Context: an optimization exercise on an open-source flow, tuned for small area and a short achievable clock period. The choices shown serve that exercise and are no tape-out recipe.
At most, simulation tests tie the RTL to the original design; equivalence was not proved.
Not every run is shown, and edits may drop behaviour that the tests do not exercise.
The RTL of runs 2 to 6 was laid out without a check of its function.

==> design.v <==
`timescale 1ns / 1ps
module decode(instr,opcode,rd_index,rs_index,rt_index,constant,shamt,address);
input [15:0] instr;
output [3:0] opcode;
output [2:0] rd_index,rs_index,rt_index,shamt;
output [5:0] constant;
output [8:0] address;
assign opcode   = instr[15:12];
assign rd_index = instr[11:9];
assign rs_index = instr[8:6];
assign rt_index = instr[5:3];
assign shamt    = instr[2:0];
assign constant = instr[5:0];
assign address  = instr[11:3];
endmodule
`timescale 1ns / 1ps
module control_unit(instr,opcode,rd_index,rs_index,rt_index,shamt,constant,address);
input [15:0] instr;
output  [3:0] opcode;
output  [2:0] rd_index,rs_index,rt_index,shamt;
output [5:0] constant;
output [8:0] address;
decode call(instr,opcode,rd_index,rs_index,rt_index,constant,shamt,address);
endmodule
`timescale 1ns / 1ps
module ALU(clk,reset,op_code,rd,rs,rt,rd_store,shamt,constant,hi,lo);
input clk,reset;
input [3:0] op_code;                   				  
input [15:0]rs,rt;  								        	  
input [15:0]rd_store;                                
input [5:0] constant;										  
input [2:0] shamt;                				        
reg [31:0] TEMP;                                      
wire [15:0] mem_addr;
output reg[15:0] rd;  							            
output reg[15:0] hi,lo;                             
reg [15:0] RAM [0:7];
assign mem_addr = rs + constant;
always @ (*)
	begin
		TEMP = rs * rt;  
		if(op_code== 0)					 
			begin                    
			rd = rs + rt; 
			end
		else if (op_code==1)				 
			begin               
			rd = rs << shamt;
			end
		else if (op_code==2)				 
			begin           
			rd = rs >> shamt; 
			end
		else if (op_code==4) 			 
			begin           
			rd = lo; 
			end
		else if (op_code==5) 			 
			begin           
			rd = hi;   
			end
		else if (op_code==6) 			 
			begin           
			rd = rs | rt; 
			end
		else if (op_code==7) 			 
			begin 
			rd = rs & rt; 
			end
		else if (op_code==8) 			 
			begin 
			rd = rs + constant; 
			end
		else if (op_code==9) 			 
			begin          
			rd = constant; 
			end         
		else if (op_code==10) 			 
			begin             
			rd = (mem_addr < 8) ? RAM [mem_addr[2:0]] : 16'd0;  
			end
		else   							 
			begin 
			rd = 0; 
			end
	end
always @ (posedge clk, posedge reset)
	begin
	if (reset)
		begin
		hi <= 0;
		lo <= 0;
		RAM[0] <= 16'b 0000000000000001;
		RAM[1] <= 16'b 0000000000000101;                      
		RAM[2] <= 16'b 0000000000000000;
		RAM[3] <= 16'b 0000000000000000;
		RAM[4] <= 16'b 0000000000000011;
		RAM[5] <= 16'b 0000000000000001;
		RAM[6] <= 16'b 0000000000000001;
		RAM[7] <= 16'b 0000000000000001;
		end
	else
		begin
		if (op_code == 3)
			begin
			hi <= TEMP[31:16];     			  
			lo <= TEMP[15:0];					 
			end
		if (op_code == 11 && mem_addr < 8)
			RAM[mem_addr[2:0]] <= rd_store;
		end
	end
endmodule
`timescale 1ns / 1ps
module data_path(clk,reset,op_code,rd_index,rs_index,rt_index,shamt,constant,rd_value,rs_value,rt_value,low,high,SR);
input clk,reset;
input [3:0] op_code;
input [2:0] rd_index, rs_index, rt_index, shamt;
input [5:0] constant;
output [15:0] rd_value;
output reg [15:0] rs_value,rt_value;
output [15:0] low,high;
output reg [15:0] SR;	
wire [15:0] hi,lo;
reg [3:0] flags;
reg wr_en;
reg [15:0] regfile[0:7];
always@(*)
	begin
     if (op_code>=0 && op_code<=7)		 
			begin
			rs_value=regfile[rs_index];
			rt_value=regfile[rt_index];
			end
    else if (op_code>=8 && op_code<=11)  
			begin
			rs_value=regfile[rs_index]; 
			rt_value=0;
			end
    else 
			begin 								 
			rs_value=0;
			rt_value=0; 
			end
	end
always @(*)
	begin	
	flags = 4'b0000;
	if(rs_value==rt_value)
			flags[3]=1;                                	    
	else if(rs_value<rt_value)
			flags[2]=1;                           		   	 
	else if(rs_value[15]==1 && rt_value[15]==1)
			flags[0]=1;                          			   
	else if(rs_value[15]==0 && rt_value[15]==0)
			flags[0]=1;                                 	  
	else if(rs_value[15:0] || rt_value[15:0])
			flags[1]=1;                          			  
	end
always @(*)
	begin
	wr_en = !(op_code == 3 || op_code >= 11);
	end
always @(posedge clk, posedge reset)
	begin
	if (reset)
		begin
		regfile[0] <= 7;
		regfile[1] <= 6;
		regfile[2] <= 5;
		regfile[3] <= 4;
		regfile[4] <= 3;
		regfile[5] <= 2;
		regfile[6] <= 1;
		regfile[7] <= 0;
		SR <= 16'b0000000000000000;
		end
	else
		begin
		if (wr_en)
			regfile[rd_index] <= rd_value;
		SR <= {12'b000000000000, flags};
		end
	end
assign low = lo;
assign high = hi;
ALU call(clk,reset,op_code,rd_value,rs_value,rt_value,regfile[rd_index],shamt,constant,hi,lo);
endmodule
`timescale 1ns / 1ps
module processor(clk,reset,instr,PC,opcode,rd_index,rs_index,rt_index,shamt,constant,address,rd_value,rs_value,rt_value,low_out,high_out,SR);
input clk,reset;
input [15:0] instr;							 
reg [7:0] pc;
output [7:0] PC;
output [3:0] opcode;
output [2:0] rd_index, rs_index, rt_index, shamt;
output [5:0] constant;
output [8:0] address;
output [15:0] rd_value,rs_value,rt_value,low_out,high_out,SR;
always @ (posedge clk,posedge reset)
begin
	if(reset==1)
		begin
		pc<=0;
		end
	else if (pc>14)								 
		begin
		pc <= 0;
		end
	else if(opcode>=12 && opcode<=14) 		 
		begin
		pc <= pc + address; 
		end
	else 
		begin
		pc <= pc + 1; 								 
		end
end
assign PC = pc;
wire [3:0] opcode;
wire [2:0] rd_index,rs_index,rt_index,shamt;
wire [5:0] constant;
wire [8:0] address;
control_unit cal1(instr,opcode,rd_index,rs_index,rt_index,shamt,constant,address);
data_path cal2(clk,reset,opcode,rd_index,rs_index,rt_index,shamt,constant,rd_value,rs_value,rt_value,low_out,high_out,SR);
endmodule 
==> run.sh <==
#!/bin/bash
# synth_recipe.tcl (not shown) runs the flow's synth.tcl, then flattens the netlist and writes it again
# the make line also repeats each setting of config.mk as NAME=value (left out here)
make -C /OpenROAD-flow-scripts/flow DESIGN_CONFIG=/design/flow/config.mk WORK_HOME=/design/flow/orfs CLKGATE_MAP_FILE= SYNTH_SCRIPT=/design/flow/synth_recipe.tcl finish
==> config.mk <==
export PLATFORM = sky130hd
export DESIGN_NAME = processor
export DESIGN_NICKNAME = processor
export VERILOG_FILES = /design/flow/design.v
export SDC_FILE = /design/flow/constraint.sdc
export NUM_CORES = 4
export LEC_CHECK = 0
export CAP_MARGIN = 20
export CORE_MARGIN = 2
export CORE_UTILIZATION = 40
export SLEW_MARGIN = 20
==> constraint.sdc <==
create_clock -name core_clock -period 8.5 [get_ports {clk}]
set_input_delay 1.7000 -clock core_clock [delete_from_list [all_inputs] [get_ports {clk}]]
set_output_delay 1.7000 -clock core_clock [all_outputs]
set_load 0.01 [all_outputs]
==> impl_metrics.py, run 1 <==
metrics = {
    "run_status": {
        "outcome": "timing/DRC/antenna clean",
    },
    "worst_setup_path": {
        "critical_path_class": "primary input to output port",
        "reg2reg_to": "cal2.call.hi[10]",
        "start_kind": "primary input",
        "reg2reg_slack_ns": 1.37,
        "path_buf_inv": 7,
        "cp.required_ns": 6.80,
        "cp_slowest_cell": "clkdlybuf4s50_1",
    },
    "sta": {
        "grt_setup_unrepaired": "no",
        "min_period_ns": 8.34,
        "fin_crit_sh": 0.981,
        "clock_skew_ns": 0.0162,
    },
    "routing": {
        "drc_errors": 0,
        "drtPass1Iterations": 7,
        "wl_per_cell_um": 26.7,
    },
    "floorplanning": {
        "die_x_um": 270,
        "core_sq_mm": 0.0701,
        "num_rows": 97,
        "die_y_um": 270,
    },
    "logic_synthesis": {
        "synthFlopType": "dfrtp_1",
        "synthMuxAreaShare": 0.173,
        "synth_top_family_by_area": "adder cells",
        "syn_inst": 2970,
        "yosysUniqueCellTypes": 92,
        "synth-compound-area-share": 0.136,
        "synthArstFlopShare": 1.00,
        "yosysSeqAreaShare": 0.266,
        "synth_xor_area_frac": 0.0176,
    },
    "cells_and_area": {
        "drive_gt1_frac": 0.299,
        "final_core_util": 0.510,
        "nets": 3828,
    },
    "clocking": {
        "clock-sinks": 300,
        "ctsHoldBuffers": 0,
        "clkTransAtPathRegs_ns": 0.05,
        "clockRootBuffer": "clkbuf_16",
        "clk_latency_ns": 0.59,
    },
    "grt": {
        "grt_max_degree": 168,
        "grt_pass1_wl_mm": 176,
        "overflow": 0,
        "grt_use_total": 0.320,
    },
    "place": {
        "portBuffers": 140,
    },
    "hold_path": {
        "hold_end": "cal2.call.RAM[7][15]",
    },
    "job": {
        "max_cap_violations": 0,
    },
}
-- run 1: sequential cells by signal, summed over array words and instances, names as in the netlist --
register and count:
cal2.call.RAM 128, cal2.regfile 128, cal2.call.hi 16, cal2.call.lo 16, pc 8, cal2.SR 4
-- run 1: stage by stage --
stage / setup WS, ns / instance area [sq um] / std cells / hold slack (ns)
after floorplan: 0.000525 / 28500 / 2981 / 0.453
after global placement: -0.555 / 34000 / 4327 / 0.469
after detailed placement: -0.668 / 34000 / 4328 / 0.480
after CTS: 0.00387 / 35500 / 4403 / 0.493
after global routing: 0.00565 / 35800 / 4415 / 0.515
final: 0.159 / 35800 / 4416 / 0.489
-- run 1: final cells by class --
type | count | area, sq um | share of cell area
well taps | 940 | 1180 | 0.0329
repair buffers | 648 | 5510 | 0.154
multi-input cells | 2187 | 19300 | 0.538
clock inverters | 13 | 268 | 0.00748
clock buffers | 53 | 1000 | 0.0281
flip-flops and latches | 300 | 7530 | 0.210
inverters | 274 | 1040 | 0.0290
diodes | 1 | 2.50 | 0.0000699
-- run 1: cells by family (layout without fill, tap and decap cells) --
logic type,after synthesis,after routing
multiplexers,405,405
XOR/XNOR,57,57
AND/OR/NAND/NOR,779,779
adder cells (fa/ha/maj),363,363
other,1,13
flip-flops,300,300
buffers and inverters,494,988
AO/OA/AOI/OAI,571,571
-- run 1: worst reg2reg max path, delay by kind of cell, from the launching register on --
kind	cells	cell delay (ns)
adder cells (fa/ha/maj)	7	3.30
AO/OA/AOI/OAI	11	2.16
flip-flops	1	0.45
buffers and inverters	4	0.39
multiplexers	1	0.30
XOR/XNOR	1	0.24
AND/OR/NAND/NOR	2	0.13
-- run 1: worst max path at each step --
stage                   from               end  slack [ns]  cells after the start
finish              instr[7]       rd_value[1]        0.16                     20
global route        instr[4]  cal2.call.hi[10]       0.006                     31
CTS                 instr[8]       rd_value[9]       0.004                     21
detailed placement  instr[8]  cal2.call.hi[15]       -0.67                     29
global placement    instr[8]  cal2.call.hi[15]       -0.55                     29
floorplan           instr[3]  cal2.call.hi[12]      0.0005                     27
-- run 1: repair_timing --
action,in CTS,in global routing
endpoints found under the setup margin,19,27
pin swaps,15,26
resized for setup,38,62
setup buffers,9,12
-- run 1: synthesized netlist by cell type (19+ instances only) --
master	n	area, sq um
a221oi_1	36	315
clkbuf_1	125	469
o21ai_0	118	591
ha_1	166	2080
nor3_1	46	230
nor2_1	270	1010
mux4_2	36	811
a22oi_1	26	195
a211oi_1	26	195
xor2_1	25	219
o22ai_1	33	206
a21oi_1	134	671
buf_4	48	360
xnor2_1	32	280
mux2i_1	75	751
mux2_2	282	3180
nand2b_1	24	150
nand3_1	36	180
nand2_1	295	1110
inv_1	260	976
buf_1	23	86.3
dfrtp_1	280	7010
a21o_1	19	143
fa_1	197	3940
dfstp_2	20	526
-- run 1: routing by layer --
metal  share of wire  track usage  up-vias
li1                -            -    11200
met1            0.42        0.435    13100
met2            0.44        0.489     1330
met3           0.090       0.0691      325
met4           0.056        0.148        2
met5         0.00010            0        -
-- run 1: layout by cell type (no fill, tap or decap), types with 34 or more instances in the layout --
cell type,instances
clkdlybuf4s50_1,121
mux2_2,282
ha_1,161
a21oi_1,130
buf_4,473
mux2i_1,74
clkbuf_16,36
dfrtp_1,280
o21ai_0,111
mux4_2,36
nand2_1,288
nor2_1,267
a221oi_1,34
inv_1,254
fa_1,192
nand3_1,34
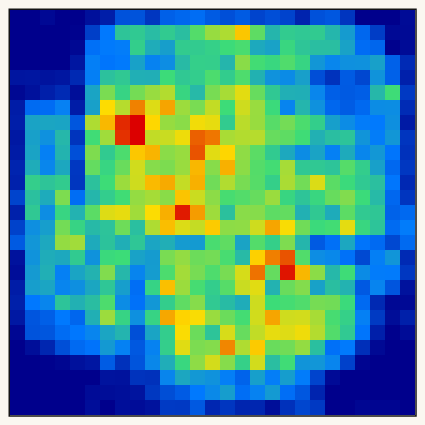
**Above:** run 1 (signal metal coverage by tile).
Drawn at 1.5 px/um. The die is cut into 27 by 27 equal tiles; dark blue is low, red is high, scaled to the fullest tile. Values are wire area over tile area, all layers added.
10% of the tiles are nearly empty. 31% of the tiles are over half the peak. The mean over all tiles is 0.27. The densest ninth of the die: centre.

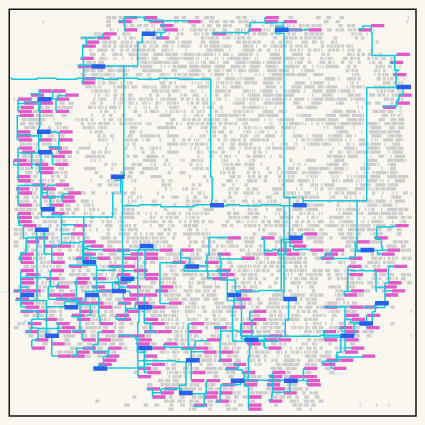
**Above:** run 1 (clock network drawn from the DEF).
Drawn at 1.5 px/um.
Key: magenta = flip-flops [count 300]; cyan = clock wires [length 4,620 um]; blue = clock drivers [count 36]
There are 37 routed clock nets. Position of the flops: spread over the die.

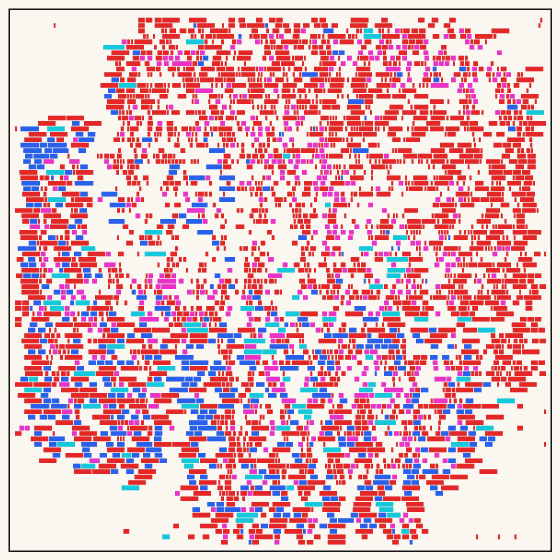
**Above:** run 1 (drive-strength map).
Drawn at 2 px/um.
Key: magenta = _3 and _4 cells [cells 517]; blue = _2 cells [cells 439]; cyan = _6 and larger [cells 84]; red = _0 and _1 cells [cells 2,435]

## Run 2: files that changed since run 1, shown whole
==> design.v <==
`timescale 1ns / 1ps
module decode(instr,opcode,rd_index,rs_index,rt_index,constant,shamt,address);
input [15:0] instr;
output [3:0] opcode;
output [2:0] rd_index,rs_index,rt_index,shamt;
output [5:0] constant;
output [8:0] address;
assign opcode   = instr[15:12];
assign rd_index = instr[11:9];
assign rs_index = instr[8:6];
assign rt_index = instr[5:3];
assign shamt    = instr[2:0];
assign constant = instr[5:0];
assign address  = instr[11:3];
endmodule
`timescale 1ns / 1ps
module control_unit(instr,opcode,rd_index,rs_index,rt_index,shamt,constant,address);
input [15:0] instr;
output  [3:0] opcode;
output  [2:0] rd_index,rs_index,rt_index,shamt;
output [5:0] constant;
output [8:0] address;
decode call(instr,opcode,rd_index,rs_index,rt_index,constant,shamt,address);
endmodule
`timescale 1ns / 1ps
module mul16(a, b, p);
input [15:0] a, b;
output [31:0] p;
  wire [17:0] bx = {2'b00, b};
  wire [18:0] be = {bx, 1'b0};
  wire [16:0] ax = {1'b0, a};
  wire [17:0] ax2 = {1'b0, a, 1'b0};
  wire [7:0] neg, one, two;
  wire [16:0] pp0;
  wire [16:0] pp1;
  wire [16:0] pp2;
  wire [16:0] pp3;
  wire [16:0] pp4;
  wire [16:0] pp5;
  wire [16:0] pp6;
  wire [16:0] pp7;
  genvar gi;
  generate for (gi = 0; gi < 8; gi = gi + 1) begin : g_booth
    wire b0 = be[2*gi], b1 = be[2*gi+1], b2 = be[2*gi+2];
    assign neg[gi] = b2;
    assign one[gi] = b1 ^ b0;
    assign two[gi] = (b2 & ~b1 & ~b0) | (~b2 & b1 & b0);
  end endgenerate
  assign pp0 = (({17{one[0]}} & ax) | ({17{two[0]}} & ax2[16:0])) ^ {17{neg[0]}};
  assign pp1 = (({17{one[1]}} & ax) | ({17{two[1]}} & ax2[16:0])) ^ {17{neg[1]}};
  assign pp2 = (({17{one[2]}} & ax) | ({17{two[2]}} & ax2[16:0])) ^ {17{neg[2]}};
  assign pp3 = (({17{one[3]}} & ax) | ({17{two[3]}} & ax2[16:0])) ^ {17{neg[3]}};
  assign pp4 = (({17{one[4]}} & ax) | ({17{two[4]}} & ax2[16:0])) ^ {17{neg[4]}};
  assign pp5 = (({17{one[5]}} & ax) | ({17{two[5]}} & ax2[16:0])) ^ {17{neg[5]}};
  assign pp6 = (({17{one[6]}} & ax) | ({17{two[6]}} & ax2[16:0])) ^ {17{neg[6]}};
  assign pp7 = (({17{one[7]}} & ax) | ({17{two[7]}} & ax2[16:0])) ^ {17{neg[7]}};
  wire [15:0] pp8 = a & {16{b[15]}};
  wire t1 = pp0[10] ^ pp1[8];
  wire t2 = pp0[10] & pp1[8];
  wire t3 = pp0[11] ^ pp1[9];
  wire t4 = pp0[11] & pp1[9];
  wire t5 = pp0[12] ^ pp1[10] ^ pp2[8];
  wire t6 = (pp0[12] & pp1[10]) | (pp0[12] & pp2[8]) | (pp1[10] & pp2[8]);
  wire t7 = pp3[6] ^ pp4[4];
  wire t8 = pp3[6] & pp4[4];
  wire t9 = pp0[13] ^ pp1[11] ^ pp2[9];
  wire t10 = (pp0[13] & pp1[11]) | (pp0[13] & pp2[9]) | (pp1[11] & pp2[9]);
  wire t11 = pp3[7] ^ pp4[5];
  wire t12 = pp3[7] & pp4[5];
  wire t13 = pp0[14] ^ pp1[12] ^ pp2[10];
  wire t14 = (pp0[14] & pp1[12]) | (pp0[14] & pp2[10]) | (pp1[12] & pp2[10]);
  wire t15 = pp3[8] ^ pp4[6] ^ pp5[4];
  wire t16 = (pp3[8] & pp4[6]) | (pp3[8] & pp5[4]) | (pp4[6] & pp5[4]);
  wire t17 = pp6[2] ^ pp7[0];
  wire t18 = pp6[2] & pp7[0];
  wire t19 = pp0[15] ^ pp1[13] ^ pp2[11];
  wire t20 = (pp0[15] & pp1[13]) | (pp0[15] & pp2[11]) | (pp1[13] & pp2[11]);
  wire t21 = pp3[9] ^ pp4[7] ^ pp5[5];
  wire t22 = (pp3[9] & pp4[7]) | (pp3[9] & pp5[5]) | (pp4[7] & pp5[5]);
  wire t23 = pp6[3] ^ pp7[1];
  wire t24 = pp6[3] & pp7[1];
  wire t25 = pp0[16] ^ pp1[14] ^ pp2[12];
  wire t26 = (pp0[16] & pp1[14]) | (pp0[16] & pp2[12]) | (pp1[14] & pp2[12]);
  wire t27 = pp3[10] ^ pp4[8] ^ pp5[6];
  wire t28 = (pp3[10] & pp4[8]) | (pp3[10] & pp5[6]) | (pp4[8] & pp5[6]);
  wire t29 = pp6[4] ^ pp7[2] ^ pp8[0];
  wire t30 = (pp6[4] & pp7[2]) | (pp6[4] & pp8[0]) | (pp7[2] & pp8[0]);
  wire t31 = neg[0] ^ pp1[15] ^ pp2[13];
  wire t32 = (neg[0] & pp1[15]) | (neg[0] & pp2[13]) | (pp1[15] & pp2[13]);
  wire t33 = pp3[11] ^ pp4[9] ^ pp5[7];
  wire t34 = (pp3[11] & pp4[9]) | (pp3[11] & pp5[7]) | (pp4[9] & pp5[7]);
  wire t35 = pp6[5] ^ pp7[3] ^ pp8[1];
  wire t36 = (pp6[5] & pp7[3]) | (pp6[5] & pp8[1]) | (pp7[3] & pp8[1]);
  wire t37 = neg[0] ^ pp1[16] ^ pp2[14];
  wire t38 = (neg[0] & pp1[16]) | (neg[0] & pp2[14]) | (pp1[16] & pp2[14]);
  wire t39 = pp3[12] ^ pp4[10] ^ pp5[8];
  wire t40 = (pp3[12] & pp4[10]) | (pp3[12] & pp5[8]) | (pp4[10] & pp5[8]);
  wire t41 = pp6[6] ^ pp7[4] ^ pp8[2];
  wire t42 = (pp6[6] & pp7[4]) | (pp6[6] & pp8[2]) | (pp7[4] & pp8[2]);
  wire t43 = ~neg[0] ^ ~neg[1] ^ pp2[15];
  wire t44 = (~neg[0] & ~neg[1]) | (~neg[0] & pp2[15]) | (~neg[1] & pp2[15]);
  wire t45 = pp3[13] ^ pp4[11] ^ pp5[9];
  wire t46 = (pp3[13] & pp4[11]) | (pp3[13] & pp5[9]) | (pp4[11] & pp5[9]);
  wire t47 = pp6[7] ^ pp7[5] ^ pp8[3];
  wire t48 = (pp6[7] & pp7[5]) | (pp6[7] & pp8[3]) | (pp7[5] & pp8[3]);
  wire t49 = pp2[16] ^ pp3[14] ^ pp4[12];
  wire t50 = (pp2[16] & pp3[14]) | (pp2[16] & pp4[12]) | (pp3[14] & pp4[12]);
  wire t51 = pp5[10] ^ pp6[8] ^ pp7[6];
  wire t52 = (pp5[10] & pp6[8]) | (pp5[10] & pp7[6]) | (pp6[8] & pp7[6]);
  wire t53 = pp8[4] ^ 1'b1;
  wire t54 = pp8[4] & 1'b1;
  wire t55 = ~neg[2] ^ pp3[15] ^ pp4[13];
  wire t56 = (~neg[2] & pp3[15]) | (~neg[2] & pp4[13]) | (pp3[15] & pp4[13]);
  wire t57 = pp5[11] ^ pp6[9] ^ pp7[7];
  wire t58 = (pp5[11] & pp6[9]) | (pp5[11] & pp7[7]) | (pp6[9] & pp7[7]);
  wire t59 = pp3[16] ^ pp4[14] ^ pp5[12];
  wire t60 = (pp3[16] & pp4[14]) | (pp3[16] & pp5[12]) | (pp4[14] & pp5[12]);
  wire t61 = pp6[10] ^ pp7[8];
  wire t62 = pp6[10] & pp7[8];
  wire t63 = ~neg[3] ^ pp4[15] ^ pp5[13];
  wire t64 = (~neg[3] & pp4[15]) | (~neg[3] & pp5[13]) | (pp4[15] & pp5[13]);
  wire t65 = pp4[16] ^ pp5[14];
  wire t66 = pp4[16] & pp5[14];
  wire t67 = pp0[6] ^ pp1[4];
  wire t68 = pp0[6] & pp1[4];
  wire t69 = pp0[7] ^ pp1[5];
  wire t70 = pp0[7] & pp1[5];
  wire t71 = pp0[8] ^ pp1[6] ^ pp2[4];
  wire t72 = (pp0[8] & pp1[6]) | (pp0[8] & pp2[4]) | (pp1[6] & pp2[4]);
  wire t73 = pp3[2] ^ pp4[0];
  wire t74 = pp3[2] & pp4[0];
  wire t75 = pp0[9] ^ pp1[7] ^ pp2[5];
  wire t76 = (pp0[9] & pp1[7]) | (pp0[9] & pp2[5]) | (pp1[7] & pp2[5]);
  wire t77 = pp3[3] ^ pp4[1];
  wire t78 = pp3[3] & pp4[1];
  wire t79 = t1 ^ pp2[6] ^ pp3[4];
  wire t80 = (t1 & pp2[6]) | (t1 & pp3[4]) | (pp2[6] & pp3[4]);
  wire t81 = pp4[2] ^ pp5[0] ^ neg[5];
  wire t82 = (pp4[2] & pp5[0]) | (pp4[2] & neg[5]) | (pp5[0] & neg[5]);
  wire t83 = t2 ^ t3 ^ pp2[7];
  wire t84 = (t2 & t3) | (t2 & pp2[7]) | (t3 & pp2[7]);
  wire t85 = pp3[5] ^ pp4[3] ^ pp5[1];
  wire t86 = (pp3[5] & pp4[3]) | (pp3[5] & pp5[1]) | (pp4[3] & pp5[1]);
  wire t87 = t4 ^ t5 ^ t7;
  wire t88 = (t4 & t5) | (t4 & t7) | (t5 & t7);
  wire t89 = pp5[2] ^ pp6[0] ^ neg[6];
  wire t90 = (pp5[2] & pp6[0]) | (pp5[2] & neg[6]) | (pp6[0] & neg[6]);
  wire t91 = t6 ^ t8 ^ t9;
  wire t92 = (t6 & t8) | (t6 & t9) | (t8 & t9);
  wire t93 = t11 ^ pp5[3] ^ pp6[1];
  wire t94 = (t11 & pp5[3]) | (t11 & pp6[1]) | (pp5[3] & pp6[1]);
  wire t95 = t10 ^ t12 ^ t13;
  wire t96 = (t10 & t12) | (t10 & t13) | (t12 & t13);
  wire t97 = t15 ^ t17 ^ neg[7];
  wire t98 = (t15 & t17) | (t15 & neg[7]) | (t17 & neg[7]);
  wire t99 = t14 ^ t16 ^ t18;
  wire t100 = (t14 & t16) | (t14 & t18) | (t16 & t18);
  wire t101 = t19 ^ t21 ^ t23;
  wire t102 = (t19 & t21) | (t19 & t23) | (t21 & t23);
  wire t103 = t20 ^ t22 ^ t24;
  wire t104 = (t20 & t22) | (t20 & t24) | (t22 & t24);
  wire t105 = t25 ^ t27 ^ t29;
  wire t106 = (t25 & t27) | (t25 & t29) | (t27 & t29);
  wire t107 = t26 ^ t28 ^ t30;
  wire t108 = (t26 & t28) | (t26 & t30) | (t28 & t30);
  wire t109 = t31 ^ t33 ^ t35;
  wire t110 = (t31 & t33) | (t31 & t35) | (t33 & t35);
  wire t111 = t32 ^ t34 ^ t36;
  wire t112 = (t32 & t34) | (t32 & t36) | (t34 & t36);
  wire t113 = t37 ^ t39 ^ t41;
  wire t114 = (t37 & t39) | (t37 & t41) | (t39 & t41);
  wire t115 = t38 ^ t40 ^ t42;
  wire t116 = (t38 & t40) | (t38 & t42) | (t40 & t42);
  wire t117 = t43 ^ t45 ^ t47;
  wire t118 = (t43 & t45) | (t43 & t47) | (t45 & t47);
  wire t119 = t44 ^ t46 ^ t48;
  wire t120 = (t44 & t46) | (t44 & t48) | (t46 & t48);
  wire t121 = t49 ^ t51 ^ t53;
  wire t122 = (t49 & t51) | (t49 & t53) | (t51 & t53);
  wire t123 = t50 ^ t52 ^ t54;
  wire t124 = (t50 & t52) | (t50 & t54) | (t52 & t54);
  wire t125 = t55 ^ t57 ^ pp8[5];
  wire t126 = (t55 & t57) | (t55 & pp8[5]) | (t57 & pp8[5]);
  wire t127 = t56 ^ t58 ^ t59;
  wire t128 = (t56 & t58) | (t56 & t59) | (t58 & t59);
  wire t129 = t61 ^ pp8[6] ^ 1'b1;
  wire t130 = (t61 & pp8[6]) | (t61 & 1'b1) | (pp8[6] & 1'b1);
  wire t131 = t60 ^ t62 ^ t63;
  wire t132 = (t60 & t62) | (t60 & t63) | (t62 & t63);
  wire t133 = pp6[11] ^ pp7[9] ^ pp8[7];
  wire t134 = (pp6[11] & pp7[9]) | (pp6[11] & pp8[7]) | (pp7[9] & pp8[7]);
  wire t135 = t64 ^ t65 ^ pp6[12];
  wire t136 = (t64 & t65) | (t64 & pp6[12]) | (t65 & pp6[12]);
  wire t137 = pp7[10] ^ pp8[8] ^ 1'b1;
  wire t138 = (pp7[10] & pp8[8]) | (pp7[10] & 1'b1) | (pp8[8] & 1'b1);
  wire t139 = t66 ^ ~neg[4] ^ pp5[15];
  wire t140 = (t66 & ~neg[4]) | (t66 & pp5[15]) | (~neg[4] & pp5[15]);
  wire t141 = pp6[13] ^ pp7[11] ^ pp8[9];
  wire t142 = (pp6[13] & pp7[11]) | (pp6[13] & pp8[9]) | (pp7[11] & pp8[9]);
  wire t143 = pp5[16] ^ pp6[14] ^ pp7[12];
  wire t144 = (pp5[16] & pp6[14]) | (pp5[16] & pp7[12]) | (pp6[14] & pp7[12]);
  wire t145 = pp8[10] ^ 1'b1;
  wire t146 = pp8[10] & 1'b1;
  wire t147 = ~neg[5] ^ pp6[15] ^ pp7[13];
  wire t148 = (~neg[5] & pp6[15]) | (~neg[5] & pp7[13]) | (pp6[15] & pp7[13]);
  wire t149 = pp6[16] ^ pp7[14];
  wire t150 = pp6[16] & pp7[14];
  wire t151 = pp0[4] ^ pp1[2];
  wire t152 = pp0[4] & pp1[2];
  wire t153 = pp0[5] ^ pp1[3];
  wire t154 = pp0[5] & pp1[3];
  wire t155 = t67 ^ pp2[2] ^ pp3[0];
  wire t156 = (t67 & pp2[2]) | (t67 & pp3[0]) | (pp2[2] & pp3[0]);
  wire t157 = t68 ^ t69 ^ pp2[3];
  wire t158 = (t68 & t69) | (t68 & pp2[3]) | (t69 & pp2[3]);
  wire t159 = t70 ^ t71 ^ t73;
  wire t160 = (t70 & t71) | (t70 & t73) | (t71 & t73);
  wire t161 = t72 ^ t74 ^ t75;
  wire t162 = (t72 & t74) | (t72 & t75) | (t74 & t75);
  wire t163 = t76 ^ t78 ^ t79;
  wire t164 = (t76 & t78) | (t76 & t79) | (t78 & t79);
  wire t165 = t80 ^ t82 ^ t83;
  wire t166 = (t80 & t82) | (t80 & t83) | (t82 & t83);
  wire t167 = t84 ^ t86 ^ t87;
  wire t168 = (t84 & t86) | (t84 & t87) | (t86 & t87);
  wire t169 = t88 ^ t90 ^ t91;
  wire t170 = (t88 & t90) | (t88 & t91) | (t90 & t91);
  wire t171 = t92 ^ t94 ^ t95;
  wire t172 = (t92 & t94) | (t92 & t95) | (t94 & t95);
  wire t173 = t96 ^ t98 ^ t99;
  wire t174 = (t96 & t98) | (t96 & t99) | (t98 & t99);
  wire t175 = t100 ^ t102 ^ t103;
  wire t176 = (t100 & t102) | (t100 & t103) | (t102 & t103);
  wire t177 = t104 ^ t106 ^ t107;
  wire t178 = (t104 & t106) | (t104 & t107) | (t106 & t107);
  wire t179 = t108 ^ t110 ^ t111;
  wire t180 = (t108 & t110) | (t108 & t111) | (t110 & t111);
  wire t181 = t112 ^ t114 ^ t115;
  wire t182 = (t112 & t114) | (t112 & t115) | (t114 & t115);
  wire t183 = t116 ^ t118 ^ t119;
  wire t184 = (t116 & t118) | (t116 & t119) | (t118 & t119);
  wire t185 = t120 ^ t122 ^ t123;
  wire t186 = (t120 & t122) | (t120 & t123) | (t122 & t123);
  wire t187 = t124 ^ t126 ^ t127;
  wire t188 = (t124 & t126) | (t124 & t127) | (t126 & t127);
  wire t189 = t128 ^ t130 ^ t131;
  wire t190 = (t128 & t130) | (t128 & t131) | (t130 & t131);
  wire t191 = t132 ^ t134 ^ t135;
  wire t192 = (t132 & t134) | (t132 & t135) | (t134 & t135);
  wire t193 = t136 ^ t138 ^ t139;
  wire t194 = (t136 & t138) | (t136 & t139) | (t138 & t139);
  wire t195 = t140 ^ t142 ^ t143;
  wire t196 = (t140 & t142) | (t140 & t143) | (t142 & t143);
  wire t197 = t144 ^ t146 ^ t147;
  wire t198 = (t144 & t146) | (t144 & t147) | (t146 & t147);
  wire t199 = t148 ^ t149 ^ pp8[12];
  wire t200 = (t148 & t149) | (t148 & pp8[12]) | (t149 & pp8[12]);
  wire t201 = t150 ^ ~neg[6] ^ pp7[15];
  wire t202 = (t150 & ~neg[6]) | (t150 & pp7[15]) | (~neg[6] & pp7[15]);
  wire t203 = pp7[16] ^ pp8[14];
  wire t204 = pp7[16] & pp8[14];
  wire t205 = pp0[2] ^ pp1[0];
  wire t206 = pp0[2] & pp1[0];
  wire t207 = pp0[3] ^ pp1[1];
  wire t208 = pp0[3] & pp1[1];
  wire t209 = t151 ^ pp2[0] ^ neg[2];
  wire t210 = (t151 & pp2[0]) | (t151 & neg[2]) | (pp2[0] & neg[2]);
  wire t211 = t152 ^ t153 ^ pp2[1];
  wire t212 = (t152 & t153) | (t152 & pp2[1]) | (t153 & pp2[1]);
  wire t213 = t154 ^ t155 ^ neg[3];
  wire t214 = (t154 & t155) | (t154 & neg[3]) | (t155 & neg[3]);
  wire t215 = t156 ^ t157 ^ pp3[1];
  wire t216 = (t156 & t157) | (t156 & pp3[1]) | (t157 & pp3[1]);
  wire t217 = t158 ^ t159 ^ neg[4];
  wire t218 = (t158 & t159) | (t158 & neg[4]) | (t159 & neg[4]);
  wire t219 = t160 ^ t161 ^ t77;
  wire t220 = (t160 & t161) | (t160 & t77) | (t161 & t77);
  wire t221 = t162 ^ t163 ^ t81;
  wire t222 = (t162 & t163) | (t162 & t81) | (t163 & t81);
  wire t223 = t164 ^ t165 ^ t85;
  wire t224 = (t164 & t165) | (t164 & t85) | (t165 & t85);
  wire t225 = t166 ^ t167 ^ t89;
  wire t226 = (t166 & t167) | (t166 & t89) | (t167 & t89);
  wire t227 = t168 ^ t169 ^ t93;
  wire t228 = (t168 & t169) | (t168 & t93) | (t169 & t93);
  wire t229 = t170 ^ t171 ^ t97;
  wire t230 = (t170 & t171) | (t170 & t97) | (t171 & t97);
  wire t231 = t172 ^ t173 ^ t101;
  wire t232 = (t172 & t173) | (t172 & t101) | (t173 & t101);
  wire t233 = t174 ^ t175 ^ t105;
  wire t234 = (t174 & t175) | (t174 & t105) | (t175 & t105);
  wire t235 = t176 ^ t177 ^ t109;
  wire t236 = (t176 & t177) | (t176 & t109) | (t177 & t109);
  wire t237 = t178 ^ t179 ^ t113;
  wire t238 = (t178 & t179) | (t178 & t113) | (t179 & t113);
  wire t239 = t180 ^ t181 ^ t117;
  wire t240 = (t180 & t181) | (t180 & t117) | (t181 & t117);
  wire t241 = t182 ^ t183 ^ t121;
  wire t242 = (t182 & t183) | (t182 & t121) | (t183 & t121);
  wire t243 = t184 ^ t185 ^ t125;
  wire t244 = (t184 & t185) | (t184 & t125) | (t185 & t125);
  wire t245 = t186 ^ t187 ^ t129;
  wire t246 = (t186 & t187) | (t186 & t129) | (t187 & t129);
  wire t247 = t188 ^ t189 ^ t133;
  wire t248 = (t188 & t189) | (t188 & t133) | (t189 & t133);
  wire t249 = t190 ^ t191 ^ t137;
  wire t250 = (t190 & t191) | (t190 & t137) | (t191 & t137);
  wire t251 = t192 ^ t193 ^ t141;
  wire t252 = (t192 & t193) | (t192 & t141) | (t193 & t141);
  wire t253 = t194 ^ t195 ^ t145;
  wire t254 = (t194 & t195) | (t194 & t145) | (t195 & t145);
  wire t255 = t196 ^ t197 ^ pp8[11];
  wire t256 = (t196 & t197) | (t196 & pp8[11]) | (t197 & pp8[11]);
  wire t257 = t198 ^ t199 ^ 1'b1;
  wire t258 = (t198 & t199) | (t198 & 1'b1) | (t199 & 1'b1);
  wire t259 = t200 ^ t201 ^ pp8[13];
  wire t260 = (t200 & t201) | (t200 & pp8[13]) | (t201 & pp8[13]);
  wire t261 = t202 ^ t203 ^ 1'b1;
  wire t262 = (t202 & t203) | (t202 & 1'b1) | (t203 & 1'b1);
  wire t263 = t204 ^ ~neg[7] ^ pp8[15];
  wire t264 = (t204 & ~neg[7]) | (t204 & pp8[15]) | (~neg[7] & pp8[15]);
  wire [31:0] ra = {t262, t260, t258, t256, t254, t252, t250, t248, t246, t244, t242, t240, t238, t236, t234, t232, t230, t228, t226, t224, t222, t220, t218, t216, t214, t212, t210, t208, t206, t205, pp0[1], pp0[0]};
  wire [31:0] rb = {t263, t261, t259, t257, t255, t253, t251, t249, t247, t245, t243, t241, t239, t237, t235, t233, t231, t229, t227, t225, t223, t221, t219, t217, t215, t213, t211, t209, t207, neg[1], 1'b0, neg[0]};
  assign p = ra + rb;
endmodule
`timescale 1ns / 1ps
`timescale 1ns / 1ps
module processor(clk,reset,instr,PC,opcode,rd_index,rs_index,rt_index,shamt,constant,address,rd_value,rs_value,rt_value,low_out,high_out,SR);
input clk,reset;
input [15:0] instr;
output [7:0] PC;
output [3:0] opcode;
output [2:0] rd_index, rs_index, rt_index, shamt;
output [5:0] constant;
output [8:0] address;
output [15:0] rd_value,rs_value,rt_value,low_out,high_out,SR;
control_unit cal1(instr,opcode,rd_index,rs_index,rt_index,shamt,constant,address);
wire [3:0] op = opcode;
reg [7:0] pc;
reg [15:0] R [0:7];
reg [15:0] RAM [0:7];
reg [15:0] hi, lo;
reg [3:0] flags_q;
wire op_r    = ~op[3];                  
wire op_rs   = ~(op[3] & op[2]);        
wire is_sw   = (op == 4'd11);
wire is_lw   = (op == 4'd10);
wire is_mul  = (op == 4'd3);
wire wr_en   = ~(is_mul | (op[3] & (op[2] | (op[1] & op[0]))));
wire [15:0] rs_v = op_rs ? R[rs_index] : 16'd0;
wire [15:0] rt_v = op_r ? R[rt_index] : 16'd0;
wire [15:0] st_v = R[rd_index];
assign rs_value = rs_v;
assign rt_value = rt_v;
wire use_c = op[3] & ~op[0] | is_sw;    
wire [15:0] addb = rt_v | (use_c ? {10'd0, constant} : 16'd0);
wire [15:0] sum = rs_v + addb;
wire [6:0] lo_sum = {1'b0, rs_v[5:0]} + {1'b0, constant};
wire ma_ok = (lo_sum[5:3] == 3'd0) & (lo_sum[6] ? (&rs_v[15:6]) : ~(|rs_v[15:6]));
wire [2:0] ma = sum[2:0];
wire [15:0] ram_rd = RAM[ma];
reg [15:0] rdv;
always @(*) begin
	case (op)
	4'd0, 4'd8: rdv = sum;
	4'd1: rdv = rs_v << shamt;
	4'd2: rdv = rs_v >> shamt;
	4'd4: rdv = lo;
	4'd5: rdv = hi;
	4'd6: rdv = rs_v | rt_v;
	4'd7: rdv = rs_v & rt_v;
	4'd9: rdv = {10'd0, constant};
	4'd10: rdv = ma_ok ? ram_rd : 16'd0;
	default: rdv = 16'd0;
	endcase
end
assign rd_value = rdv;
wire [31:0] prod;
mul16 mul(rs_v, rt_v, prod);
wire eq = (rs_v == rt_v);
wire lt = (rs_v < rt_v);
wire sgn_eq = (rs_v[15] == rt_v[15]);
wire [3:0] flags = {eq, ~eq & lt, ~eq & ~lt & ~sgn_eq, ~eq & ~lt & sgn_eq};
assign SR = {12'd0, flags_q};
assign low_out = lo;
assign high_out = hi;
assign PC = pc;
integer k;
always @(posedge clk, posedge reset) begin
	if (reset) begin
		pc <= 8'd0;
		hi <= 16'd0;
		lo <= 16'd0;
		flags_q <= 4'd0;
		for (k = 0; k < 8; k = k + 1) R[k] <= 7 - k;
		RAM[0] <= 16'd1;
		RAM[1] <= 16'd5;
		RAM[2] <= 16'd0;
		RAM[3] <= 16'd0;
		RAM[4] <= 16'd3;
		RAM[5] <= 16'd1;
		RAM[6] <= 16'd1;
		RAM[7] <= 16'd1;
	end else begin
		if (pc > 8'd14) pc <= 8'd0;
		else if (op[3] & op[2] & ~(op[1] & op[0])) pc <= pc + address[7:0];
		else pc <= pc + 8'd1;
		if (is_mul) begin
			hi <= prod[31:16];
			lo <= prod[15:0];
		end
		flags_q <= flags;
		if (wr_en) R[rd_index] <= rdv;
		if (is_sw & ma_ok) RAM[ma] <= st_v;
	end
end
endmodule
==> config.mk <==
export PLATFORM = sky130hd
export DESIGN_NAME = processor
export DESIGN_NICKNAME = processor
export VERILOG_FILES = /design/flow/design.v
export SDC_FILE = /design/flow/constraint.sdc
export NUM_CORES = 4
export LEC_CHECK = 0
export CAP_MARGIN = 20
export CORE_MARGIN = 2
export CORE_UTILIZATION = 40
export GPL_TIMING_DRIVEN = 0
export SLEW_MARGIN = 20
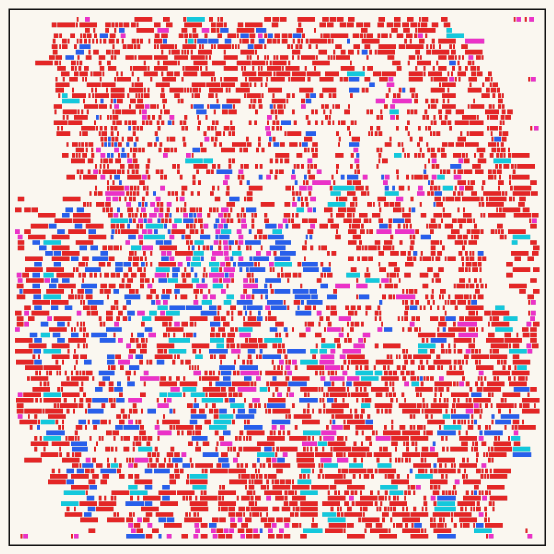
**Above:** run 2 (drive-strength map).
Drawn at 2 px/um.
Key: red = _0 and _1 cells [cells 2,916]; magenta = _3 and _4 cells [cells 277]; blue = _2 cells [cells 350]; cyan = _6 and larger [cells 120]

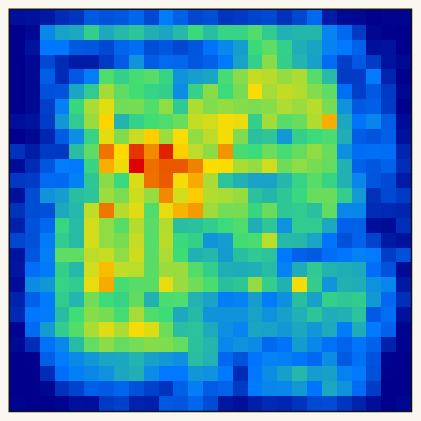
**Above:** run 2 (signal metal coverage by tile).
Drawn at 1.5 px/um. The die is cut into 27 by 27 equal tiles; dark blue is low, red is high, scaled to the fullest tile. Values are wire area over tile area, all layers added.
The fullest tile reaches 0.99. 6.7% of the tiles are nearly empty. The densest ninth of the die: centre. The mean over all tiles is 0.35. 27% of the tiles are over half the peak.

==> impl_metrics.py, run 2 <==
metrics = {
    "place": {
        "dp.cells": 4439,
        "gp_congestion": 1.02,
        "portBuffers": 137,
        "dpl-instance-area_sq_mm": 0.0307,
        "dp_hpwl_mm": 104,
        "dpl_worst_slack_ns": -3.76,
    },
    "hold_path": {
        "min_path_type": "flop to flop",
        "hold_depth": 2,
        "hold_start": "RAM[1][6]",
        "hold_end": "RAM[1][6]",
    },
    "logic_synthesis": {
        "ys_top_cells_by_count": "nand2_1 (379), o21ai_0 (350), a21oi_1 (288)",
        "synth-seq-cells": 300,
        "ys_warn_count": 3,
        "synth_top_cell_by_area": "dfrtp_1",
        "synth_edf_count": 0,
        "synthFlopType": "dfrtp_1",
        "synth_area_sq_mm": 0.0277,
        "syn_inst": 3341,
        "synth_top_area_share": 0.253,
        "yosys-top-cells-area": "dfrtp_1 (25%), fa_1 (7.5%), o21ai_0 (6.3%)",
        "yosysSeqAreaShare": 0.272,
        "yosys.cell_count.top_type": "nand2_1",
        "yosysUniqueCellTypes": 86,
        "postSynthAreaPerCell_sq_um": 8.29,
        "synthArstFlopShare": 1.00,
    },
    "routing": {
        "drc_errors": 0,
        "wirelength_mm": 142,
        "drt_iter0_drc": 4250,
        "wl_per_cell_um": 30.9,
        "vias_per_cell": 6.46,
        "drtPass1Iterations": 6,
        "vias": 29700,
        "antenna_left": 0,
    },
    "worst_setup_path": {
        "r2r_cells": 23,
        "cp.arrival_ns": 6.83,
        "critical_path_class": "primary input to output port",
        "reg2reg_slack_ns": 1.13,
        "critPathMaxFanout": 14,
        "reg2reg_to": "hi[12]",
        "start_kind": "primary input",
        "cp.required_ns": 6.80,
        "reg2reg_from": "R[7][14]",
        "critPathCaptureType": "output port",
    },
    "cells_and_area": {
        "final_core_util": 0.502,
        "mostFrequentLayoutCell": "nand2_1",
        "layout_common_cells": "nand2_1 (374), o21ai_0 (330), dfrtp_1 (280), a21oi_1 (273), inv_1 (237)",
        "largestRegisters": "RAM (128), R (128)",
        "syn2layout_area_growth_pct": 24.2,
        "drive_gt1_frac": 0.204,
        "antenna_cells": 0,
        "final_cells": 4594,
        "final_cell_area_sq_mm": 0.0344,
        "nets": 3873,
    },
    "grt": {
        "grt_max_degree": 35,
        "grt_pass1_vias": 28000,
        "overflow": 0,
        "grt_use_total": 0.392,
        "grt_pass1_wl_mm": 202,
        "antenna_found_initial": 3,
    },
    "clocking": {
        "h-tree-depth": 2,
        "clock-sinks": 300,
        "cts_buffer_depth": 3,
        "clkTransAtPathRegs_ns": 0.06,
        "clockRootBuffer": "clkbuf_16",
        "cts_buffers": 38,
        "clk_latency_ns": 0.61,
        "cts_tree": "done",
    },
    "sta": {
        "fin_crit_sh": 1.00,
        "worst_pin_slew_ns": 1.13,
        "fmax_mhz": 117,
        "setup_ws_ns": -0.0276,
        "setup_violations": 6,
        "min_period_ns": 8.53,
        "hold_violations": 0,
        "fin_tns_setup_ns": -0.0813,
        "relSlewSlack": 0.240,
        "clock_skew_ns": 0.0381,
        "slew_violations": 0,
    },
    "job": {
        "max_cap_violations": 0,
    },
    "run_status": {
        "failed_checks": "negative setup slack",
        "outcome": "complete, but fails checks",
    },
    "floorplanning": {
        "die_y_um": 267,
        "dieArea_sq_mm": 0.0714,
        "num_rows": 96,
        "ios": 153,
        "die_x_um": 267,
        "start_util": 0.404,
        "core_sq_mm": 0.0686,
    },
}
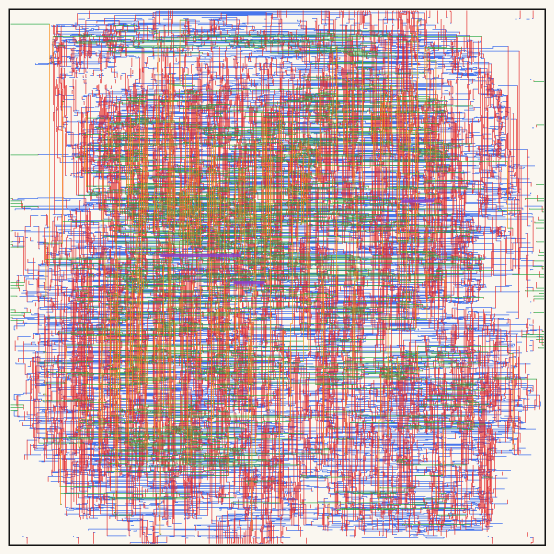
**Above:** run 2 (wiring by layer).
Drawn at 2 px/um.
Key: red = metal 2 [wire length 57.3 mm]; purple = metal 5 [wire length 67.2 um]; green = metal 3 [wire length 17,900 um]; blue = metal 1 [wire length 58.5 mm]; orange = metal 4 [wire length 8,430 um]

## run 2: metrics by stage
step | hold WS (ns)
finish | 0.476
detailed placement | 0.457
global placement | 0.455
global route | 0.490
floorplan | 0.442
CTS | 0.477
## run 2: final cells by class
cell class	instances	area, sq um
fillers	6693	34200
multi-input cells	2490	18900
flip-flops and latches	300	7530
repair buffers	261	2540
plain buffers	285	1920
well taps	931	1160
clock buffers	52	1090
inverters	257	1010
clock inverters	18	274
## run 2: timing repair
action                     CTS  global route
pin swaps                   32            32
setup endpoints to repair  217            33
resized for setup          355           206
setup buffers               60            44
hold buffers                 0             0
## run 2: worst max path at each step
stage | from | end | slack [ns] | cells after the start
2_1_floorplan | instr[3] | hi[14] | 0.05 | 28
3_3_place_gp | instr[4] | hi[12] | -3.79 | 28
3_5_place_dp | instr[4] | hi[12] | -3.76 | 28
4_1_cts | instr[7] | hi[12] | -0.03 | 25
5_1_grt | instr[4] | hi[14] | -0.01 | 30
6_report | instr[15] | rd_value[12] | -0.03 | 20
## run 2: logic make-up after synthesis
group           count (synthesis)  share of synthesized area
buf+inv                       562                     0.0854
fa+ha+maj                     222                      0.128
simple gates                  875                      0.141
flops                         300                      0.272
compound gates               1099                      0.249
other cells                     1                   0.000135
mux                           224                      0.106
xor+xnor                       58                     0.0183
## run 2: worst max-delay path, stage by stage
cell and delay [ns]:
clkdlybuf4s50_1 0.55, nand2_2 0.18, clkbuf_4 0.29, buf_4 0.27, o221a_2 0.35, clkbuf_8 0.27
buf_8 0.26, ha_1 0.20, a211oi_1 0.17, a311oi_1 0.32, nand4_1 0.17, or4_4 0.59
o31ai_4 0.12, buf_6 0.17, and2_1 0.14, buf_6 0.18, a311oi_4 0.10, buf_4 0.18
inv_1 0.05, clkdlybuf4s50_1 0.53
## run 2: layer usage
metal | up-vias | routed length [um] | global-route usage
met5 | - | 67 | 0.00416
met4 | 6 | 8430 | 0.193
met3 | 512 | 17900 | 0.112
met2 | 2150 | 57300 | 0.552
met1 | 14500 | 58500 | 0.547
li1 | 12500 | - | -
==> run 3, diff against run 2 <==
--- a/design.v
+++ b/design.v
@@ -23,9 +23,9 @@
 decode call(instr,opcode,rd_index,rs_index,rt_index,constant,shamt,address);
 endmodule
 `timescale 1ns / 1ps
-module mul16(a, b, p);
+module mul16(a, b, s, c);
 input [15:0] a, b;
-output [31:0] p;
+output [31:0] s, c;
   wire [17:0] bx = {2'b00, b};
   wire [18:0] be = {bx, 1'b0};
   wire [16:0] ax = {1'b0, a};
@@ -319,9 +319,8 @@
   wire t262 = (t202 & t203) | (t202 & 1'b1) | (t203 & 1'b1);
   wire t263 = t204 ^ ~neg[7] ^ pp8[15];
   wire t264 = (t204 & ~neg[7]) | (t204 & pp8[15]) | (~neg[7] & pp8[15]);
-  wire [31:0] ra = {t262, t260, t258, t256, t254, t252, t250, t248, t246, t244, t242, t240, t238, t236, t234, t232, t230, t228, t226, t224, t222, t220, t218, t216, t214, t212, t210, t208, t206, t205, pp0[1], pp0[0]};
-  wire [31:0] rb = {t263, t261, t259, t257, t255, t253, t251, t249, t247, t245, t243, t241, t239, t237, t235, t233, t231, t229, t227, t225, t223, t221, t219, t217, t215, t213, t211, t209, t207, neg[1], 1'b0, neg[0]};
-  assign p = ra + rb;
+  assign s = {t262, t260, t258, t256, t254, t252, t250, t248, t246, t244, t242, t240, t238, t236, t234, t232, t230, t228, t226, t224, t222, t220, t218, t216, t214, t212, t210, t208, t206, t205, pp0[1], pp0[0]};
+  assign c = {t263, t261, t259, t257, t255, t253, t251, t249, t247, t245, t243, t241, t239, t237, t235, t233, t231, t229, t227, t225, t223, t221, t219, t217, t215, t213, t211, t209, t207, neg[1], 1'b0, neg[0]};
 endmodule
 `timescale 1ns / 1ps
 `timescale 1ns / 1ps
@@ -339,7 +338,8 @@
 reg [7:0] pc;
 reg [15:0] R [0:7];
 reg [15:0] RAM [0:7];
-reg [15:0] hi, lo;
+reg [31:0] ps, pc2;    
+wire [15:0] hi, lo;
 reg [3:0] flags_q;
 wire op_r    = ~op[3];                  
 wire op_rs   = ~(op[3] & op[2]);        
@@ -375,8 +375,11 @@
 	endcase
 end
 assign rd_value = rdv;
-wire [31:0] prod;
-mul16 mul(rs_v, rt_v, prod);
+wire [31:0] mul_s, mul_c;
+mul16 mul(rs_v, rt_v, mul_s, mul_c);
+wire [31:0] prod = ps + pc2;
+assign lo = prod[15:0];
+assign hi = prod[31:16];
 wire eq = (rs_v == rt_v);
 wire lt = (rs_v < rt_v);
 wire sgn_eq = (rs_v[15] == rt_v[15]);
@@ -389,8 +392,8 @@
 always @(posedge clk, posedge reset) begin
 	if (reset) begin
 		pc <= 8'd0;
-		hi <= 16'd0;
-		lo <= 16'd0;
+		ps <= 32'd0;
+		pc2 <= 32'd0;
 		flags_q <= 4'd0;
 		for (k = 0; k < 8; k = k + 1) R[k] <= 7 - k;
 		RAM[0] <= 16'd1;
@@ -406,8 +409,8 @@
 		else if (op[3] & op[2] & ~(op[1] & op[0])) pc <= pc + address[7:0];
 		else pc <= pc + 8'd1;
 		if (is_mul) begin
-			hi <= prod[31:16];
-			lo <= prod[15:0];
+			ps <= mul_s;
+			pc2 <= mul_c;
 		end
 		flags_q <= flags;
 		if (wr_en) R[rd_index] <= rdv;
--- a/config.mk
+++ b/config.mk
@@ -8,5 +8,4 @@
 export CAP_MARGIN = 20
 export CORE_MARGIN = 2
 export CORE_UTILIZATION = 40
-export GPL_TIMING_DRIVEN = 0
 export SLEW_MARGIN = 20
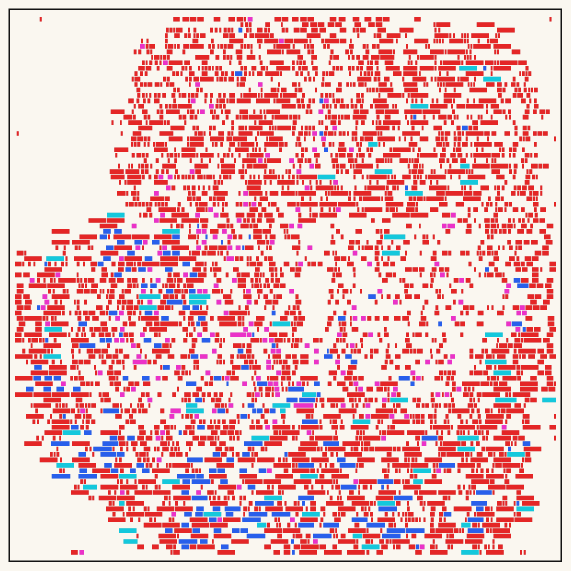
**Above:** run 3 (drive-strength map).
Drawn at 2 px/um.
Key: magenta = _3 and _4 cells [cells 201]; blue = _2 cells [cells 200]; cyan = _6 and larger [cells 58]; red = _0 and _1 cells [cells 3,241]

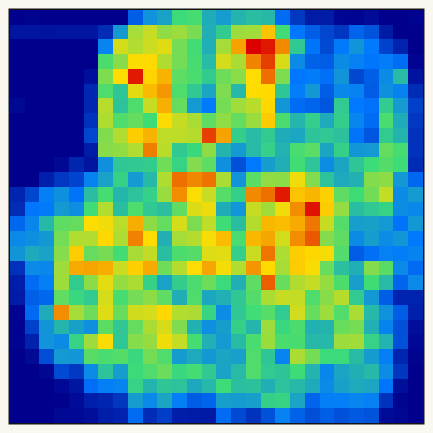
**Above:** run 3 (signal metal coverage by tile).
Drawn at 1.5 px/um. The die is cut into 28 by 28 equal tiles; dark blue is low, red is high, scaled to the fullest tile. Values are wire area over tile area, all layers added.
12% of the tiles are nearly empty. 38% of the tiles are over half the peak. The fullest tile reaches 0.74.

==> impl_metrics.py, run 3 <==
metrics = {
    "worst_setup_path": {
        "reg2reg_from": "R[7][5]",
        "cp_slowest_stage_delay_ns": 0.61,
        "start_kind": "primary input",
        "critPathMaxFanout": 38,
        "path_common_cell": "buf_4",
        "crit_family": "buffers and inverters",
        "cp.required_ns": 6.80,
        "cp_slowest_cell": "mux2i_1",
        "path_cells": "clkdlybuf4s50_1 > buf_12 > nand2_1 > o22ai_1 > o31a_1 > buf_4 > ha_1 > nand3_1 > o31ai_1 > mux2i_1 > nor2_1 > buf_4 > a31o_2 > a211oi_1 > buf_4 > inv_1 > clkdlybuf4s50_1",
        "cp.arrival_ns": 6.66,
        "critical_path_class": "primary input to output port",
        "path_buf_inv": 7,
        "critPathCaptureType": "output port",
        "critPathLaunch": "instr[8]",
    },
    "place": {
        "portBuffers": 140,
        "dp_hpwl_mm": 97.6,
        "dpl_worst_slack_ns": 0.306,
        "dpl-instance-area_sq_mm": 0.0321,
        "dp.cells": 4586,
        "gp_congestion": 1.03,
    },
    "cells_and_area": {
        "layout_common_cells": "nand2_1 (488), nor2_1 (324), dfrtp_1 (311), o21ai_0 (302), a21oi_1 (278)",
        "largestRegisters": "RAM (128), R (128), ps (32)",
        "final_cell_area_sq_mm": 0.0335,
        "syn2layout_area_growth_pct": 13.9,
        "nets": 3909,
        "drive_gt1_frac": 0.124,
        "mostFrequentLayoutCell": "nand2_1",
        "final_cells": 4661,
    },
    "routing": {
        "vias_per_cell": 6.34,
        "vias": 29600,
        "antenna_left": 0,
        "wirelength_mm": 132,
        "wl_per_cell_um": 28.4,
        "drc_errors": 0,
        "drt_iter0_drc": 3957,
        "drtPass1Iterations": 6,
    },
    "logic_synthesis": {
        "postSynthAreaPerCell_sq_um": 8.14,
        "yosysUniqueCellTypes": 92,
        "syn_inst": 3617,
        "yosysSeqAreaShare": 0.282,
        "ys_top_cells_by_count": "nand2_1 (489), nor2_1 (327), dfrtp_1 (311)",
        "ys_warn_count": 3,
        "synth-seq-cells": 331,
        "synth_top_cell_by_area": "dfrtp_1",
        "synth_area_sq_mm": 0.0294,
        "synth_edf_count": 0,
        "synthFlopType": "dfrtp_1",
        "yosys-top-cells-area": "dfrtp_1 (26%), fa_1 (7.1%), nand2_1 (6.2%)",
        "synthArstFlopShare": 1.00,
        "synth_top_area_share": 0.264,
        "yosys.cell_count.top_type": "nand2_1",
    },
    "sta": {
        "setup_ws_ns": 0.143,
        "fin_tns_setup_ns": 0,
        "grt_setup_unrepaired": "no",
        "hold_violations": 0,
        "relSlewSlack": 0.181,
        "clock_skew_ns": 0.0707,
        "fmax_mhz": 120,
        "setup_violations": 0,
        "worst_pin_slew_ns": 1.22,
        "fin_crit_sh": 0.983,
        "slew_violations": 0,
        "min_period_ns": 8.36,
    },
    "grt": {
        "grt_pass1_vias": 27800,
        "antenna_found_initial": 6,
        "grt_max_degree": 169,
        "grt_pass1_wl_mm": 193,
        "grt_use_total": 0.343,
        "overflow": 0,
    },
    "clocking": {
        "cts_buffers": 39,
        "clockRootBuffer": "clkbuf_16",
        "clock-sinks": 331,
        "cts_setup_buffers": 0,
        "clkTransAtPathRegs_ns": 0.06,
        "clk_latency_ns": 0.62,
        "cts_tree": "done",
        "cts_buffer_depth": 3,
    },
    "floorplanning": {
        "ios": 153,
        "start_util": 0.403,
        "dieArea_sq_mm": 0.0758,
        "die_y_um": 275,
        "die_x_um": 275,
        "num_rows": 99,
        "core_sq_mm": 0.0730,
    },
    "hold_path": {
        "hold_start": "RAM[1][0]",
        "min_path_type": "flop to flop",
    },
    "run_status": {
        "outcome": "timing/DRC/antenna clean",
    },
}
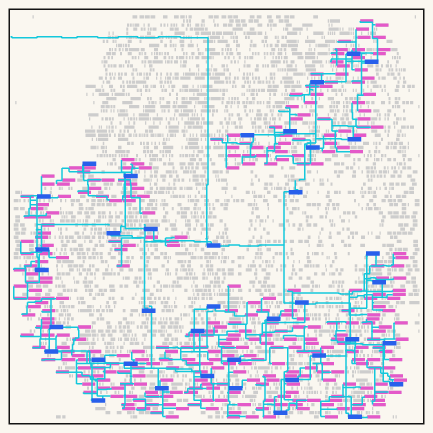
**Above:** run 3 (clock network drawn from the DEF).
Drawn at 1.5 px/um.
Key: magenta = flip-flops [count 331]; blue = clock drivers [count 39]; cyan = clock wires [length 4,850 um]
There are 40 routed clock nets.

run 3: cell count changes after synthesis, moves of 14 or more:
cell	change
a21o_1	+75
a22oi_1	-18
clkbuf_1	+27
dfrtp_1	+31
inv_1	-72
mux4_2	-23
nand2_1	+110
nor2_1	+81
o21ai_0	-48
o21ai_1	+14
o221ai_1	+15
o22ai_1	+19
run 3: worst paths after layout:
kind	to	slack (ns)	cells after the start
max	rd_value[13]	0.14	17
min reg2reg	RAM[1][0]	0.47	2
max reg2reg	pc2[19]	2.75	19
min in group asynchronous	R[5][4]	1.53	2
max in group asynchronous	RAM[4][11]	5.64	3
min	RAM[1][0]	0.47	2
run 3: cell type report:
type	count	area (sq um)
Fill cell	7255	39400
Multi-Input combinational cell	2769	19000
Sequential cell	331	8310
Timing Repair Buffer	336	2880
Tap cell	959	1200
Clock buffer	53	1090
Inverter	192	724
Clock inverter	19	267
Antenna cell	2	5.00
run 3: kinds of logic (layout without fill, tap and decap cells):
kind of cell             Yosys count  after routing  synth area share
AO/OA/AOI/OAI                   1167           1167             0.252
adder cells (fa/ha/maj)          222            222             0.121
XOR/XNOR                          68             68            0.0202
AND/OR/NAND/NOR                 1096           1096             0.164
flip-flops                       331            331             0.282
multiplexers                     204            204            0.0838
buffers and inverters            528            600            0.0768
other                              1             14          0.000127
run 3: what timing repair did:
item | in CTS | in global routing
hold buffers | 0 | 0
endpoints found under the setup margin | 0 | 1
gates resized for setup | 0 | 2
run 3: worst reg2reg max path, cell delays in order, from the launching register on:
cell	delay [ns]
dfrtp_1	0.41
mux4_2	0.48
a21oi_1	0.28
or3_1	0.22
buf_4	0.21
inv_1	0.14
buf_4	0.23
nor2_1	0.57
buf_4	0.31
nor2_1	0.05
o21ai_0	0.14
o221ai_1	0.14
fa_1	0.53
fa_1	0.54
inv_1	0.06
fa_1	0.54
inv_1	0.05
fa_1	0.62
nand2_1	0.08
nand2_1	0.07
run 3: metal layers:
layer | part of all wire | track usage
met4 | 0.042 | 0.126
met3 | 0.11 | 0.0717
met2 | 0.41 | 0.493
met1 | 0.44 | 0.505
met5 | 0.00021 | 0
run 3: through the flow:
stage / utilization / hold slack, ns
after detailed placement: 0.440 / 0.459
final: 0.459 / 0.465
after floorplan: - / 0.441
after global routing: 0.459 / 0.480
after CTS: 0.459 / 0.468
after global placement: 0.440 / 0.452
==> run 4: too many edits to list; what changed since run 3 <==
design.v: 420 -> 549 lines; modules unchanged: 2
  mul16: edited, 299 -> 432 lines
  processor: edited, 94 -> 91 lines
==> module processor as of run 4 <==
module processor(clk,reset,instr,PC,opcode,rd_index,rs_index,rt_index,shamt,constant,address,rd_value,rs_value,rt_value,low_out,high_out,SR);
input clk,reset;
input [15:0] instr;
output [7:0] PC;
output [3:0] opcode;
output [2:0] rd_index, rs_index, rt_index, shamt;
output [5:0] constant;
output [8:0] address;
output [15:0] rd_value,rs_value,rt_value,low_out,high_out,SR;
control_unit cal1(instr,opcode,rd_index,rs_index,rt_index,shamt,constant,address);
wire [3:0] op = opcode;
reg [7:0] pc;
reg [15:0] R [0:7];
reg [15:0] RAM [0:7];
reg [15:0] hi, lo;
reg [3:0] flags_q;
wire op_r    = ~op[3];                  
wire op_rs   = ~(op[3] & op[2]);        
wire is_sw   = (op == 4'd11);
wire is_lw   = (op == 4'd10);
wire is_mul  = (op == 4'd3);
wire wr_en   = ~(is_mul | (op[3] & (op[2] | (op[1] & op[0]))));
wire [15:0] rs_v = op_rs ? R[rs_index] : 16'd0;
wire [2:0]  t_idx = is_sw ? rd_index : rt_index;
wire [15:0] t_raw = R[t_idx];
wire [15:0] rt_v = op_r ? t_raw : 16'd0;
assign rs_value = rs_v;
assign rt_value = rt_v;
wire use_c = op[3] & ~op[0] | is_sw;    
wire [15:0] addb = rt_v | (use_c ? {10'd0, constant} : 16'd0);
wire [15:0] sum = rs_v + addb;
wire [6:0] lo_sum = {1'b0, rs_v[5:0]} + {1'b0, constant};
wire ma_ok = (lo_sum[5:3] == 3'd0) & (lo_sum[6] ? (&rs_v[15:6]) : ~(|rs_v[15:6]));
wire [2:0] ma = sum[2:0];
wire [15:0] ram_rd = RAM[ma];
reg [15:0] rdv;
always @(*) begin
	case (op)
	4'd0, 4'd8: rdv = sum;
	4'd1: rdv = rs_v << shamt;
	4'd2: rdv = rs_v >> shamt;
	4'd4: rdv = lo;
	4'd5: rdv = hi;
	4'd6: rdv = rs_v | rt_v;
	4'd7: rdv = rs_v & rt_v;
	4'd9: rdv = {10'd0, constant};
	4'd10: rdv = ma_ok ? ram_rd : 16'd0;
	default: rdv = 16'd0;
	endcase
end
assign rd_value = rdv;
wire [31:0] prod;
mul16 mul(rs_v, rt_v, prod);
wire eq = (rs_v == rt_v);
wire lt = (rs_v < rt_v);
wire sgn_eq = (rs_v[15] == rt_v[15]);
wire [3:0] flags = {eq, ~eq & lt, ~eq & ~lt & ~sgn_eq, ~eq & ~lt & sgn_eq};
assign SR = {12'd0, flags_q};
assign low_out = lo;
assign high_out = hi;
assign PC = pc;
integer k;
always @(posedge clk, posedge reset) begin
	if (reset) begin
		pc <= 8'd0;
		hi <= 16'd0;
		lo <= 16'd0;
		flags_q <= 4'd0;
		for (k = 0; k < 8; k = k + 1) R[k] <= 7 - k;
		RAM[0] <= 16'd1;
		RAM[1] <= 16'd5;
		RAM[2] <= 16'd0;
		RAM[3] <= 16'd0;
		RAM[4] <= 16'd3;
		RAM[5] <= 16'd1;
		RAM[6] <= 16'd1;
		RAM[7] <= 16'd1;
	end else begin
		if (pc > 8'd14) pc <= 8'd0;
		else if (op[3] & op[2] & ~(op[1] & op[0])) pc <= pc + address[7:0];
		else pc <= pc + 8'd1;
		if (is_mul) begin
			hi <= prod[31:16];
			lo <= prod[15:0];
		end
		flags_q <= flags;
		if (wr_en) R[rd_index] <= rdv;
		if (is_sw & ma_ok) RAM[ma] <= t_raw;
	end
end
endmodule
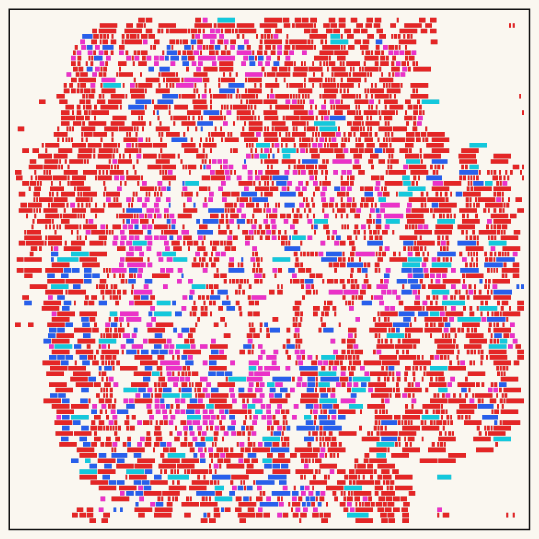
**Above:** run 4 (drive-strength map).
Drawn at 2 px/um.
Key: blue = _2 cells [cells 300]; red = _0 and _1 cells [cells 2,566]; magenta = _3 and _4 cells [cells 539]; cyan = _6 and larger [cells 90]

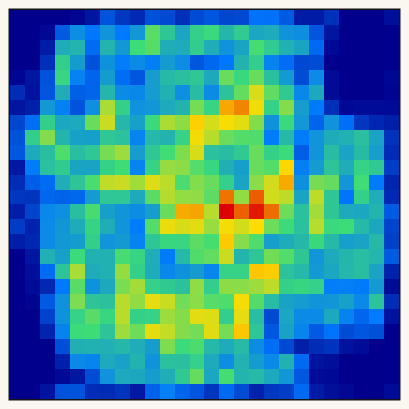
**Above:** run 4 (signal metal coverage by tile).
Drawn at 1.5 px/um. The die is cut into 26 by 26 equal tiles; dark blue is low, red is high, scaled to the fullest tile. Values are wire area over tile area, all layers added.
The emptiest ninth of the die: upper right. 22% of the tiles are over half the peak. 11% of the tiles are nearly empty.

==> impl_metrics.py, run 4 <==
metrics = {
    "place": {
        "dp_hpwl_mm": 78.7,
        "portBuffers": 140,
        "gp_congestion": 1.02,
        "dpl_worst_slack_ns": -0.837,
        "dpl-instance-area_sq_mm": 0.0316,
    },
    "logic_synthesis": {
        "yosysSeqAreaShare": 0.289,
        "synth_top_cell_by_area": "dfrtp_1",
        "syn_inst": 2981,
        "synth_edf_count": 0,
        "yosys-top-cells-area": "dfrtp_1 (27%), fa_1 (15%), nand2_1 (7.0%)",
        "synthArstFlopShare": 1.00,
        "postSynthAreaPerCell_sq_um": 8.75,
        "yosysUniqueCellTypes": 87,
        "synth-seq-cells": 300,
        "ys_top_cells_by_count": "nand2_1 (489), inv_1 (290), dfrtp_1 (280)",
        "synthFlopType": "dfrtp_1",
        "synth_area_sq_mm": 0.0261,
    },
    "cells_and_area": {
        "drive_gt1_frac": 0.266,
        "n_fill_cell": 5960,
        "final_cell_area_sq_mm": 0.0339,
        "mostFrequentLayoutCell": "nand2_1",
        "nets": 3796,
    },
    "worst_setup_path": {
        "start_kind": "primary input",
        "cp_slowest_cell": "clkdlybuf4s50_1",
        "critical_path_class": "primary input to output port",
        "cp.required_ns": 6.80,
        "critPathCaptureType": "output port",
        "critPathMaxFanout": 7,
    },
    "routing": {
        "wirelength_mm": 102,
        "drt_iter0_drc": 2564,
        "drtPass1Iterations": 8,
        "antenna_left": 0,
    },
    "sta": {
        "min_period_ns": 8.40,
        "clock_skew_ns": 0.0344,
        "fin_tns_setup_ns": 0,
        "grt_setup_unrepaired": "yes",
        "slew_violations": 0,
        "setup_ws_ns": 0.0992,
        "worst_pin_slew_ns": 0.998,
        "fmax_mhz": 119,
    },
    "clocking": {
        "h-tree-depth": 2,
        "cts_buffer_depth": 3,
        "clk_latency_ns": 0.59,
        "clock-sinks": 300,
        "clockRootBuffer": "clkbuf_16",
    },
    "floorplanning": {
        "die_y_um": 259,
        "num_rows": 93,
        "ios": 153,
    },
    "job": {
        "max_cap_violations": 0,
    },
    "run_status": {
        "outcome": "timing/DRC/antenna clean",
    },
    "grt": {
        "grt_pass1_wl_mm": 155,
        "overflow": 0,
    },
}
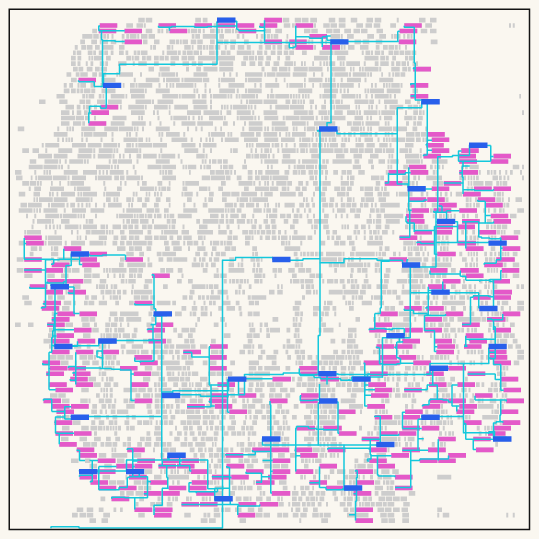
**Above:** run 4 (clock network drawn from the DEF).
Drawn at 2 px/um.
Key: cyan = clock wires [length 4,470 um]; blue = clock drivers [count 36]; magenta = flip-flops [count 300]
There are 37 routed clock nets.

run 4: cell count changes after synthesis, sizes merged, moves of 23 or more:
cell / previous run / this run
dfrtp: 311 / 280
inv: 183 / 295
xnor2: 51 / 28
o221ai: 51 / 17
o21ai: 336 / 238
clkbuf: 217 / 123
a21o: 95 / 12
a21oi: 278 / 151
mux2: 76 / 104
fa: 104 / 198
mux2i: 103 / 64
a221oi: 73 / 25
o22ai: 81 / 38
nor2: 328 / 254
run 4: final timing paths:
check,start,end,depth (start not counted)
hold reg to reg,RAM[7][0],RAM[7][0],2
hold / removal,RAM[7][0],RAM[7][0],2
max in group asynchronous,reset,hi[6],3
min in group asynchronous,reset,R[4][3],2
setup / recovery,instr[14],rd_value[1],29
setup reg to reg,R[2][2],hi[14],27
run 4: kinds of logic (layout without fill, tap and decap cells):
group,after synthesis,in the layout,share of synthesized area
AO/OA/AOI/OAI,672,672,0.163
multiplexers,191,191,0.0893
buffers and inverters,529,1032,0.0856
AND/OR/NAND/NOR,933,933,0.152
other,1,13,0.000144
adder cells (fa/ha/maj),309,309,0.205
flip-flops,300,300,0.289
XOR/XNOR,46,46,0.0154
run 4: layout make-up:
class / instances / area, sq um / share of cell area
Clock buffer: 49 / 1020 / 0.0301
Timing Repair Buffer: 662 / 5670 / 0.167
Inverter: 306 / 1170 / 0.0344
Clock inverter: 15 / 211 / 0.00623
Antenna cell: 1 / 2.50 / 0.0000738
Sequential cell: 300 / 7530 / 0.222
Tap cell: 855 / 1070 / 0.0315
Multi-Input combinational cell: 2163 / 17300 / 0.509
run 4: metal layers:
metal,up-vias,share of wire,GRT usage
met5,-,0,0
met4,0,0.043,0.119
met3,253,0.072,0.0410
met2,1100,0.47,0.491
met1,12500,0.42,0.414
li1,11000,-,-
run 4: what timing repair did:
item	4_1_cts	5_1_grt
resized for setup	85	69
hold buffers	0	0
endpoints found under the setup margin	27	24
pin swaps	60	49
gates cloned	3	0
buffers inserted	51	14
run 4: critical path: cells and delay by family:
| family | cells | cell delay (ns) |
|---|---|---|
| compound gates | 7 | 0.93 |
| xor+xnor | 1 | 0.18 |
| buf+inv | 14 | 2.62 |
| fa+ha+maj | 1 | 0.40 |
| simple gates | 5 | 0.66 |
| mux | 1 | 0.19 |
run 4: per-stage QoR:
step,hold WS [ns],cells
finish,0.464,4351
global route,0.480,4350
CTS,0.465,4337
detailed placement,0.456,4219
global placement,0.452,4217
floorplan,0.442,2992
==> run 5, diff against run 4 <==
--- a/config.mk
+++ b/config.mk
@@ -8,4 +8,5 @@
 export CAP_MARGIN = 20
 export CORE_MARGIN = 2
 export CORE_UTILIZATION = 40
+export SETUP_SLACK_MARGIN = 2
 export SLEW_MARGIN = 20
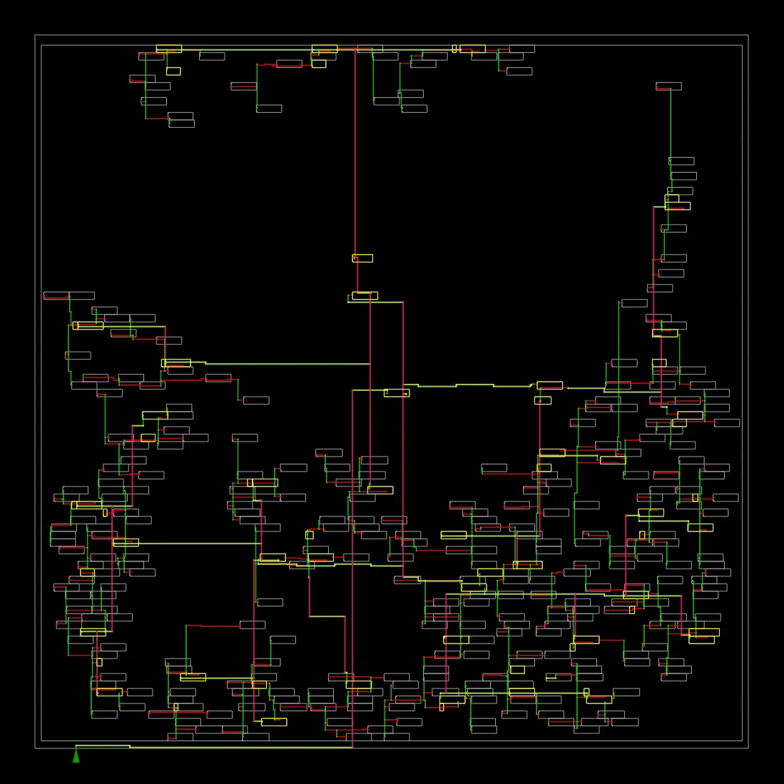
**Above:** run 5 (clock routing).
num sequential: 300
clock skew: 0.0344 ns
clk_buf instances: 54

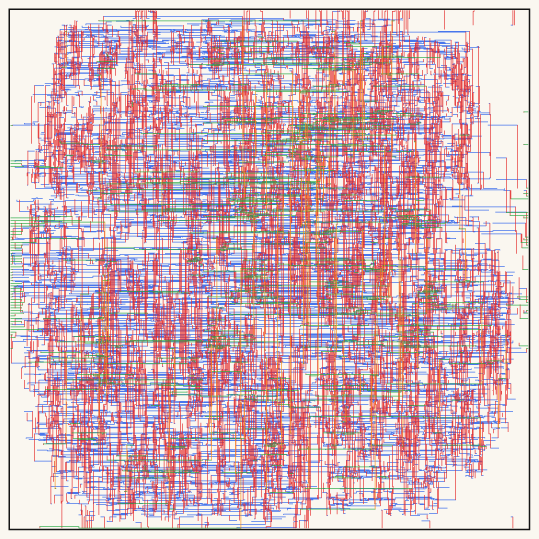
**Above:** run 5 (wiring by layer).
Drawn at 2 px/um.
Key: red = metal 2 [wire length 48.3 mm]; green = metal 3 [wire length 7,550 um]; blue = metal 1 [wire length 46.9 mm]; orange = metal 4 [wire length 3,580 um]

==> impl_metrics.py, run 5 <==
metrics = {
    "worst_setup_path": {
        "reg2reg_from": "R[7][0]",
        "r2r_cells": 22,
        "cp.arrival_ns": 8.66,
        "start_kind": "primary input",
        "path_common_cell": "fa_1",
        "cp_slowest_cell": "fa_1",
        "path_buf_inv": 8,
        "reg2reg_slack_ns": 1.72,
        "critPathCaptureType": "flop",
        "critical_path_class": "primary input to flop",
        "critPathMaxFanout": 8,
        "crit_family": "adder cells",
        "cp_slowest_stage_delay_ns": 0.55,
        "reg2reg_to": "hi[11]",
    },
    "routing": {
        "drc_errors": 0,
        "antenna_left": 0,
        "wl_per_cell_um": 24.3,
        "drtPass1Iterations": 6,
        "vias_per_cell": 5.69,
    },
    "grt": {
        "grt_pass1_wl_mm": 159,
        "grt_pass1_vias": 25400,
        "grt_use_total": 0.315,
        "antenna_found_initial": 2,
        "grt_max_degree": 160,
    },
    "cells_and_area": {
        "n_fill_cell": 5862,
        "mostFrequentLayoutCell": "nand2_1",
        "final_cells": 4377,
        "drive_gt1_frac": 0.314,
        "syn2layout_area_growth_pct": 35.6,
        "largestRegisters": "RAM (128), R (128)",
        "final_core_util": 0.549,
        "nets": 3819,
    },
    "logic_synthesis": {
        "synthFlopType": "dfrtp_1",
        "yosys-top-cells-area": "dfrtp_1 (27%), fa_1 (15%), nand2_1 (7.0%)",
        "synth_area_sq_mm": 0.0261,
        "synthArstFlopShare": 1.00,
        "synth-seq-cells": 300,
        "yosys.cell_count.top_type": "nand2_1",
        "yosysUniqueCellTypes": 87,
        "syn_inst": 2981,
        "ys_warn_count": 4,
        "synth_top_cell_by_area": "dfrtp_1",
        "synth_top_area_share": 0.269,
        "ys_top_cells_by_count": "nand2_1 (489), inv_1 (290), dfrtp_1 (280)",
        "postSynthAreaPerCell_sq_um": 8.75,
        "synth_edf_count": 0,
    },
    "hold_path": {
        "hold_depth": 2,
        "min_path_type": "flop to flop",
        "hold_start": "RAM[4][1]",
        "hold_end": "RAM[4][1]",
    },
    "clocking": {
        "clkTransAtPathRegs_ns": 0.05,
        "cts_buffer_depth": 3,
        "cts_buffers": 37,
        "clock-sinks": 300,
        "clockRootBuffer": "clkbuf_16",
        "cts_tree": "done",
        "clk_latency_ns": 0.58,
        "h-tree-depth": 2,
    },
    "sta": {
        "slew_violations": 0,
        "hold_violations": 0,
        "grt_setup_unrepaired": "yes",
        "fin_crit_sh": 0.969,
        "relSlewSlack": 0.318,
        "worst_pin_slew_ns": 1.02,
        "min_period_ns": 8.24,
        "setup_violations": 0,
    },
    "place": {
        "gp_congestion": 0.980,
        "dp_hpwl_mm": 81.1,
        "portBuffers": 140,
        "dp.cells": 4197,
    },
    "floorplanning": {
        "ios": 153,
        "dieArea_sq_mm": 0.0673,
        "die_y_um": 259,
        "core_sq_mm": 0.0645,
        "start_util": 0.405,
    },
    "job": {
        "max_cap_violations": 0,
    },
    "run_status": {
        "outcome": "timing/DRC/antenna clean",
    },
}
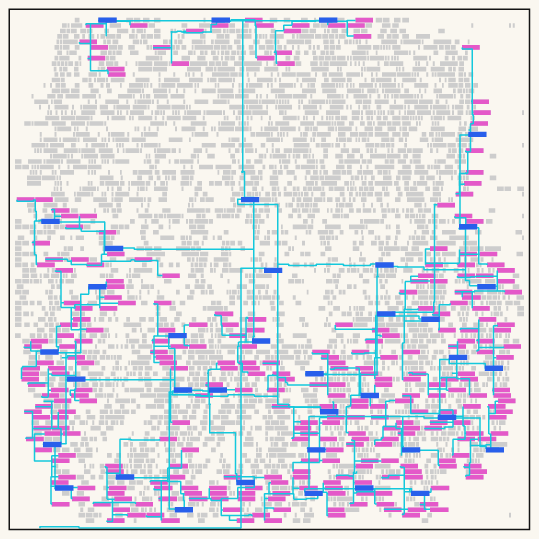
**Above:** run 5 (clock network drawn from the DEF).
Drawn at 2 px/um.
Key: cyan = clock wires [length 4,720 um]; blue = clock drivers [count 37]; magenta = flip-flops [count 300]
There are 38 routed clock nets.

-- run 5: cell types whose count changed in the layout (fill, tap and decap cells not counted), moves of 13 or more --
cell	previous run	this run
buf_6	16	80
buf_4	482	434
o21ai_0	133	110
a21oi_1	137	116
nor2_1	214	195
a21oi_2	14	31
inv_1	285	268
o21ai_1	92	109
nand2_1	486	471
ha_4	5	19
ha_1	103	90
inv_2	11	24
-- run 5: metrics by stage --
step           instance area (sq um)  worst slack (ns)
2_1_floorplan                  27100           -0.0583
3_3_place_gp                   31800            -0.949
3_5_place_dp                   31800            -0.967
6_report                       35400             0.261
4_1_cts                        34200             0.334
5_1_grt                        35400            0.0439
-- run 5: how the worst max path moves through the flow --
stage | startpoint | end | slack, ns
final | instr[14] | hi[11] | 0.26
after global routing | instr[14] | hi[9] | 0.04
after CTS | instr[12] | rd_value[15] | 0.33
after detailed placement | instr[14] | rd_value[15] | -0.97
after global placement | instr[14] | rd_value[15] | -0.95
after floorplan | instr[14] | hi[11] | -0.06
-- run 5: final cells by class --
class	instances	area, sq um	share of cell area
timing repair buffer	684	6210	0.176
inverter	306	1200	0.0338
clock inverter	13	119	0.00336
sequential	300	7530	0.213
antenna	2	5.00	0.000141
clock buffer	54	1110	0.0314
multi-input combinational	2163	18100	0.513
tap	855	1070	0.0302
-- run 5: per-layer routing --
layer	part of all wire	global-route usage	vias up
li1	-	-	11100
met1	0.44	0.448	12600
met2	0.45	0.492	1007
met3	0.071	0.0466	196
met4	0.034	0.103	0
met5	0	0	-
-- run 5: cells by family after synthesis --
kind of cell | synth area share
AND/OR/NAND/NOR | 0.152
buffers and inverters | 0.0856
XOR/XNOR | 0.0154
flip-flops | 0.289
adder cells (fa/ha/maj) | 0.205
multiplexers | 0.0893
other | 0.000144
AO/OA/AOI/OAI | 0.163
-- run 5: what timing repair did --
action | in CTS | in global routing
endpoints found under the hold margin | 0 | 0
hold buffers | 0 | 0
gates resized for setup | 247 | 182
pin swaps | 93 | 98
setup buffers | 61 | 48
cloned | 0 | 2
endpoints found under the setup margin | 164 | 61
-- run 5: worst reg2reg max path: stages (launching register included) --
cell	delay [ns]
dfrtp_1	0.41
mux4_2	0.47
and2_1	0.20
o21a_1	0.21
inv_1	0.28
nor2_2	0.10
fa_1	0.59
fa_1	0.42
inv_1	0.08
fa_2	0.44
fa_2	0.36
fa_1	0.54
inv_1	0.05
fa_1	0.55
ha_4	0.23
and4_1	0.19
a221o_1	0.38
a311o_2	0.44
a31oi_4	0.22
o21ai_1	0.09
a21oi_2	0.13
xor2_1	0.15
o21ai_1	0.08
==> run 6, diff against run 5 <==
--- a/config.mk
+++ b/config.mk
@@ -5,6 +5,7 @@
 export SDC_FILE = /design/flow/constraint.sdc
 export NUM_CORES = 4
 export LEC_CHECK = 0
+export ABC_CLOCK_PERIOD_IN_PS = 4000
 export CAP_MARGIN = 20
 export CORE_MARGIN = 2
 export CORE_UTILIZATION = 40
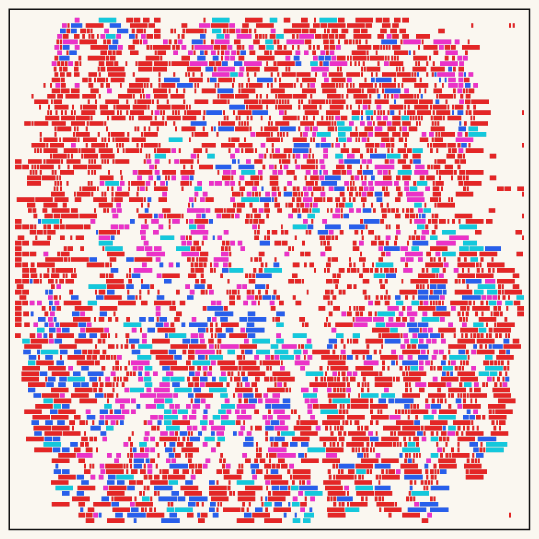
**Above:** run 6 (drive-strength map).
Drawn at 2 px/um.
Key: blue = _2 cells [cells 377]; magenta = _3 and _4 cells [cells 552]; red = _0 and _1 cells [cells 2,415]; cyan = _6 and larger [cells 176]

==> impl_metrics.py, run 6 <==
metrics = {
    "logic_synthesis": {
        "yosys-top-cells-area": "dfrtp_1 (27%), fa_1 (15%), nand2_1 (7.0%)",
        "synth-seq-cells": 300,
        "postSynthAreaPerCell_sq_um": 8.75,
        "synth_edf_count": 0,
        "synth_top_cell_by_area": "dfrtp_1",
        "synth_area_sq_mm": 0.0261,
        "ys_top_cells_by_count": "nand2_1 (489), inv_1 (290), dfrtp_1 (280)",
        "synth_top_area_share": 0.269,
        "ys_warn_count": 4,
        "syn_inst": 2981,
        "synthArstFlopShare": 1.00,
    },
    "sta": {
        "relSlewSlack": 0.318,
        "fmax_mhz": 121,
        "slew_violations": 0,
        "fin_crit_sh": 0.969,
    },
    "job": {
        "max_cap_violations": 0,
    },
    "worst_setup_path": {
        "critical_path_class": "primary input to flop",
        "critPathMaxFanout": 8,
        "critPathCaptureType": "flop",
        "cp_slowest_cell": "fa_1",
        "reg2reg_from": "R[7][0]",
        "cp_slowest_stage_delay_ns": 0.55,
        "start_kind": "primary input",
        "cp.arrival_ns": 8.66,
    },
    "place": {
        "dpl_worst_slack_ns": -0.967,
        "dp.cells": 4197,
        "portBuffers": 140,
        "gp_congestion": 0.980,
    },
    "floorplanning": {
        "die_x_um": 259,
        "ios": 153,
        "die_y_um": 259,
    },
    "clocking": {
        "clockRootBuffer": "clkbuf_16",
        "cts_buffers": 37,
        "cts_buffer_depth": 3,
        "clkTransAtPathRegs_ns": 0.05,
        "clk_latency_ns": 0.58,
        "clock-sinks": 300,
        "ctsHoldBuffers": 0,
    },
    "grt": {
        "grt_pass1_wl_mm": 159,
        "grt_use_total": 0.315,
        "antenna_found_initial": 2,
        "grt_max_degree": 160,
    },
    "routing": {
        "wirelength_mm": 106,
        "drc_errors": 0,
        "vias": 24900,
        "vias_per_cell": 5.69,
        "antenna_left": 0,
        "drtPass1Iterations": 6,
    },
    "hold_path": {
        "min_path_type": "flop to flop",
        "hold_depth": 2,
        "hold_start": "RAM[4][1]",
        "hold_end": "RAM[4][1]",
    },
    "cells_and_area": {
        "final_cells": 4377,
        "nets": 3819,
        "mostFrequentLayoutCell": "nand2_1",
        "drive_gt1_frac": 0.314,
        "layout_common_cells": "nand2_1 (471), buf_4 (434), dfrtp_1 (280), inv_1 (268), nor2_1 (195)",
    },
    "run_status": {
        "outcome": "timing/DRC/antenna clean",
    },
}
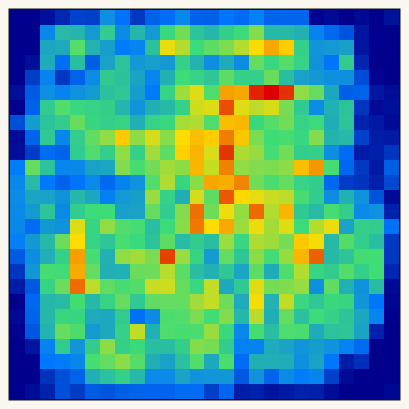
**Above:** run 6 (signal metal coverage by tile).
Drawn at 1.5 px/um. The die is cut into 26 by 26 equal tiles; dark blue is low, red is high, scaled to the fullest tile. Values are wire area over tile area, all layers added.
6.7% of the tiles are nearly empty. The densest ninth of the die: centre. The mean over all tiles is 0.26. 32% of the tiles are over half the peak. The fullest tile reaches 0.64.

run 6: layout make-up:
type                    count  area (sq um)
flip-flops and latches    300          7530
fillers                  5862         29100
well taps                 855          1070
clock inverters            13           119
inverters                 306          1200
diodes                      2          5.00
multi-input cells        2163         18100
repair buffers            684          6210
clock buffers              54          1110
run 6: routing by layer:
layer | wire (um) | part of all wire | up-vias | global-route usage
met4 | 3580 | 0.034 | 0 | 0.103
met3 | 7550 | 0.071 | 196 | 0.0466
li1 | - | - | 11100 | -
met2 | 48300 | 0.45 | 1007 | 0.492
met5 | 0 | 0 | - | 0
met1 | 46900 | 0.44 | 12600 | 0.448
run 6: worst max-delay path, delay by kind of cell:
kind | cells | cell delay, ns
compound gates | 8 | 1.69
xor+xnor | 1 | 0.15
fa+ha+maj | 7 | 3.02
buf+inv | 8 | 0.96
mux | 1 | 0.19
simple gates | 6 | 0.92
run 6: logic make-up (layout without fill, tap and decap cells):
family                   Yosys count  after routing  synth area share
other                              1             14          0.000144
XOR/XNOR                          46             46            0.0154
adder cells (fa/ha/maj)          309            309             0.205
multiplexers                     191            191            0.0893
AND/OR/NAND/NOR                  933            933             0.152
flip-flops                       300            300             0.289
buffers and inverters            529           1057            0.0856
AO/OA/AOI/OAI                    672            672             0.163
run 6: stage by stage:
stage	area, sq um	hold WS, ns
3_3_place_gp	31800	0.453
2_1_floorplan	27100	0.442
3_5_place_dp	31800	0.459
4_1_cts	34200	0.467
6_report	35400	0.463
5_1_grt	35400	0.482
run 6: repair_timing:
item | 4_1_cts | 5_1_grt
pin swaps | 93 | 98
resized for setup | 247 | 182
setup endpoints to repair | 164 | 61
hold endpoints to repair | 0 | 0
buffers inserted | 61 | 48
gates cloned | 0 | 2
run 6: how the worst max path moves through the flow:
stage	start	to	cells past startpoint
after detailed placement	instr[14]	rd_value[15]	25
after CTS	instr[12]	rd_value[15]	26
after global routing	instr[14]	hi[9]	32
after global placement	instr[14]	rd_value[15]	25
after floorplan	instr[14]	hi[11]	27
final	instr[14]	hi[11]	31
==> run 7, diff against run 6 <==
--- a/design.v
+++ b/design.v
@@ -22,9 +22,10 @@
 output [8:0] address;
 decode call(instr,opcode,rd_index,rs_index,rt_index,constant,shamt,address);
 endmodule
-module mul16(a, b, p);
+`timescale 1ns / 1ps
+module mul16(a, b, s, c);
 input [15:0] a, b;
-output [31:0] p;
+output [31:0] s, c;
   wire [15:0] pp [0:15];
   genvar gi;
   generate for (gi = 0; gi < 16; gi = gi + 1) begin : g_pp
@@ -450,9 +451,8 @@
   wire t418 = (t362 & t363) | (t362 & pp[15][13]) | (t363 & pp[15][13]);
   wire t419 = t364 ^ pp[14][15] ^ pp[15][14];
   wire t420 = (t364 & pp[14][15]) | (t364 & pp[15][14]) | (pp[14][15] & pp[15][14]);
-  wire [31:0] ra = {1'b0, t420, t418, t416, t414, t412, t410, t408, t406, t404, t402, t400, t398, t396, t394, t392, t390, t388, t386, t384, t382, t380, t378, t376, t374, t372, t370, t368, t366, t365, pp[0][1], pp[0][0]};
-  wire [31:0] rb = {1'b0, pp[15][15], t419, t417, t415, t413, t411, t409, t407, t405, t403, t401, t399, t397, t395, t393, t391, t389, t387, t385, t383, t381, t379, t377, t375, t373, t371, t369, t367, pp[2][0], pp[1][0], 1'b0};
-  assign p = ra + rb;
+  assign s = {1'b0, t420, t418, t416, t414, t412, t410, t408, t406, t404, t402, t400, t398, t396, t394, t392, t390, t388, t386, t384, t382, t380, t378, t376, t374, t372, t370, t368, t366, t365, pp[0][1], pp[0][0]};
+  assign c = {1'b0, pp[15][15], t419, t417, t415, t413, t411, t409, t407, t405, t403, t401, t399, t397, t395, t393, t391, t389, t387, t385, t383, t381, t379, t377, t375, t373, t371, t369, t367, pp[2][0], pp[1][0], 1'b0};
 endmodule
 `timescale 1ns / 1ps
 `timescale 1ns / 1ps
@@ -470,27 +470,64 @@
 reg [7:0] pc;
 reg [15:0] R [0:7];
 reg [15:0] RAM [0:7];
-reg [15:0] hi, lo;
+reg [31:0] ps, pc2;    
 reg [3:0] flags_q;
 wire op_r    = ~op[3];                  
 wire op_rs   = ~(op[3] & op[2]);        
 wire is_sw   = (op == 4'd11);
-wire is_lw   = (op == 4'd10);
 wire is_mul  = (op == 4'd3);
 wire wr_en   = ~(is_mul | (op[3] & (op[2] | (op[1] & op[0]))));
-wire [15:0] rs_v = op_rs ? R[rs_index] : 16'd0;
-wire [2:0]  t_idx = is_sw ? rd_index : rt_index;
-wire [15:0] t_raw = R[t_idx];
-wire [15:0] rt_v = op_r ? t_raw : 16'd0;
+reg [15:0] rs_v, rt_v, st_v;
+integer i;
+always @(*) begin
+	rs_v = 16'd0;
+	rt_v = 16'd0;
+	st_v = 16'd0;
+	for (i = 0; i < 8; i = i + 1) begin
+		rs_v = rs_v | (R[i] & {16{op_rs & (rs_index == i)}});
+		rt_v = rt_v | (R[i] & {16{op_r & (rt_index == i)}});
+		st_v = st_v | (R[i] & {16{rd_index == i}});
+	end
+end
 assign rs_value = rs_v;
 assign rt_value = rt_v;
-wire use_c = op[3] & ~op[0] | is_sw;    
-wire [15:0] addb = rt_v | (use_c ? {10'd0, constant} : 16'd0);
-wire [15:0] sum = rs_v + addb;
-wire [6:0] lo_sum = {1'b0, rs_v[5:0]} + {1'b0, constant};
-wire ma_ok = (lo_sum[5:3] == 3'd0) & (lo_sum[6] ? (&rs_v[15:6]) : ~(|rs_v[15:6]));
-wire [2:0] ma = sum[2:0];
-wire [15:0] ram_rd = RAM[ma];
+wire [15:0] sum = rs_v + (rt_v | (op[3] ? {10'd0, constant} : 16'd0));
+reg [7:0] cl, ch, r02, r35;
+reg carry3, eq_n1, eq_n0x;
+reg [15:0] ram_rd;
+reg [7:0] ma_hot;
+integer v, j;
+always @(*) begin
+	for (v = 0; v < 8; v = v + 1) begin
+		cl[v]  = (constant[2:0] == v);
+		ch[v]  = (constant[5:3] == v);
+		r02[v] = (rs_v[2:0] == v);
+		r35[v] = (rs_v[5:3] == v);
+	end
+	carry3 = 1'b0;
+	eq_n1 = 1'b0;
+	eq_n0x = 1'b0;
+	for (v = 0; v < 8; v = v + 1) begin
+		carry3 = carry3 | (cl[v] & (rs_v[2:0] > 7 - v));
+		eq_n1 = eq_n1 | (r35[v] & ch[7 - v]);
+		if (v != 0) eq_n0x = eq_n0x | (r35[v] & ch[8 - v]);
+	end
+	ram_rd = 16'd0;
+	for (j = 0; j < 8; j = j + 1) begin
+		ma_hot[j] = 1'b0;
+		for (v = 0; v < 8; v = v + 1)
+			ma_hot[j] = ma_hot[j] | (cl[v] & r02[(j - v) & 7]);
+		ram_rd = ram_rd | (RAM[j] & {16{ma_hot[j]}});
+	end
+end
+wire ones_hi = &rs_v[15:6];
+wire ma_ok = carry3 ? (ones_hi & eq_n1)
+                    : (ch[0] ? ~(|rs_v[15:3]) : (ones_hi & eq_n0x));
+wire [31:0] mul_s, mul_c;
+mul16 mul(rs_v, rt_v, mul_s, mul_c);
+wire [31:0] prod = ps + pc2;
+wire [15:0] lo = prod[15:0];
+wire [15:0] hi = prod[31:16];
 reg [15:0] rdv;
 always @(*) begin
 	case (op)
@@ -507,8 +544,6 @@
 	endcase
 end
 assign rd_value = rdv;
-wire [31:0] prod;
-mul16 mul(rs_v, rt_v, prod);
 wire eq = (rs_v == rt_v);
 wire lt = (rs_v < rt_v);
 wire sgn_eq = (rs_v[15] == rt_v[15]);
@@ -521,8 +556,8 @@
 always @(posedge clk, posedge reset) begin
 	if (reset) begin
 		pc <= 8'd0;
-		hi <= 16'd0;
-		lo <= 16'd0;
+		ps <= 32'd0;
+		pc2 <= 32'd0;
 		flags_q <= 4'd0;
 		for (k = 0; k < 8; k = k + 1) R[k] <= 7 - k;
 		RAM[0] <= 16'd1;
@@ -538,12 +573,13 @@
 		else if (op[3] & op[2] & ~(op[1] & op[0])) pc <= pc + address[7:0];
 		else pc <= pc + 8'd1;
 		if (is_mul) begin
-			hi <= prod[31:16];
-			lo <= prod[15:0];
+			ps <= mul_s;
+			pc2 <= mul_c;
 		end
 		flags_q <= flags;
 		if (wr_en) R[rd_index] <= rdv;
-		if (is_sw & ma_ok) RAM[ma] <= t_raw;
+		for (k = 0; k < 8; k = k + 1)
+			if (is_sw & ma_ok & ma_hot[k]) RAM[k] <= st_v;
 	end
 end
 endmodule
==> flow/run.sh (new file) <==
#!/bin/bash
# The standard layout (standard.sh), with two changes: buf_4 port buffers,
# and no adder-cell mapping (extract_fa) in synthesis, so ABC maps adders.
set -euo pipefail
export BUFFER_PORTS_ARGS="-buffer_cell sky130_fd_sc_hd__buf_4"
export ADDER_MAP_FILE=
bash standard.sh > standard.log 2>&1
==> standard.sh (new file) <==
#!/bin/bash
# synth_recipe.tcl (not shown) runs the flow's synth.tcl, then flattens the netlist and writes it again
# the make line also repeats each setting of config.mk as NAME=value (left out here)
make -C /OpenROAD-flow-scripts/flow DESIGN_CONFIG=/design/flow/config.mk WORK_HOME=/design/flow/orfs CLKGATE_MAP_FILE= SYNTH_SCRIPT=/design/flow/synth_recipe.tcl "${@:-finish}"
--- a/config.mk
+++ b/config.mk
@@ -5,9 +5,7 @@
 export SDC_FILE = /design/flow/constraint.sdc
 export NUM_CORES = 4
 export LEC_CHECK = 0
-export ABC_CLOCK_PERIOD_IN_PS = 4000
 export CAP_MARGIN = 20
 export CORE_MARGIN = 2
 export CORE_UTILIZATION = 40
-export SETUP_SLACK_MARGIN = 2
 export SLEW_MARGIN = 20
removed: run.sh
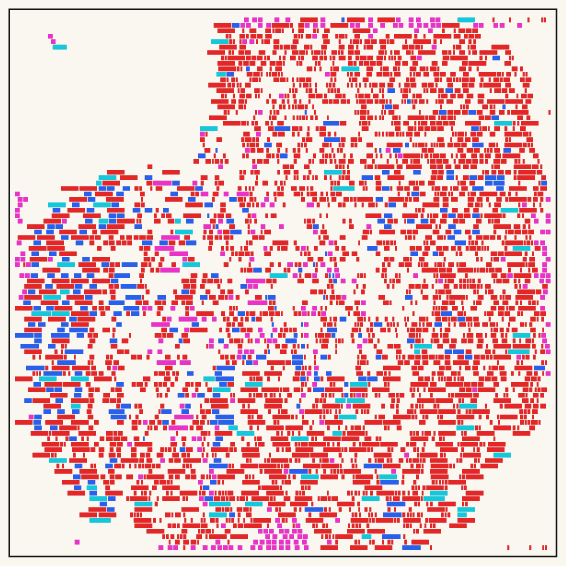
**Above:** run 7 (drive-strength map).
Drawn at 2 px/um.
Key: red = _0 and _1 cells [cells 2,868]; cyan = _6 and larger [cells 62]; blue = _2 cells [cells 281]; magenta = _3 and _4 cells [cells 282]

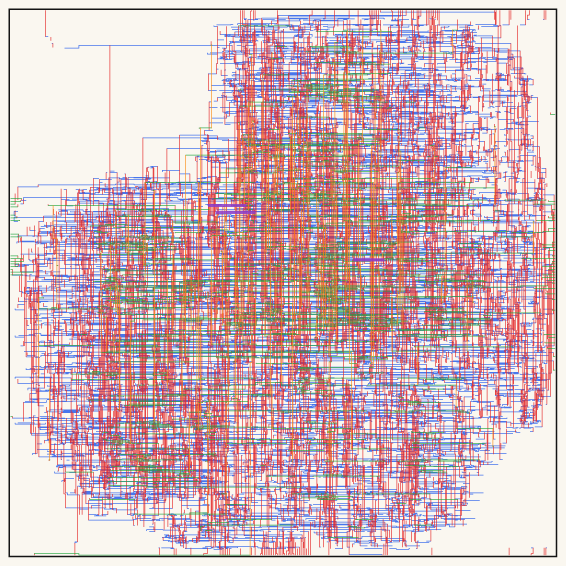
**Above:** run 7 (wiring by layer).
Drawn at 2 px/um.
Key: red = metal 2 [wire length 50.5 mm]; purple = metal 5 [wire length 49.7 um]; green = metal 3 [wire length 11,300 um]; blue = metal 1 [wire length 51.0 mm]; orange = metal 4 [wire length 6,090 um]

==> impl_metrics.py, run 7 <==
metrics = {
    "clocking": {
        "cts_buffers": 41,
        "cts_setup_buffers": 0,
        "cts_tree": "done",
        "h-tree-depth": 2,
        "ctsHoldBuffers": 0,
        "post_cts_resized": 0,
        "cts_buffer_depth": 3,
        "clock-sinks": 329,
        "clkTransAtPathRegs_ns": 0.06,
    },
    "floorplanning": {
        "die_y_um": 273,
        "dieArea_sq_mm": 0.0745,
        "ios": 153,
        "core_sq_mm": 0.0715,
        "die_x_um": 273,
    },
    "cells_and_area": {
        "mostFrequentLayoutCell": "nand2_1",
        "drive_gt1_frac": 0.179,
        "layout_common_cells": "nand2_1 (523), xnor2_1 (328), dfrtp_1 (309), nor2_1 (267), buf_4 (258)",
        "multi_input_area_sq_mm": 0.0190,
        "final_core_util": 0.450,
        "nets": 3480,
        "syn2layout_area_growth_pct": 11.2,
        "antenna_cells": 0,
    },
    "logic_synthesis": {
        "yosys.cell_count.top_type": "nand2_1",
        "yosysSeqAreaShare": 0.286,
        "synth_top_area_share": 0.267,
        "postSynthAreaPerCell_sq_um": 8.41,
        "ys_warn_count": 4,
        "synthFlopType": "dfrtp_1",
        "synth_edf_count": 0,
        "yosys-top-cells-area": "dfrtp_1 (27%), xnor2_1 (10%), nand2_1 (6.8%)",
        "synthArstFlopShare": 1.00,
        "synth_top_cell_by_area": "dfrtp_1",
        "synth-seq-cells": 329,
        "synth_area_sq_mm": 0.0289,
        "syn_inst": 3437,
        "yosysUniqueCellTypes": 117,
    },
    "worst_setup_path": {
        "cp_slowest_cell": "nor2b_1",
        "critical_path_class": "primary input to output port",
        "path_cells": "buf_4 > nor2b_1 > and2_1 > a221oi_4 > and2_1 > maj3_2 > maj3_2 > a21oi_1 > o21ai_0 > a22oi_1 > nand2_1 > nor4b_2 > mux2i_1 > nand3_2 > buf_4",
        "cp.required_ns": 6.80,
        "cp.arrival_ns": 6.44,
        "critPathCaptureType": "output port",
        "critPathMaxFanout": 36,
    },
    "sta": {
        "grt_setup_unrepaired": "no",
        "clock_skew_ns": 0.0375,
        "min_period_ns": 8.14,
        "worst_pin_slew_ns": 1.12,
        "slew_violations": 0,
        "hold_violations": 0,
        "relSlewSlack": 0.247,
        "setup_violations": 0,
    },
    "routing": {
        "drt_iter0_drc": 3070,
        "highest_layer": "met5",
        "drc_errors": 0,
        "wl_met1_mm": 51.0,
        "vias": 26900,
        "drtPass1Iterations": 6,
    },
    "grt": {
        "grt_use_total": 0.314,
        "overflow": 0,
        "grt_max_degree": 165,
        "grt_pass1_vias": 25300,
    },
    "place": {
        "dpl_worst_slack_ns": 0.450,
        "portBuffers": 140,
        "dp_hpwl_mm": 88.9,
    },
    "run_status": {
        "outcome": "timing/DRC/antenna clean",
    },
    "job": {
        "max_cap_violations": 0,
    },
}
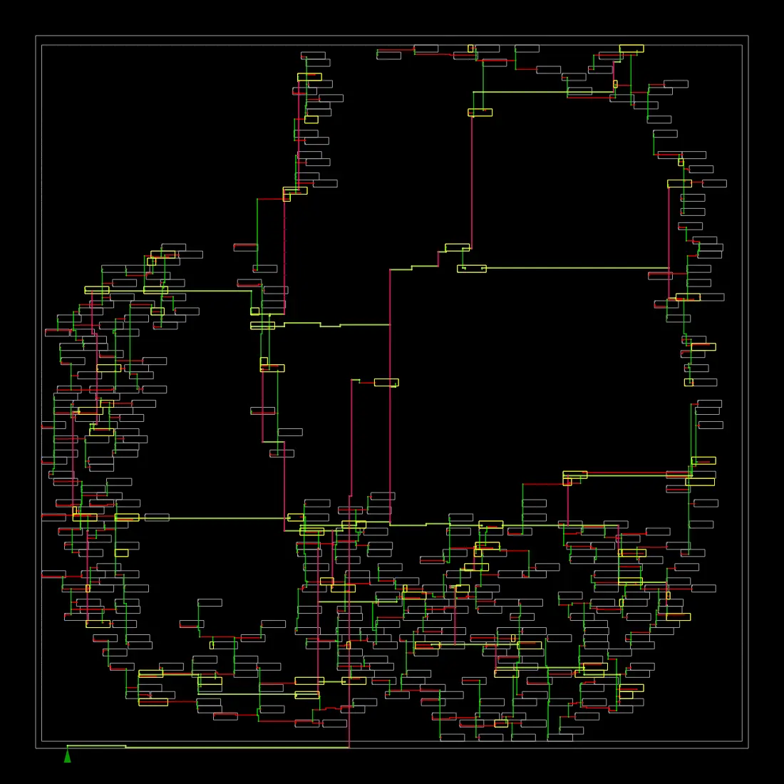
**Above:** run 7 (clock routing).
Clock Latency Late Sink: 0.59 ns
clk_buf instances: 59
num sequential: 329

-- run 7: cell types whose count changed after synthesis, sizes merged, moves of 50 or more --
cell,delta
xor2,+87
buf,+50
maj3,+187
o21ai,+68
xnor2,+312
a22oi,+77
ha,-111
inv,-225
fa,-198
-- run 7: path summary, 6_finish.rpt --
check	endpoint	slack, ns	depth (start not counted)	from
min in group asynchronous	R[3][3]	1.21	3	reset
setup reg to reg	R[0][14]	3.10	16	ps[2]
hold / removal	RAM[0][4]	0.48	2	RAM[0][4]
setup / recovery	rd_value[15]	0.36	15	instr[7]
hold reg to reg	RAM[0][4]	0.48	2	RAM[0][4]
max in group asynchronous	RAM[5][3]	5.56	5	reset
-- run 7: worst min-delay path, delay by kind of cell (launching register included) --
| family | cells | cell delay [ns] |
|---|---|---|
| simple gates | 1 | 0.04 |
| flops | 1 | 0.34 |
| compound gates | 1 | 0.06 |
-- run 7: area by class of cell --
| type | instances | share of cell area |
|---|---|---|
| Inverter | 79 | 0.00946 |
| Sequential cell | 329 | 0.257 |
| Timing Repair Buffer | 262 | 0.0627 |
| Multi-Input combinational cell | 2749 | 0.590 |
| Clock inverter | 15 | 0.00728 |
| Tap cell | 950 | 0.0370 |
| Clock buffer | 59 | 0.0365 |
-- run 7: logic make-up (layout without fill, tap and decap cells) --
kind of cell	Yosys count	after routing	share of synthesized area
simple gates	1049	1049	0.161
buf+inv	370	415	0.0627
xor+xnor	465	465	0.153
fa+ha+maj	187	187	0.0666
flops	329	329	0.286
compound gates	863	863	0.200
mux	173	173	0.0699
other cells	1	12	0.000130
-- run 7: stage by stage --
stage / hold WS (ns) / area, sq um / std cells
after floorplan: 0.442 / 29000 / 3448
after global placement: 0.462 / 30700 / 4366
after detailed placement: 0.470 / 30700 / 4366
after CTS: 0.484 / 32100 / 4440
after global routing: 0.502 / 32100 / 4443
final: 0.478 / 32100 / 4443
-- run 7: routing by layer --
metal | track usage | vias to the layer above
met3 | 0.0629 | 322
met5 | 0 | -
li1 | - | 12100
met4 | 0.145 | 6
met2 | 0.467 | 1340
met1 | 0.438 | 13100
==> run 8, diff against run 7 <==
==> flow/run.sh (replaced) <==
#!/bin/bash
# The standard layout (standard.sh), with one change: the port buffers that
# global placement inserts on every input and output are buf_4 cells instead
# of the resizer's default pick (clkdlybuf4s50_1, a delay cell).
set -euo pipefail
export BUFFER_PORTS_ARGS="-buffer_cell sky130_fd_sc_hd__buf_4"
bash standard.sh > standard.log 2>&1
--- a/config.mk
+++ b/config.mk
@@ -5,6 +5,7 @@
 export SDC_FILE = /design/flow/constraint.sdc
 export NUM_CORES = 4
 export LEC_CHECK = 0
+export ABC_AREA = 1
 export CAP_MARGIN = 20
 export CORE_MARGIN = 2
 export CORE_UTILIZATION = 40
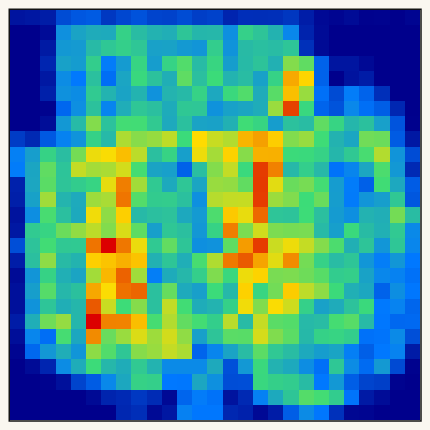
**Above:** run 8 (signal metal coverage by tile).
Drawn at 1.5 px/um. The die is cut into 27 by 27 equal tiles; dark blue is low, red is high, scaled to the fullest tile. Values are wire area over tile area, all layers added.
The emptiest ninth of the die: upper right. 10% of the tiles are nearly empty. The mean over all tiles is 0.26. 28% of the tiles are over half the peak. The fullest tile reaches 0.69.

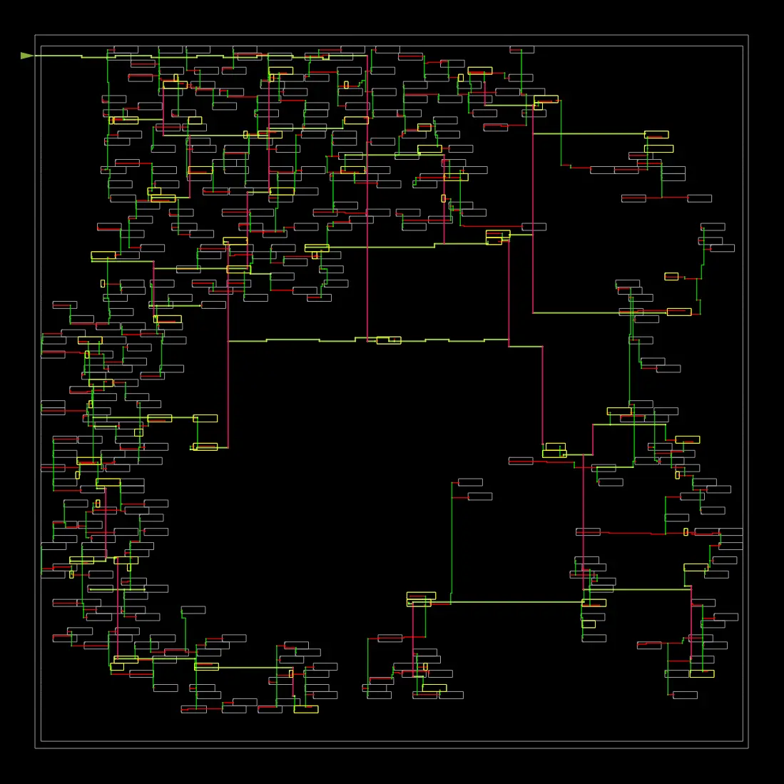
**Above:** run 8 (clock routing).
Clock Sinks: 329
Inserted Clock Buffers: 41

==> impl_metrics.py, run 8 <==
metrics = {
    "clocking": {
        "cts_buffer_depth": 3,
        "cts_tree": "done",
        "clockRootBuffer": "clkbuf_16",
        "clk_latency_ns": 0.60,
        "h-tree-depth": 2,
        "clkTransAtPathRegs_ns": 0.05,
        "cts_setup_buffers": 0,
    },
    "cells_and_area": {
        "nets": 4661,
        "final_core_util": 0.454,
        "antenna_cells": 0,
        "syn2layout_area_growth_pct": 12.2,
        "largestRegisters": "RAM (128), R (128), ps (31)",
        "layout_common_cells": "nand2_1 (1,720), inv_1 (627), dfrtp_1 (309), buf_4 (256), o21ai_0 (243)",
        "final_cells": 5320,
        "drive_gt1_frac": 0.0945,
        "mostFrequentLayoutCell": "nand2_1",
    },
    "sta": {
        "setup_violations": 0,
        "fin_tns_setup_ns": 0,
        "grt_setup_unrepaired": "no",
        "clock_skew_ns": 0.0231,
        "fmax_mhz": 125,
        "relSlewSlack": 0.211,
        "hold_violations": 0,
        "fin_crit_sh": 0.945,
        "slew_violations": 0,
        "min_period_ns": 8.03,
        "setup_ws_ns": 0.468,
        "worst_pin_slew_ns": 1.18,
    },
    "worst_setup_path": {
        "critPathLaunch": "instr[15]",
        "r2r_cells": 16,
        "cp_slowest_cell": "fa_1",
        "critPathCaptureType": "output port",
        "path_cells": "buf_4 > clkinv_1 > nand2_1 > inv_1 > a22o_1 > nor4_1 > buf_4 > o21ai_0 > ha_1 > fa_1 > nand3_1 > a31oi_1 > nor2_1 > o21ai_0 > a21oi_1 > o21ai_0 > or2_2 > nand2_1 > nand2_1 > nor2_1 > nand3_2 > buf_4",
        "reg2reg_to": "pc2[15]",
        "cp.arrival_ns": 6.33,
        "start_kind": "primary input",
        "reg2reg_from": "R[0][13]",
        "critical_path_class": "primary input to output port",
        "cp.required_ns": 6.80,
        "crit_family": "simple AND/OR/NAND/NOR gates",
        "cp_slowest_stage_delay_ns": 0.47,
        "reg2reg_slack_ns": 2.95,
        "critPathMaxFanout": 11,
        "path_buf_inv": 5,
    },
    "logic_synthesis": {
        "yosys.cell_count.top_type": "nand2_1",
        "yosys-top-cells-area": "dfrtp_1 (27%), nand2_1 (22%), fa_1 (14%)",
        "syn_inst": 4222,
        "postSynthAreaPerCell_sq_um": 6.88,
        "synth_edf_count": 0,
        "yosysSeqAreaShare": 0.284,
        "synthFlopType": "dfrtp_1",
        "ys_warn_count": 4,
        "synth_area_sq_mm": 0.0291,
        "ys_top_cells_by_count": "nand2_1 (1,720), inv_1 (628), dfrtp_1 (309)",
        "synth_top_cell_by_area": "dfrtp_1",
        "synth_top_area_share": 0.266,
        "yosysUniqueCellTypes": 54,
        "synthArstFlopShare": 1.00,
        "synth-seq-cells": 329,
    },
    "place": {
        "gp_congestion": 1.02,
        "dp_hpwl_mm": 89.1,
        "dp.cells": 5246,
        "portBuffers": 140,
        "dpl_worst_slack_ns": 0.542,
    },
    "routing": {
        "wirelength_mm": 118,
        "vias": 28600,
        "antenna_left": 0,
        "drc_errors": 0,
        "vias_per_cell": 5.37,
        "drtPass1Iterations": 7,
        "wl_per_cell_um": 22.2,
        "drt_iter0_drc": 3140,
    },
    "grt": {
        "overflow": 0,
        "grt_pass1_wl_mm": 176,
        "grt_pass1_vias": 27700,
        "grt_max_degree": 149,
        "grt_use_total": 0.314,
        "antenna_found_initial": 0,
    },
    "hold_path": {
        "hold_start": "pc2[5]",
        "min_path_type": "flop to flop",
        "hold_depth": 2,
        "hold_end": "pc2[5]",
    },
    "floorplanning": {
        "core_sq_mm": 0.0717,
        "num_rows": 98,
        "ios": 153,
        "die_y_um": 273,
        "die_x_um": 273,
        "start_util": 0.405,
        "dieArea_sq_mm": 0.0748,
    },
    "job": {
        "max_cap_violations": 0,
    },
    "run_status": {
        "outcome": "timing/DRC/antenna clean",
    },
}
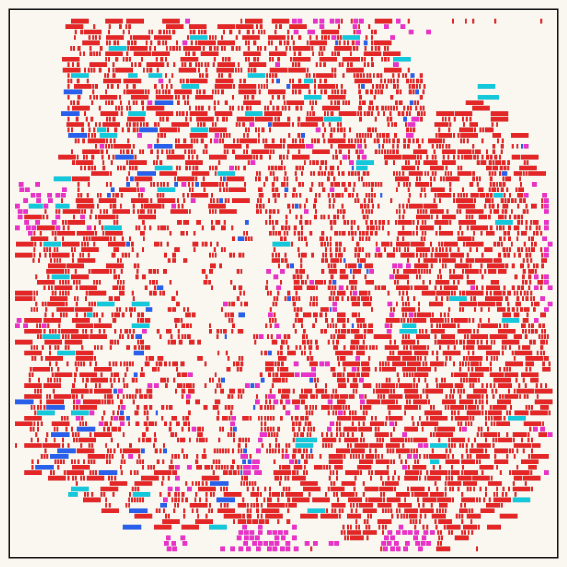
**Above:** run 8 (drive-strength map).
Drawn at 2 px/um.
Key: magenta = _3 and _4 cells [cells 272]; cyan = _6 and larger [cells 56]; blue = _2 cells [cells 85]; red = _0 and _1 cells [cells 3,957]

[run 8: final cells by class]
cell class	count	area, sq um
clock buffer	66	1200
multi-input combinational	3062	17400
inverter	647	2430
clock inverter	8	124
timing repair buffer	258	1960
sequential	329	8260
fill	7472	39100
tap	950	1190
[run 8: worst max path at each step]
| stage | to | cells past startpoint |
|---|---|---|
| 5_1_grt | rd_value[13] | 23 |
| 3_3_place_gp | rd_value[13] | 23 |
| 3_5_place_dp | rd_value[13] | 23 |
| 4_1_cts | rd_value[13] | 23 |
| 2_1_floorplan | rd_value[13] | 21 |
| 6_report | rd_value[12] | 22 |
[run 8: logic make-up after synthesis]
logic type,Yosys count,share of synthesized area
and+or+nand+nor,2198,0.303
buffers and inverters,842,0.118
AOI/OAI and AO/OA,517,0.103
DFF,329,0.284
adders and majority gates,304,0.182
xor gates and xnor gates,31,0.00935
other,1,0.000129
[run 8: layer usage]
metal / track usage / vias up / wire, um
met5: 0 / - / 0
met4: 0.133 / 0 / 5620
met2: 0.500 / 1248 / 52900
met1: 0.424 / 13900 / 50200
met3: 0.0503 / 255 / 9250
li1: - / 13200 / -
[run 8: stage by stage]
stage / hold WS [ns] / cell area [sq um]
floorplan: 0.446 / 29100
global placement: 0.459 / 31300
detailed placement: 0.463 / 31300
CTS: 0.476 / 32600
global route: 0.492 / 32600
finish: 0.474 / 32600
[run 8: worst min-delay path, delay by kind of cell (launching register included)]
family           cells  cell delay, ns
and+or+nand+nor      2            0.09
DFF                  1            0.34
[run 8: timing repair]
action	4_1_cts	5_1_grt
hold endpoints to repair	0	0
endpoints found under the setup margin	0	1
hold buffers	0	0
gates resized for setup	0	1

==> layout pictures side by side <==
Wiring by layer.
Drawn at 2 px/um.
image #1
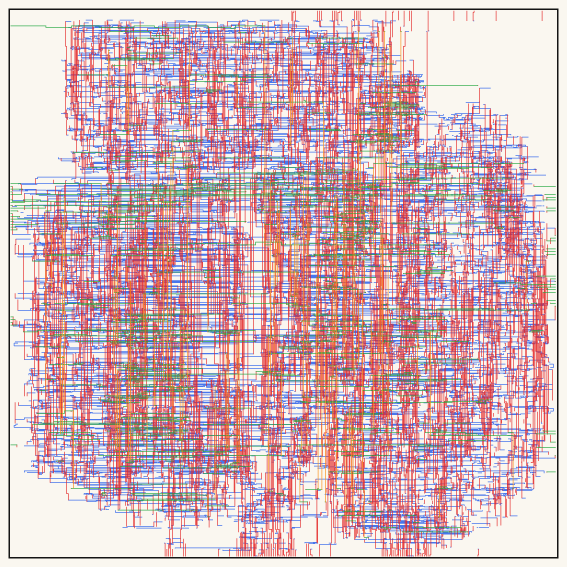
image #2
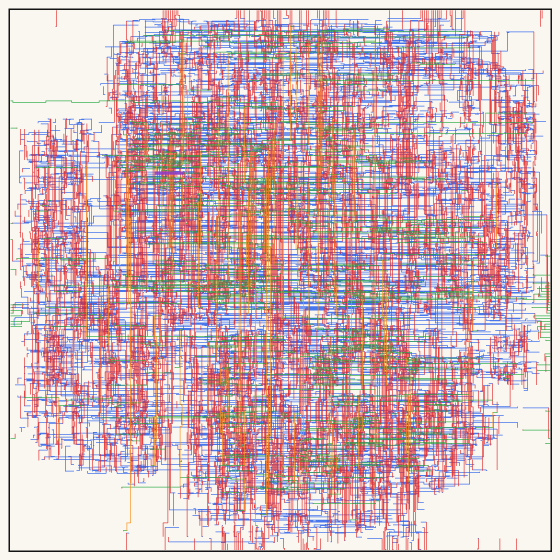
image #3
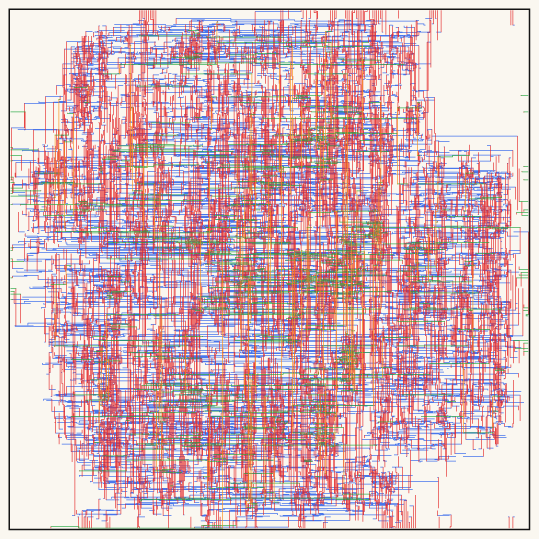
image #4
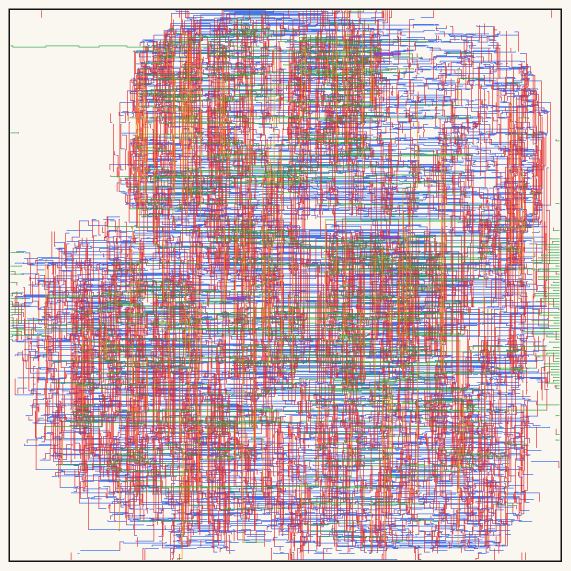
Image #1 is run 8.
Image #4 is run 3.
Image #3 is run 4.
Image #2 is run 1.
Of these, least wire: image #3

Key to image #2:
Key: green = metal 3 [wire length 10,700 um]; purple = metal 5 [wire length 12.9 um]; red = metal 2 [wire length 51.7 mm]; blue = metal 1 [wire length 49.1 mm]; orange = metal 4 [wire length 6,570 um]


==> layout pictures side by side <==
Clock network drawn from the DEF.
panel A
Drawn at 2 px/um.
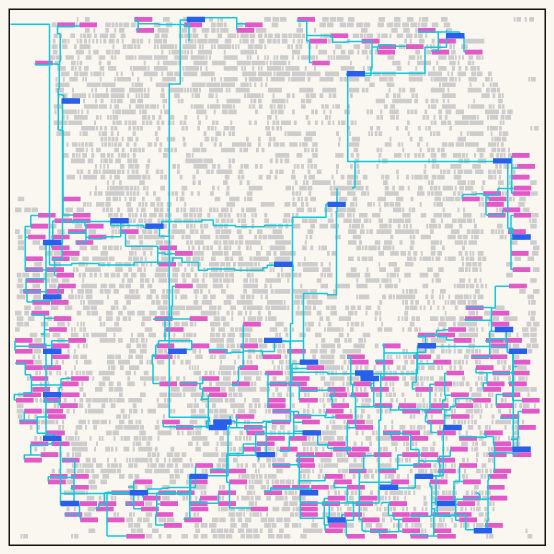
panel B
Drawn at 1.5 px/um.
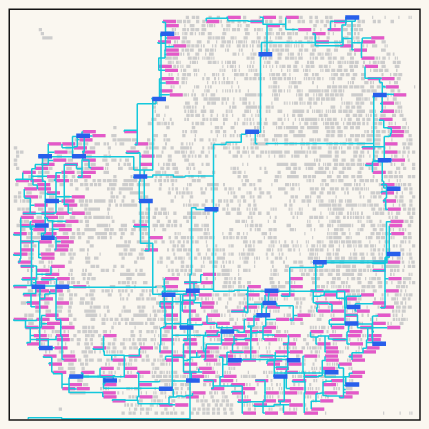
panel C
Drawn at 1.5 px/um.
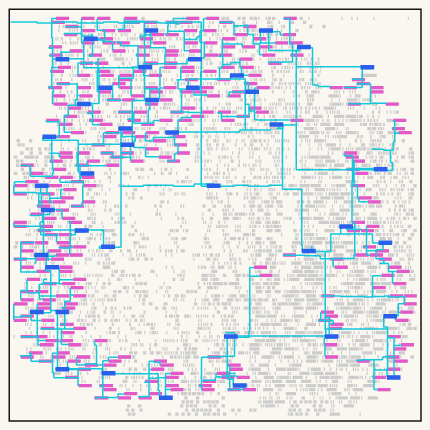
run 7: panel B
run 8: panel C
run 2: panel A

Key to panel A:
Key: cyan = clock wires [length 5,100 um]; magenta = flip-flops [count 300]; blue = clock drivers [count 38]
There are 39 routed clock nets.

==> port drivers added, routing unchanged <==
Ports are ideal in the flow. The routed layouts listed here were re-timed in OpenROAD.
Step 1 sets driving cells, clkbuf_16 on the clock port and buf_2 on the other inputs (assumed; they add their load-dependent delay and slew).
Step 2 adds t to the input delays and takes it off the output delays; t is the mean of the earliest and latest rising clock arrival at the registers after step 1. Input paths then give back, and output paths get back, about the clock's delay inside the block.
Slacks: ideal / step 1 / step 2; pairs: ideal / step 1.
| run | shift t [ns] | setup slack, ns | hold slack, ns | worst slew at a driven data input, ns | pins driven straight from the clock port |
|---|---|---|---|---|---|
| run 1 | 0.641 | 0.159 / 0.134 / -0.327 | 0.489 / 0.489 / 0.489 | 0.04 | 1 |
| run 2 | 0.663 | -0.028 / -0.054 / -0.614 | 0.476 / 0.476 / 0.476 | 0.09 | 1 |
| run 3 | 0.652 | 0.143 / 0.109 / 0.109 | 0.465 / 0.465 / 0.465 | 0.08 | 1 |
| run 4 | 0.634 | 0.099 / 0.081 / -0.389 | 0.464 / 0.464 / 0.464 | 0.05 | 1 |
| run 5 | 0.621 | 0.261 / 0.281 / -0.339 | 0.463 / 0.463 / 0.463 | 0.05 | 1 |
| run 6 | 0.621 | 0.261 / 0.281 / -0.339 | 0.463 / 0.463 / 0.463 | 0.05 | 1 |
| run 7 | 0.631 | 0.357 / 0.334 / 0.334 | 0.478 / 0.478 / 0.478 | 0.04 | 1 |
| run 8 | 0.651 | 0.468 / 0.444 / 0.444 | 0.474 / 0.474 / 0.474 | 0.04 | 1 |
With both steps, setup timing fails in run 1, run 4, run 5 and run 6, where it was met with ideal ports.
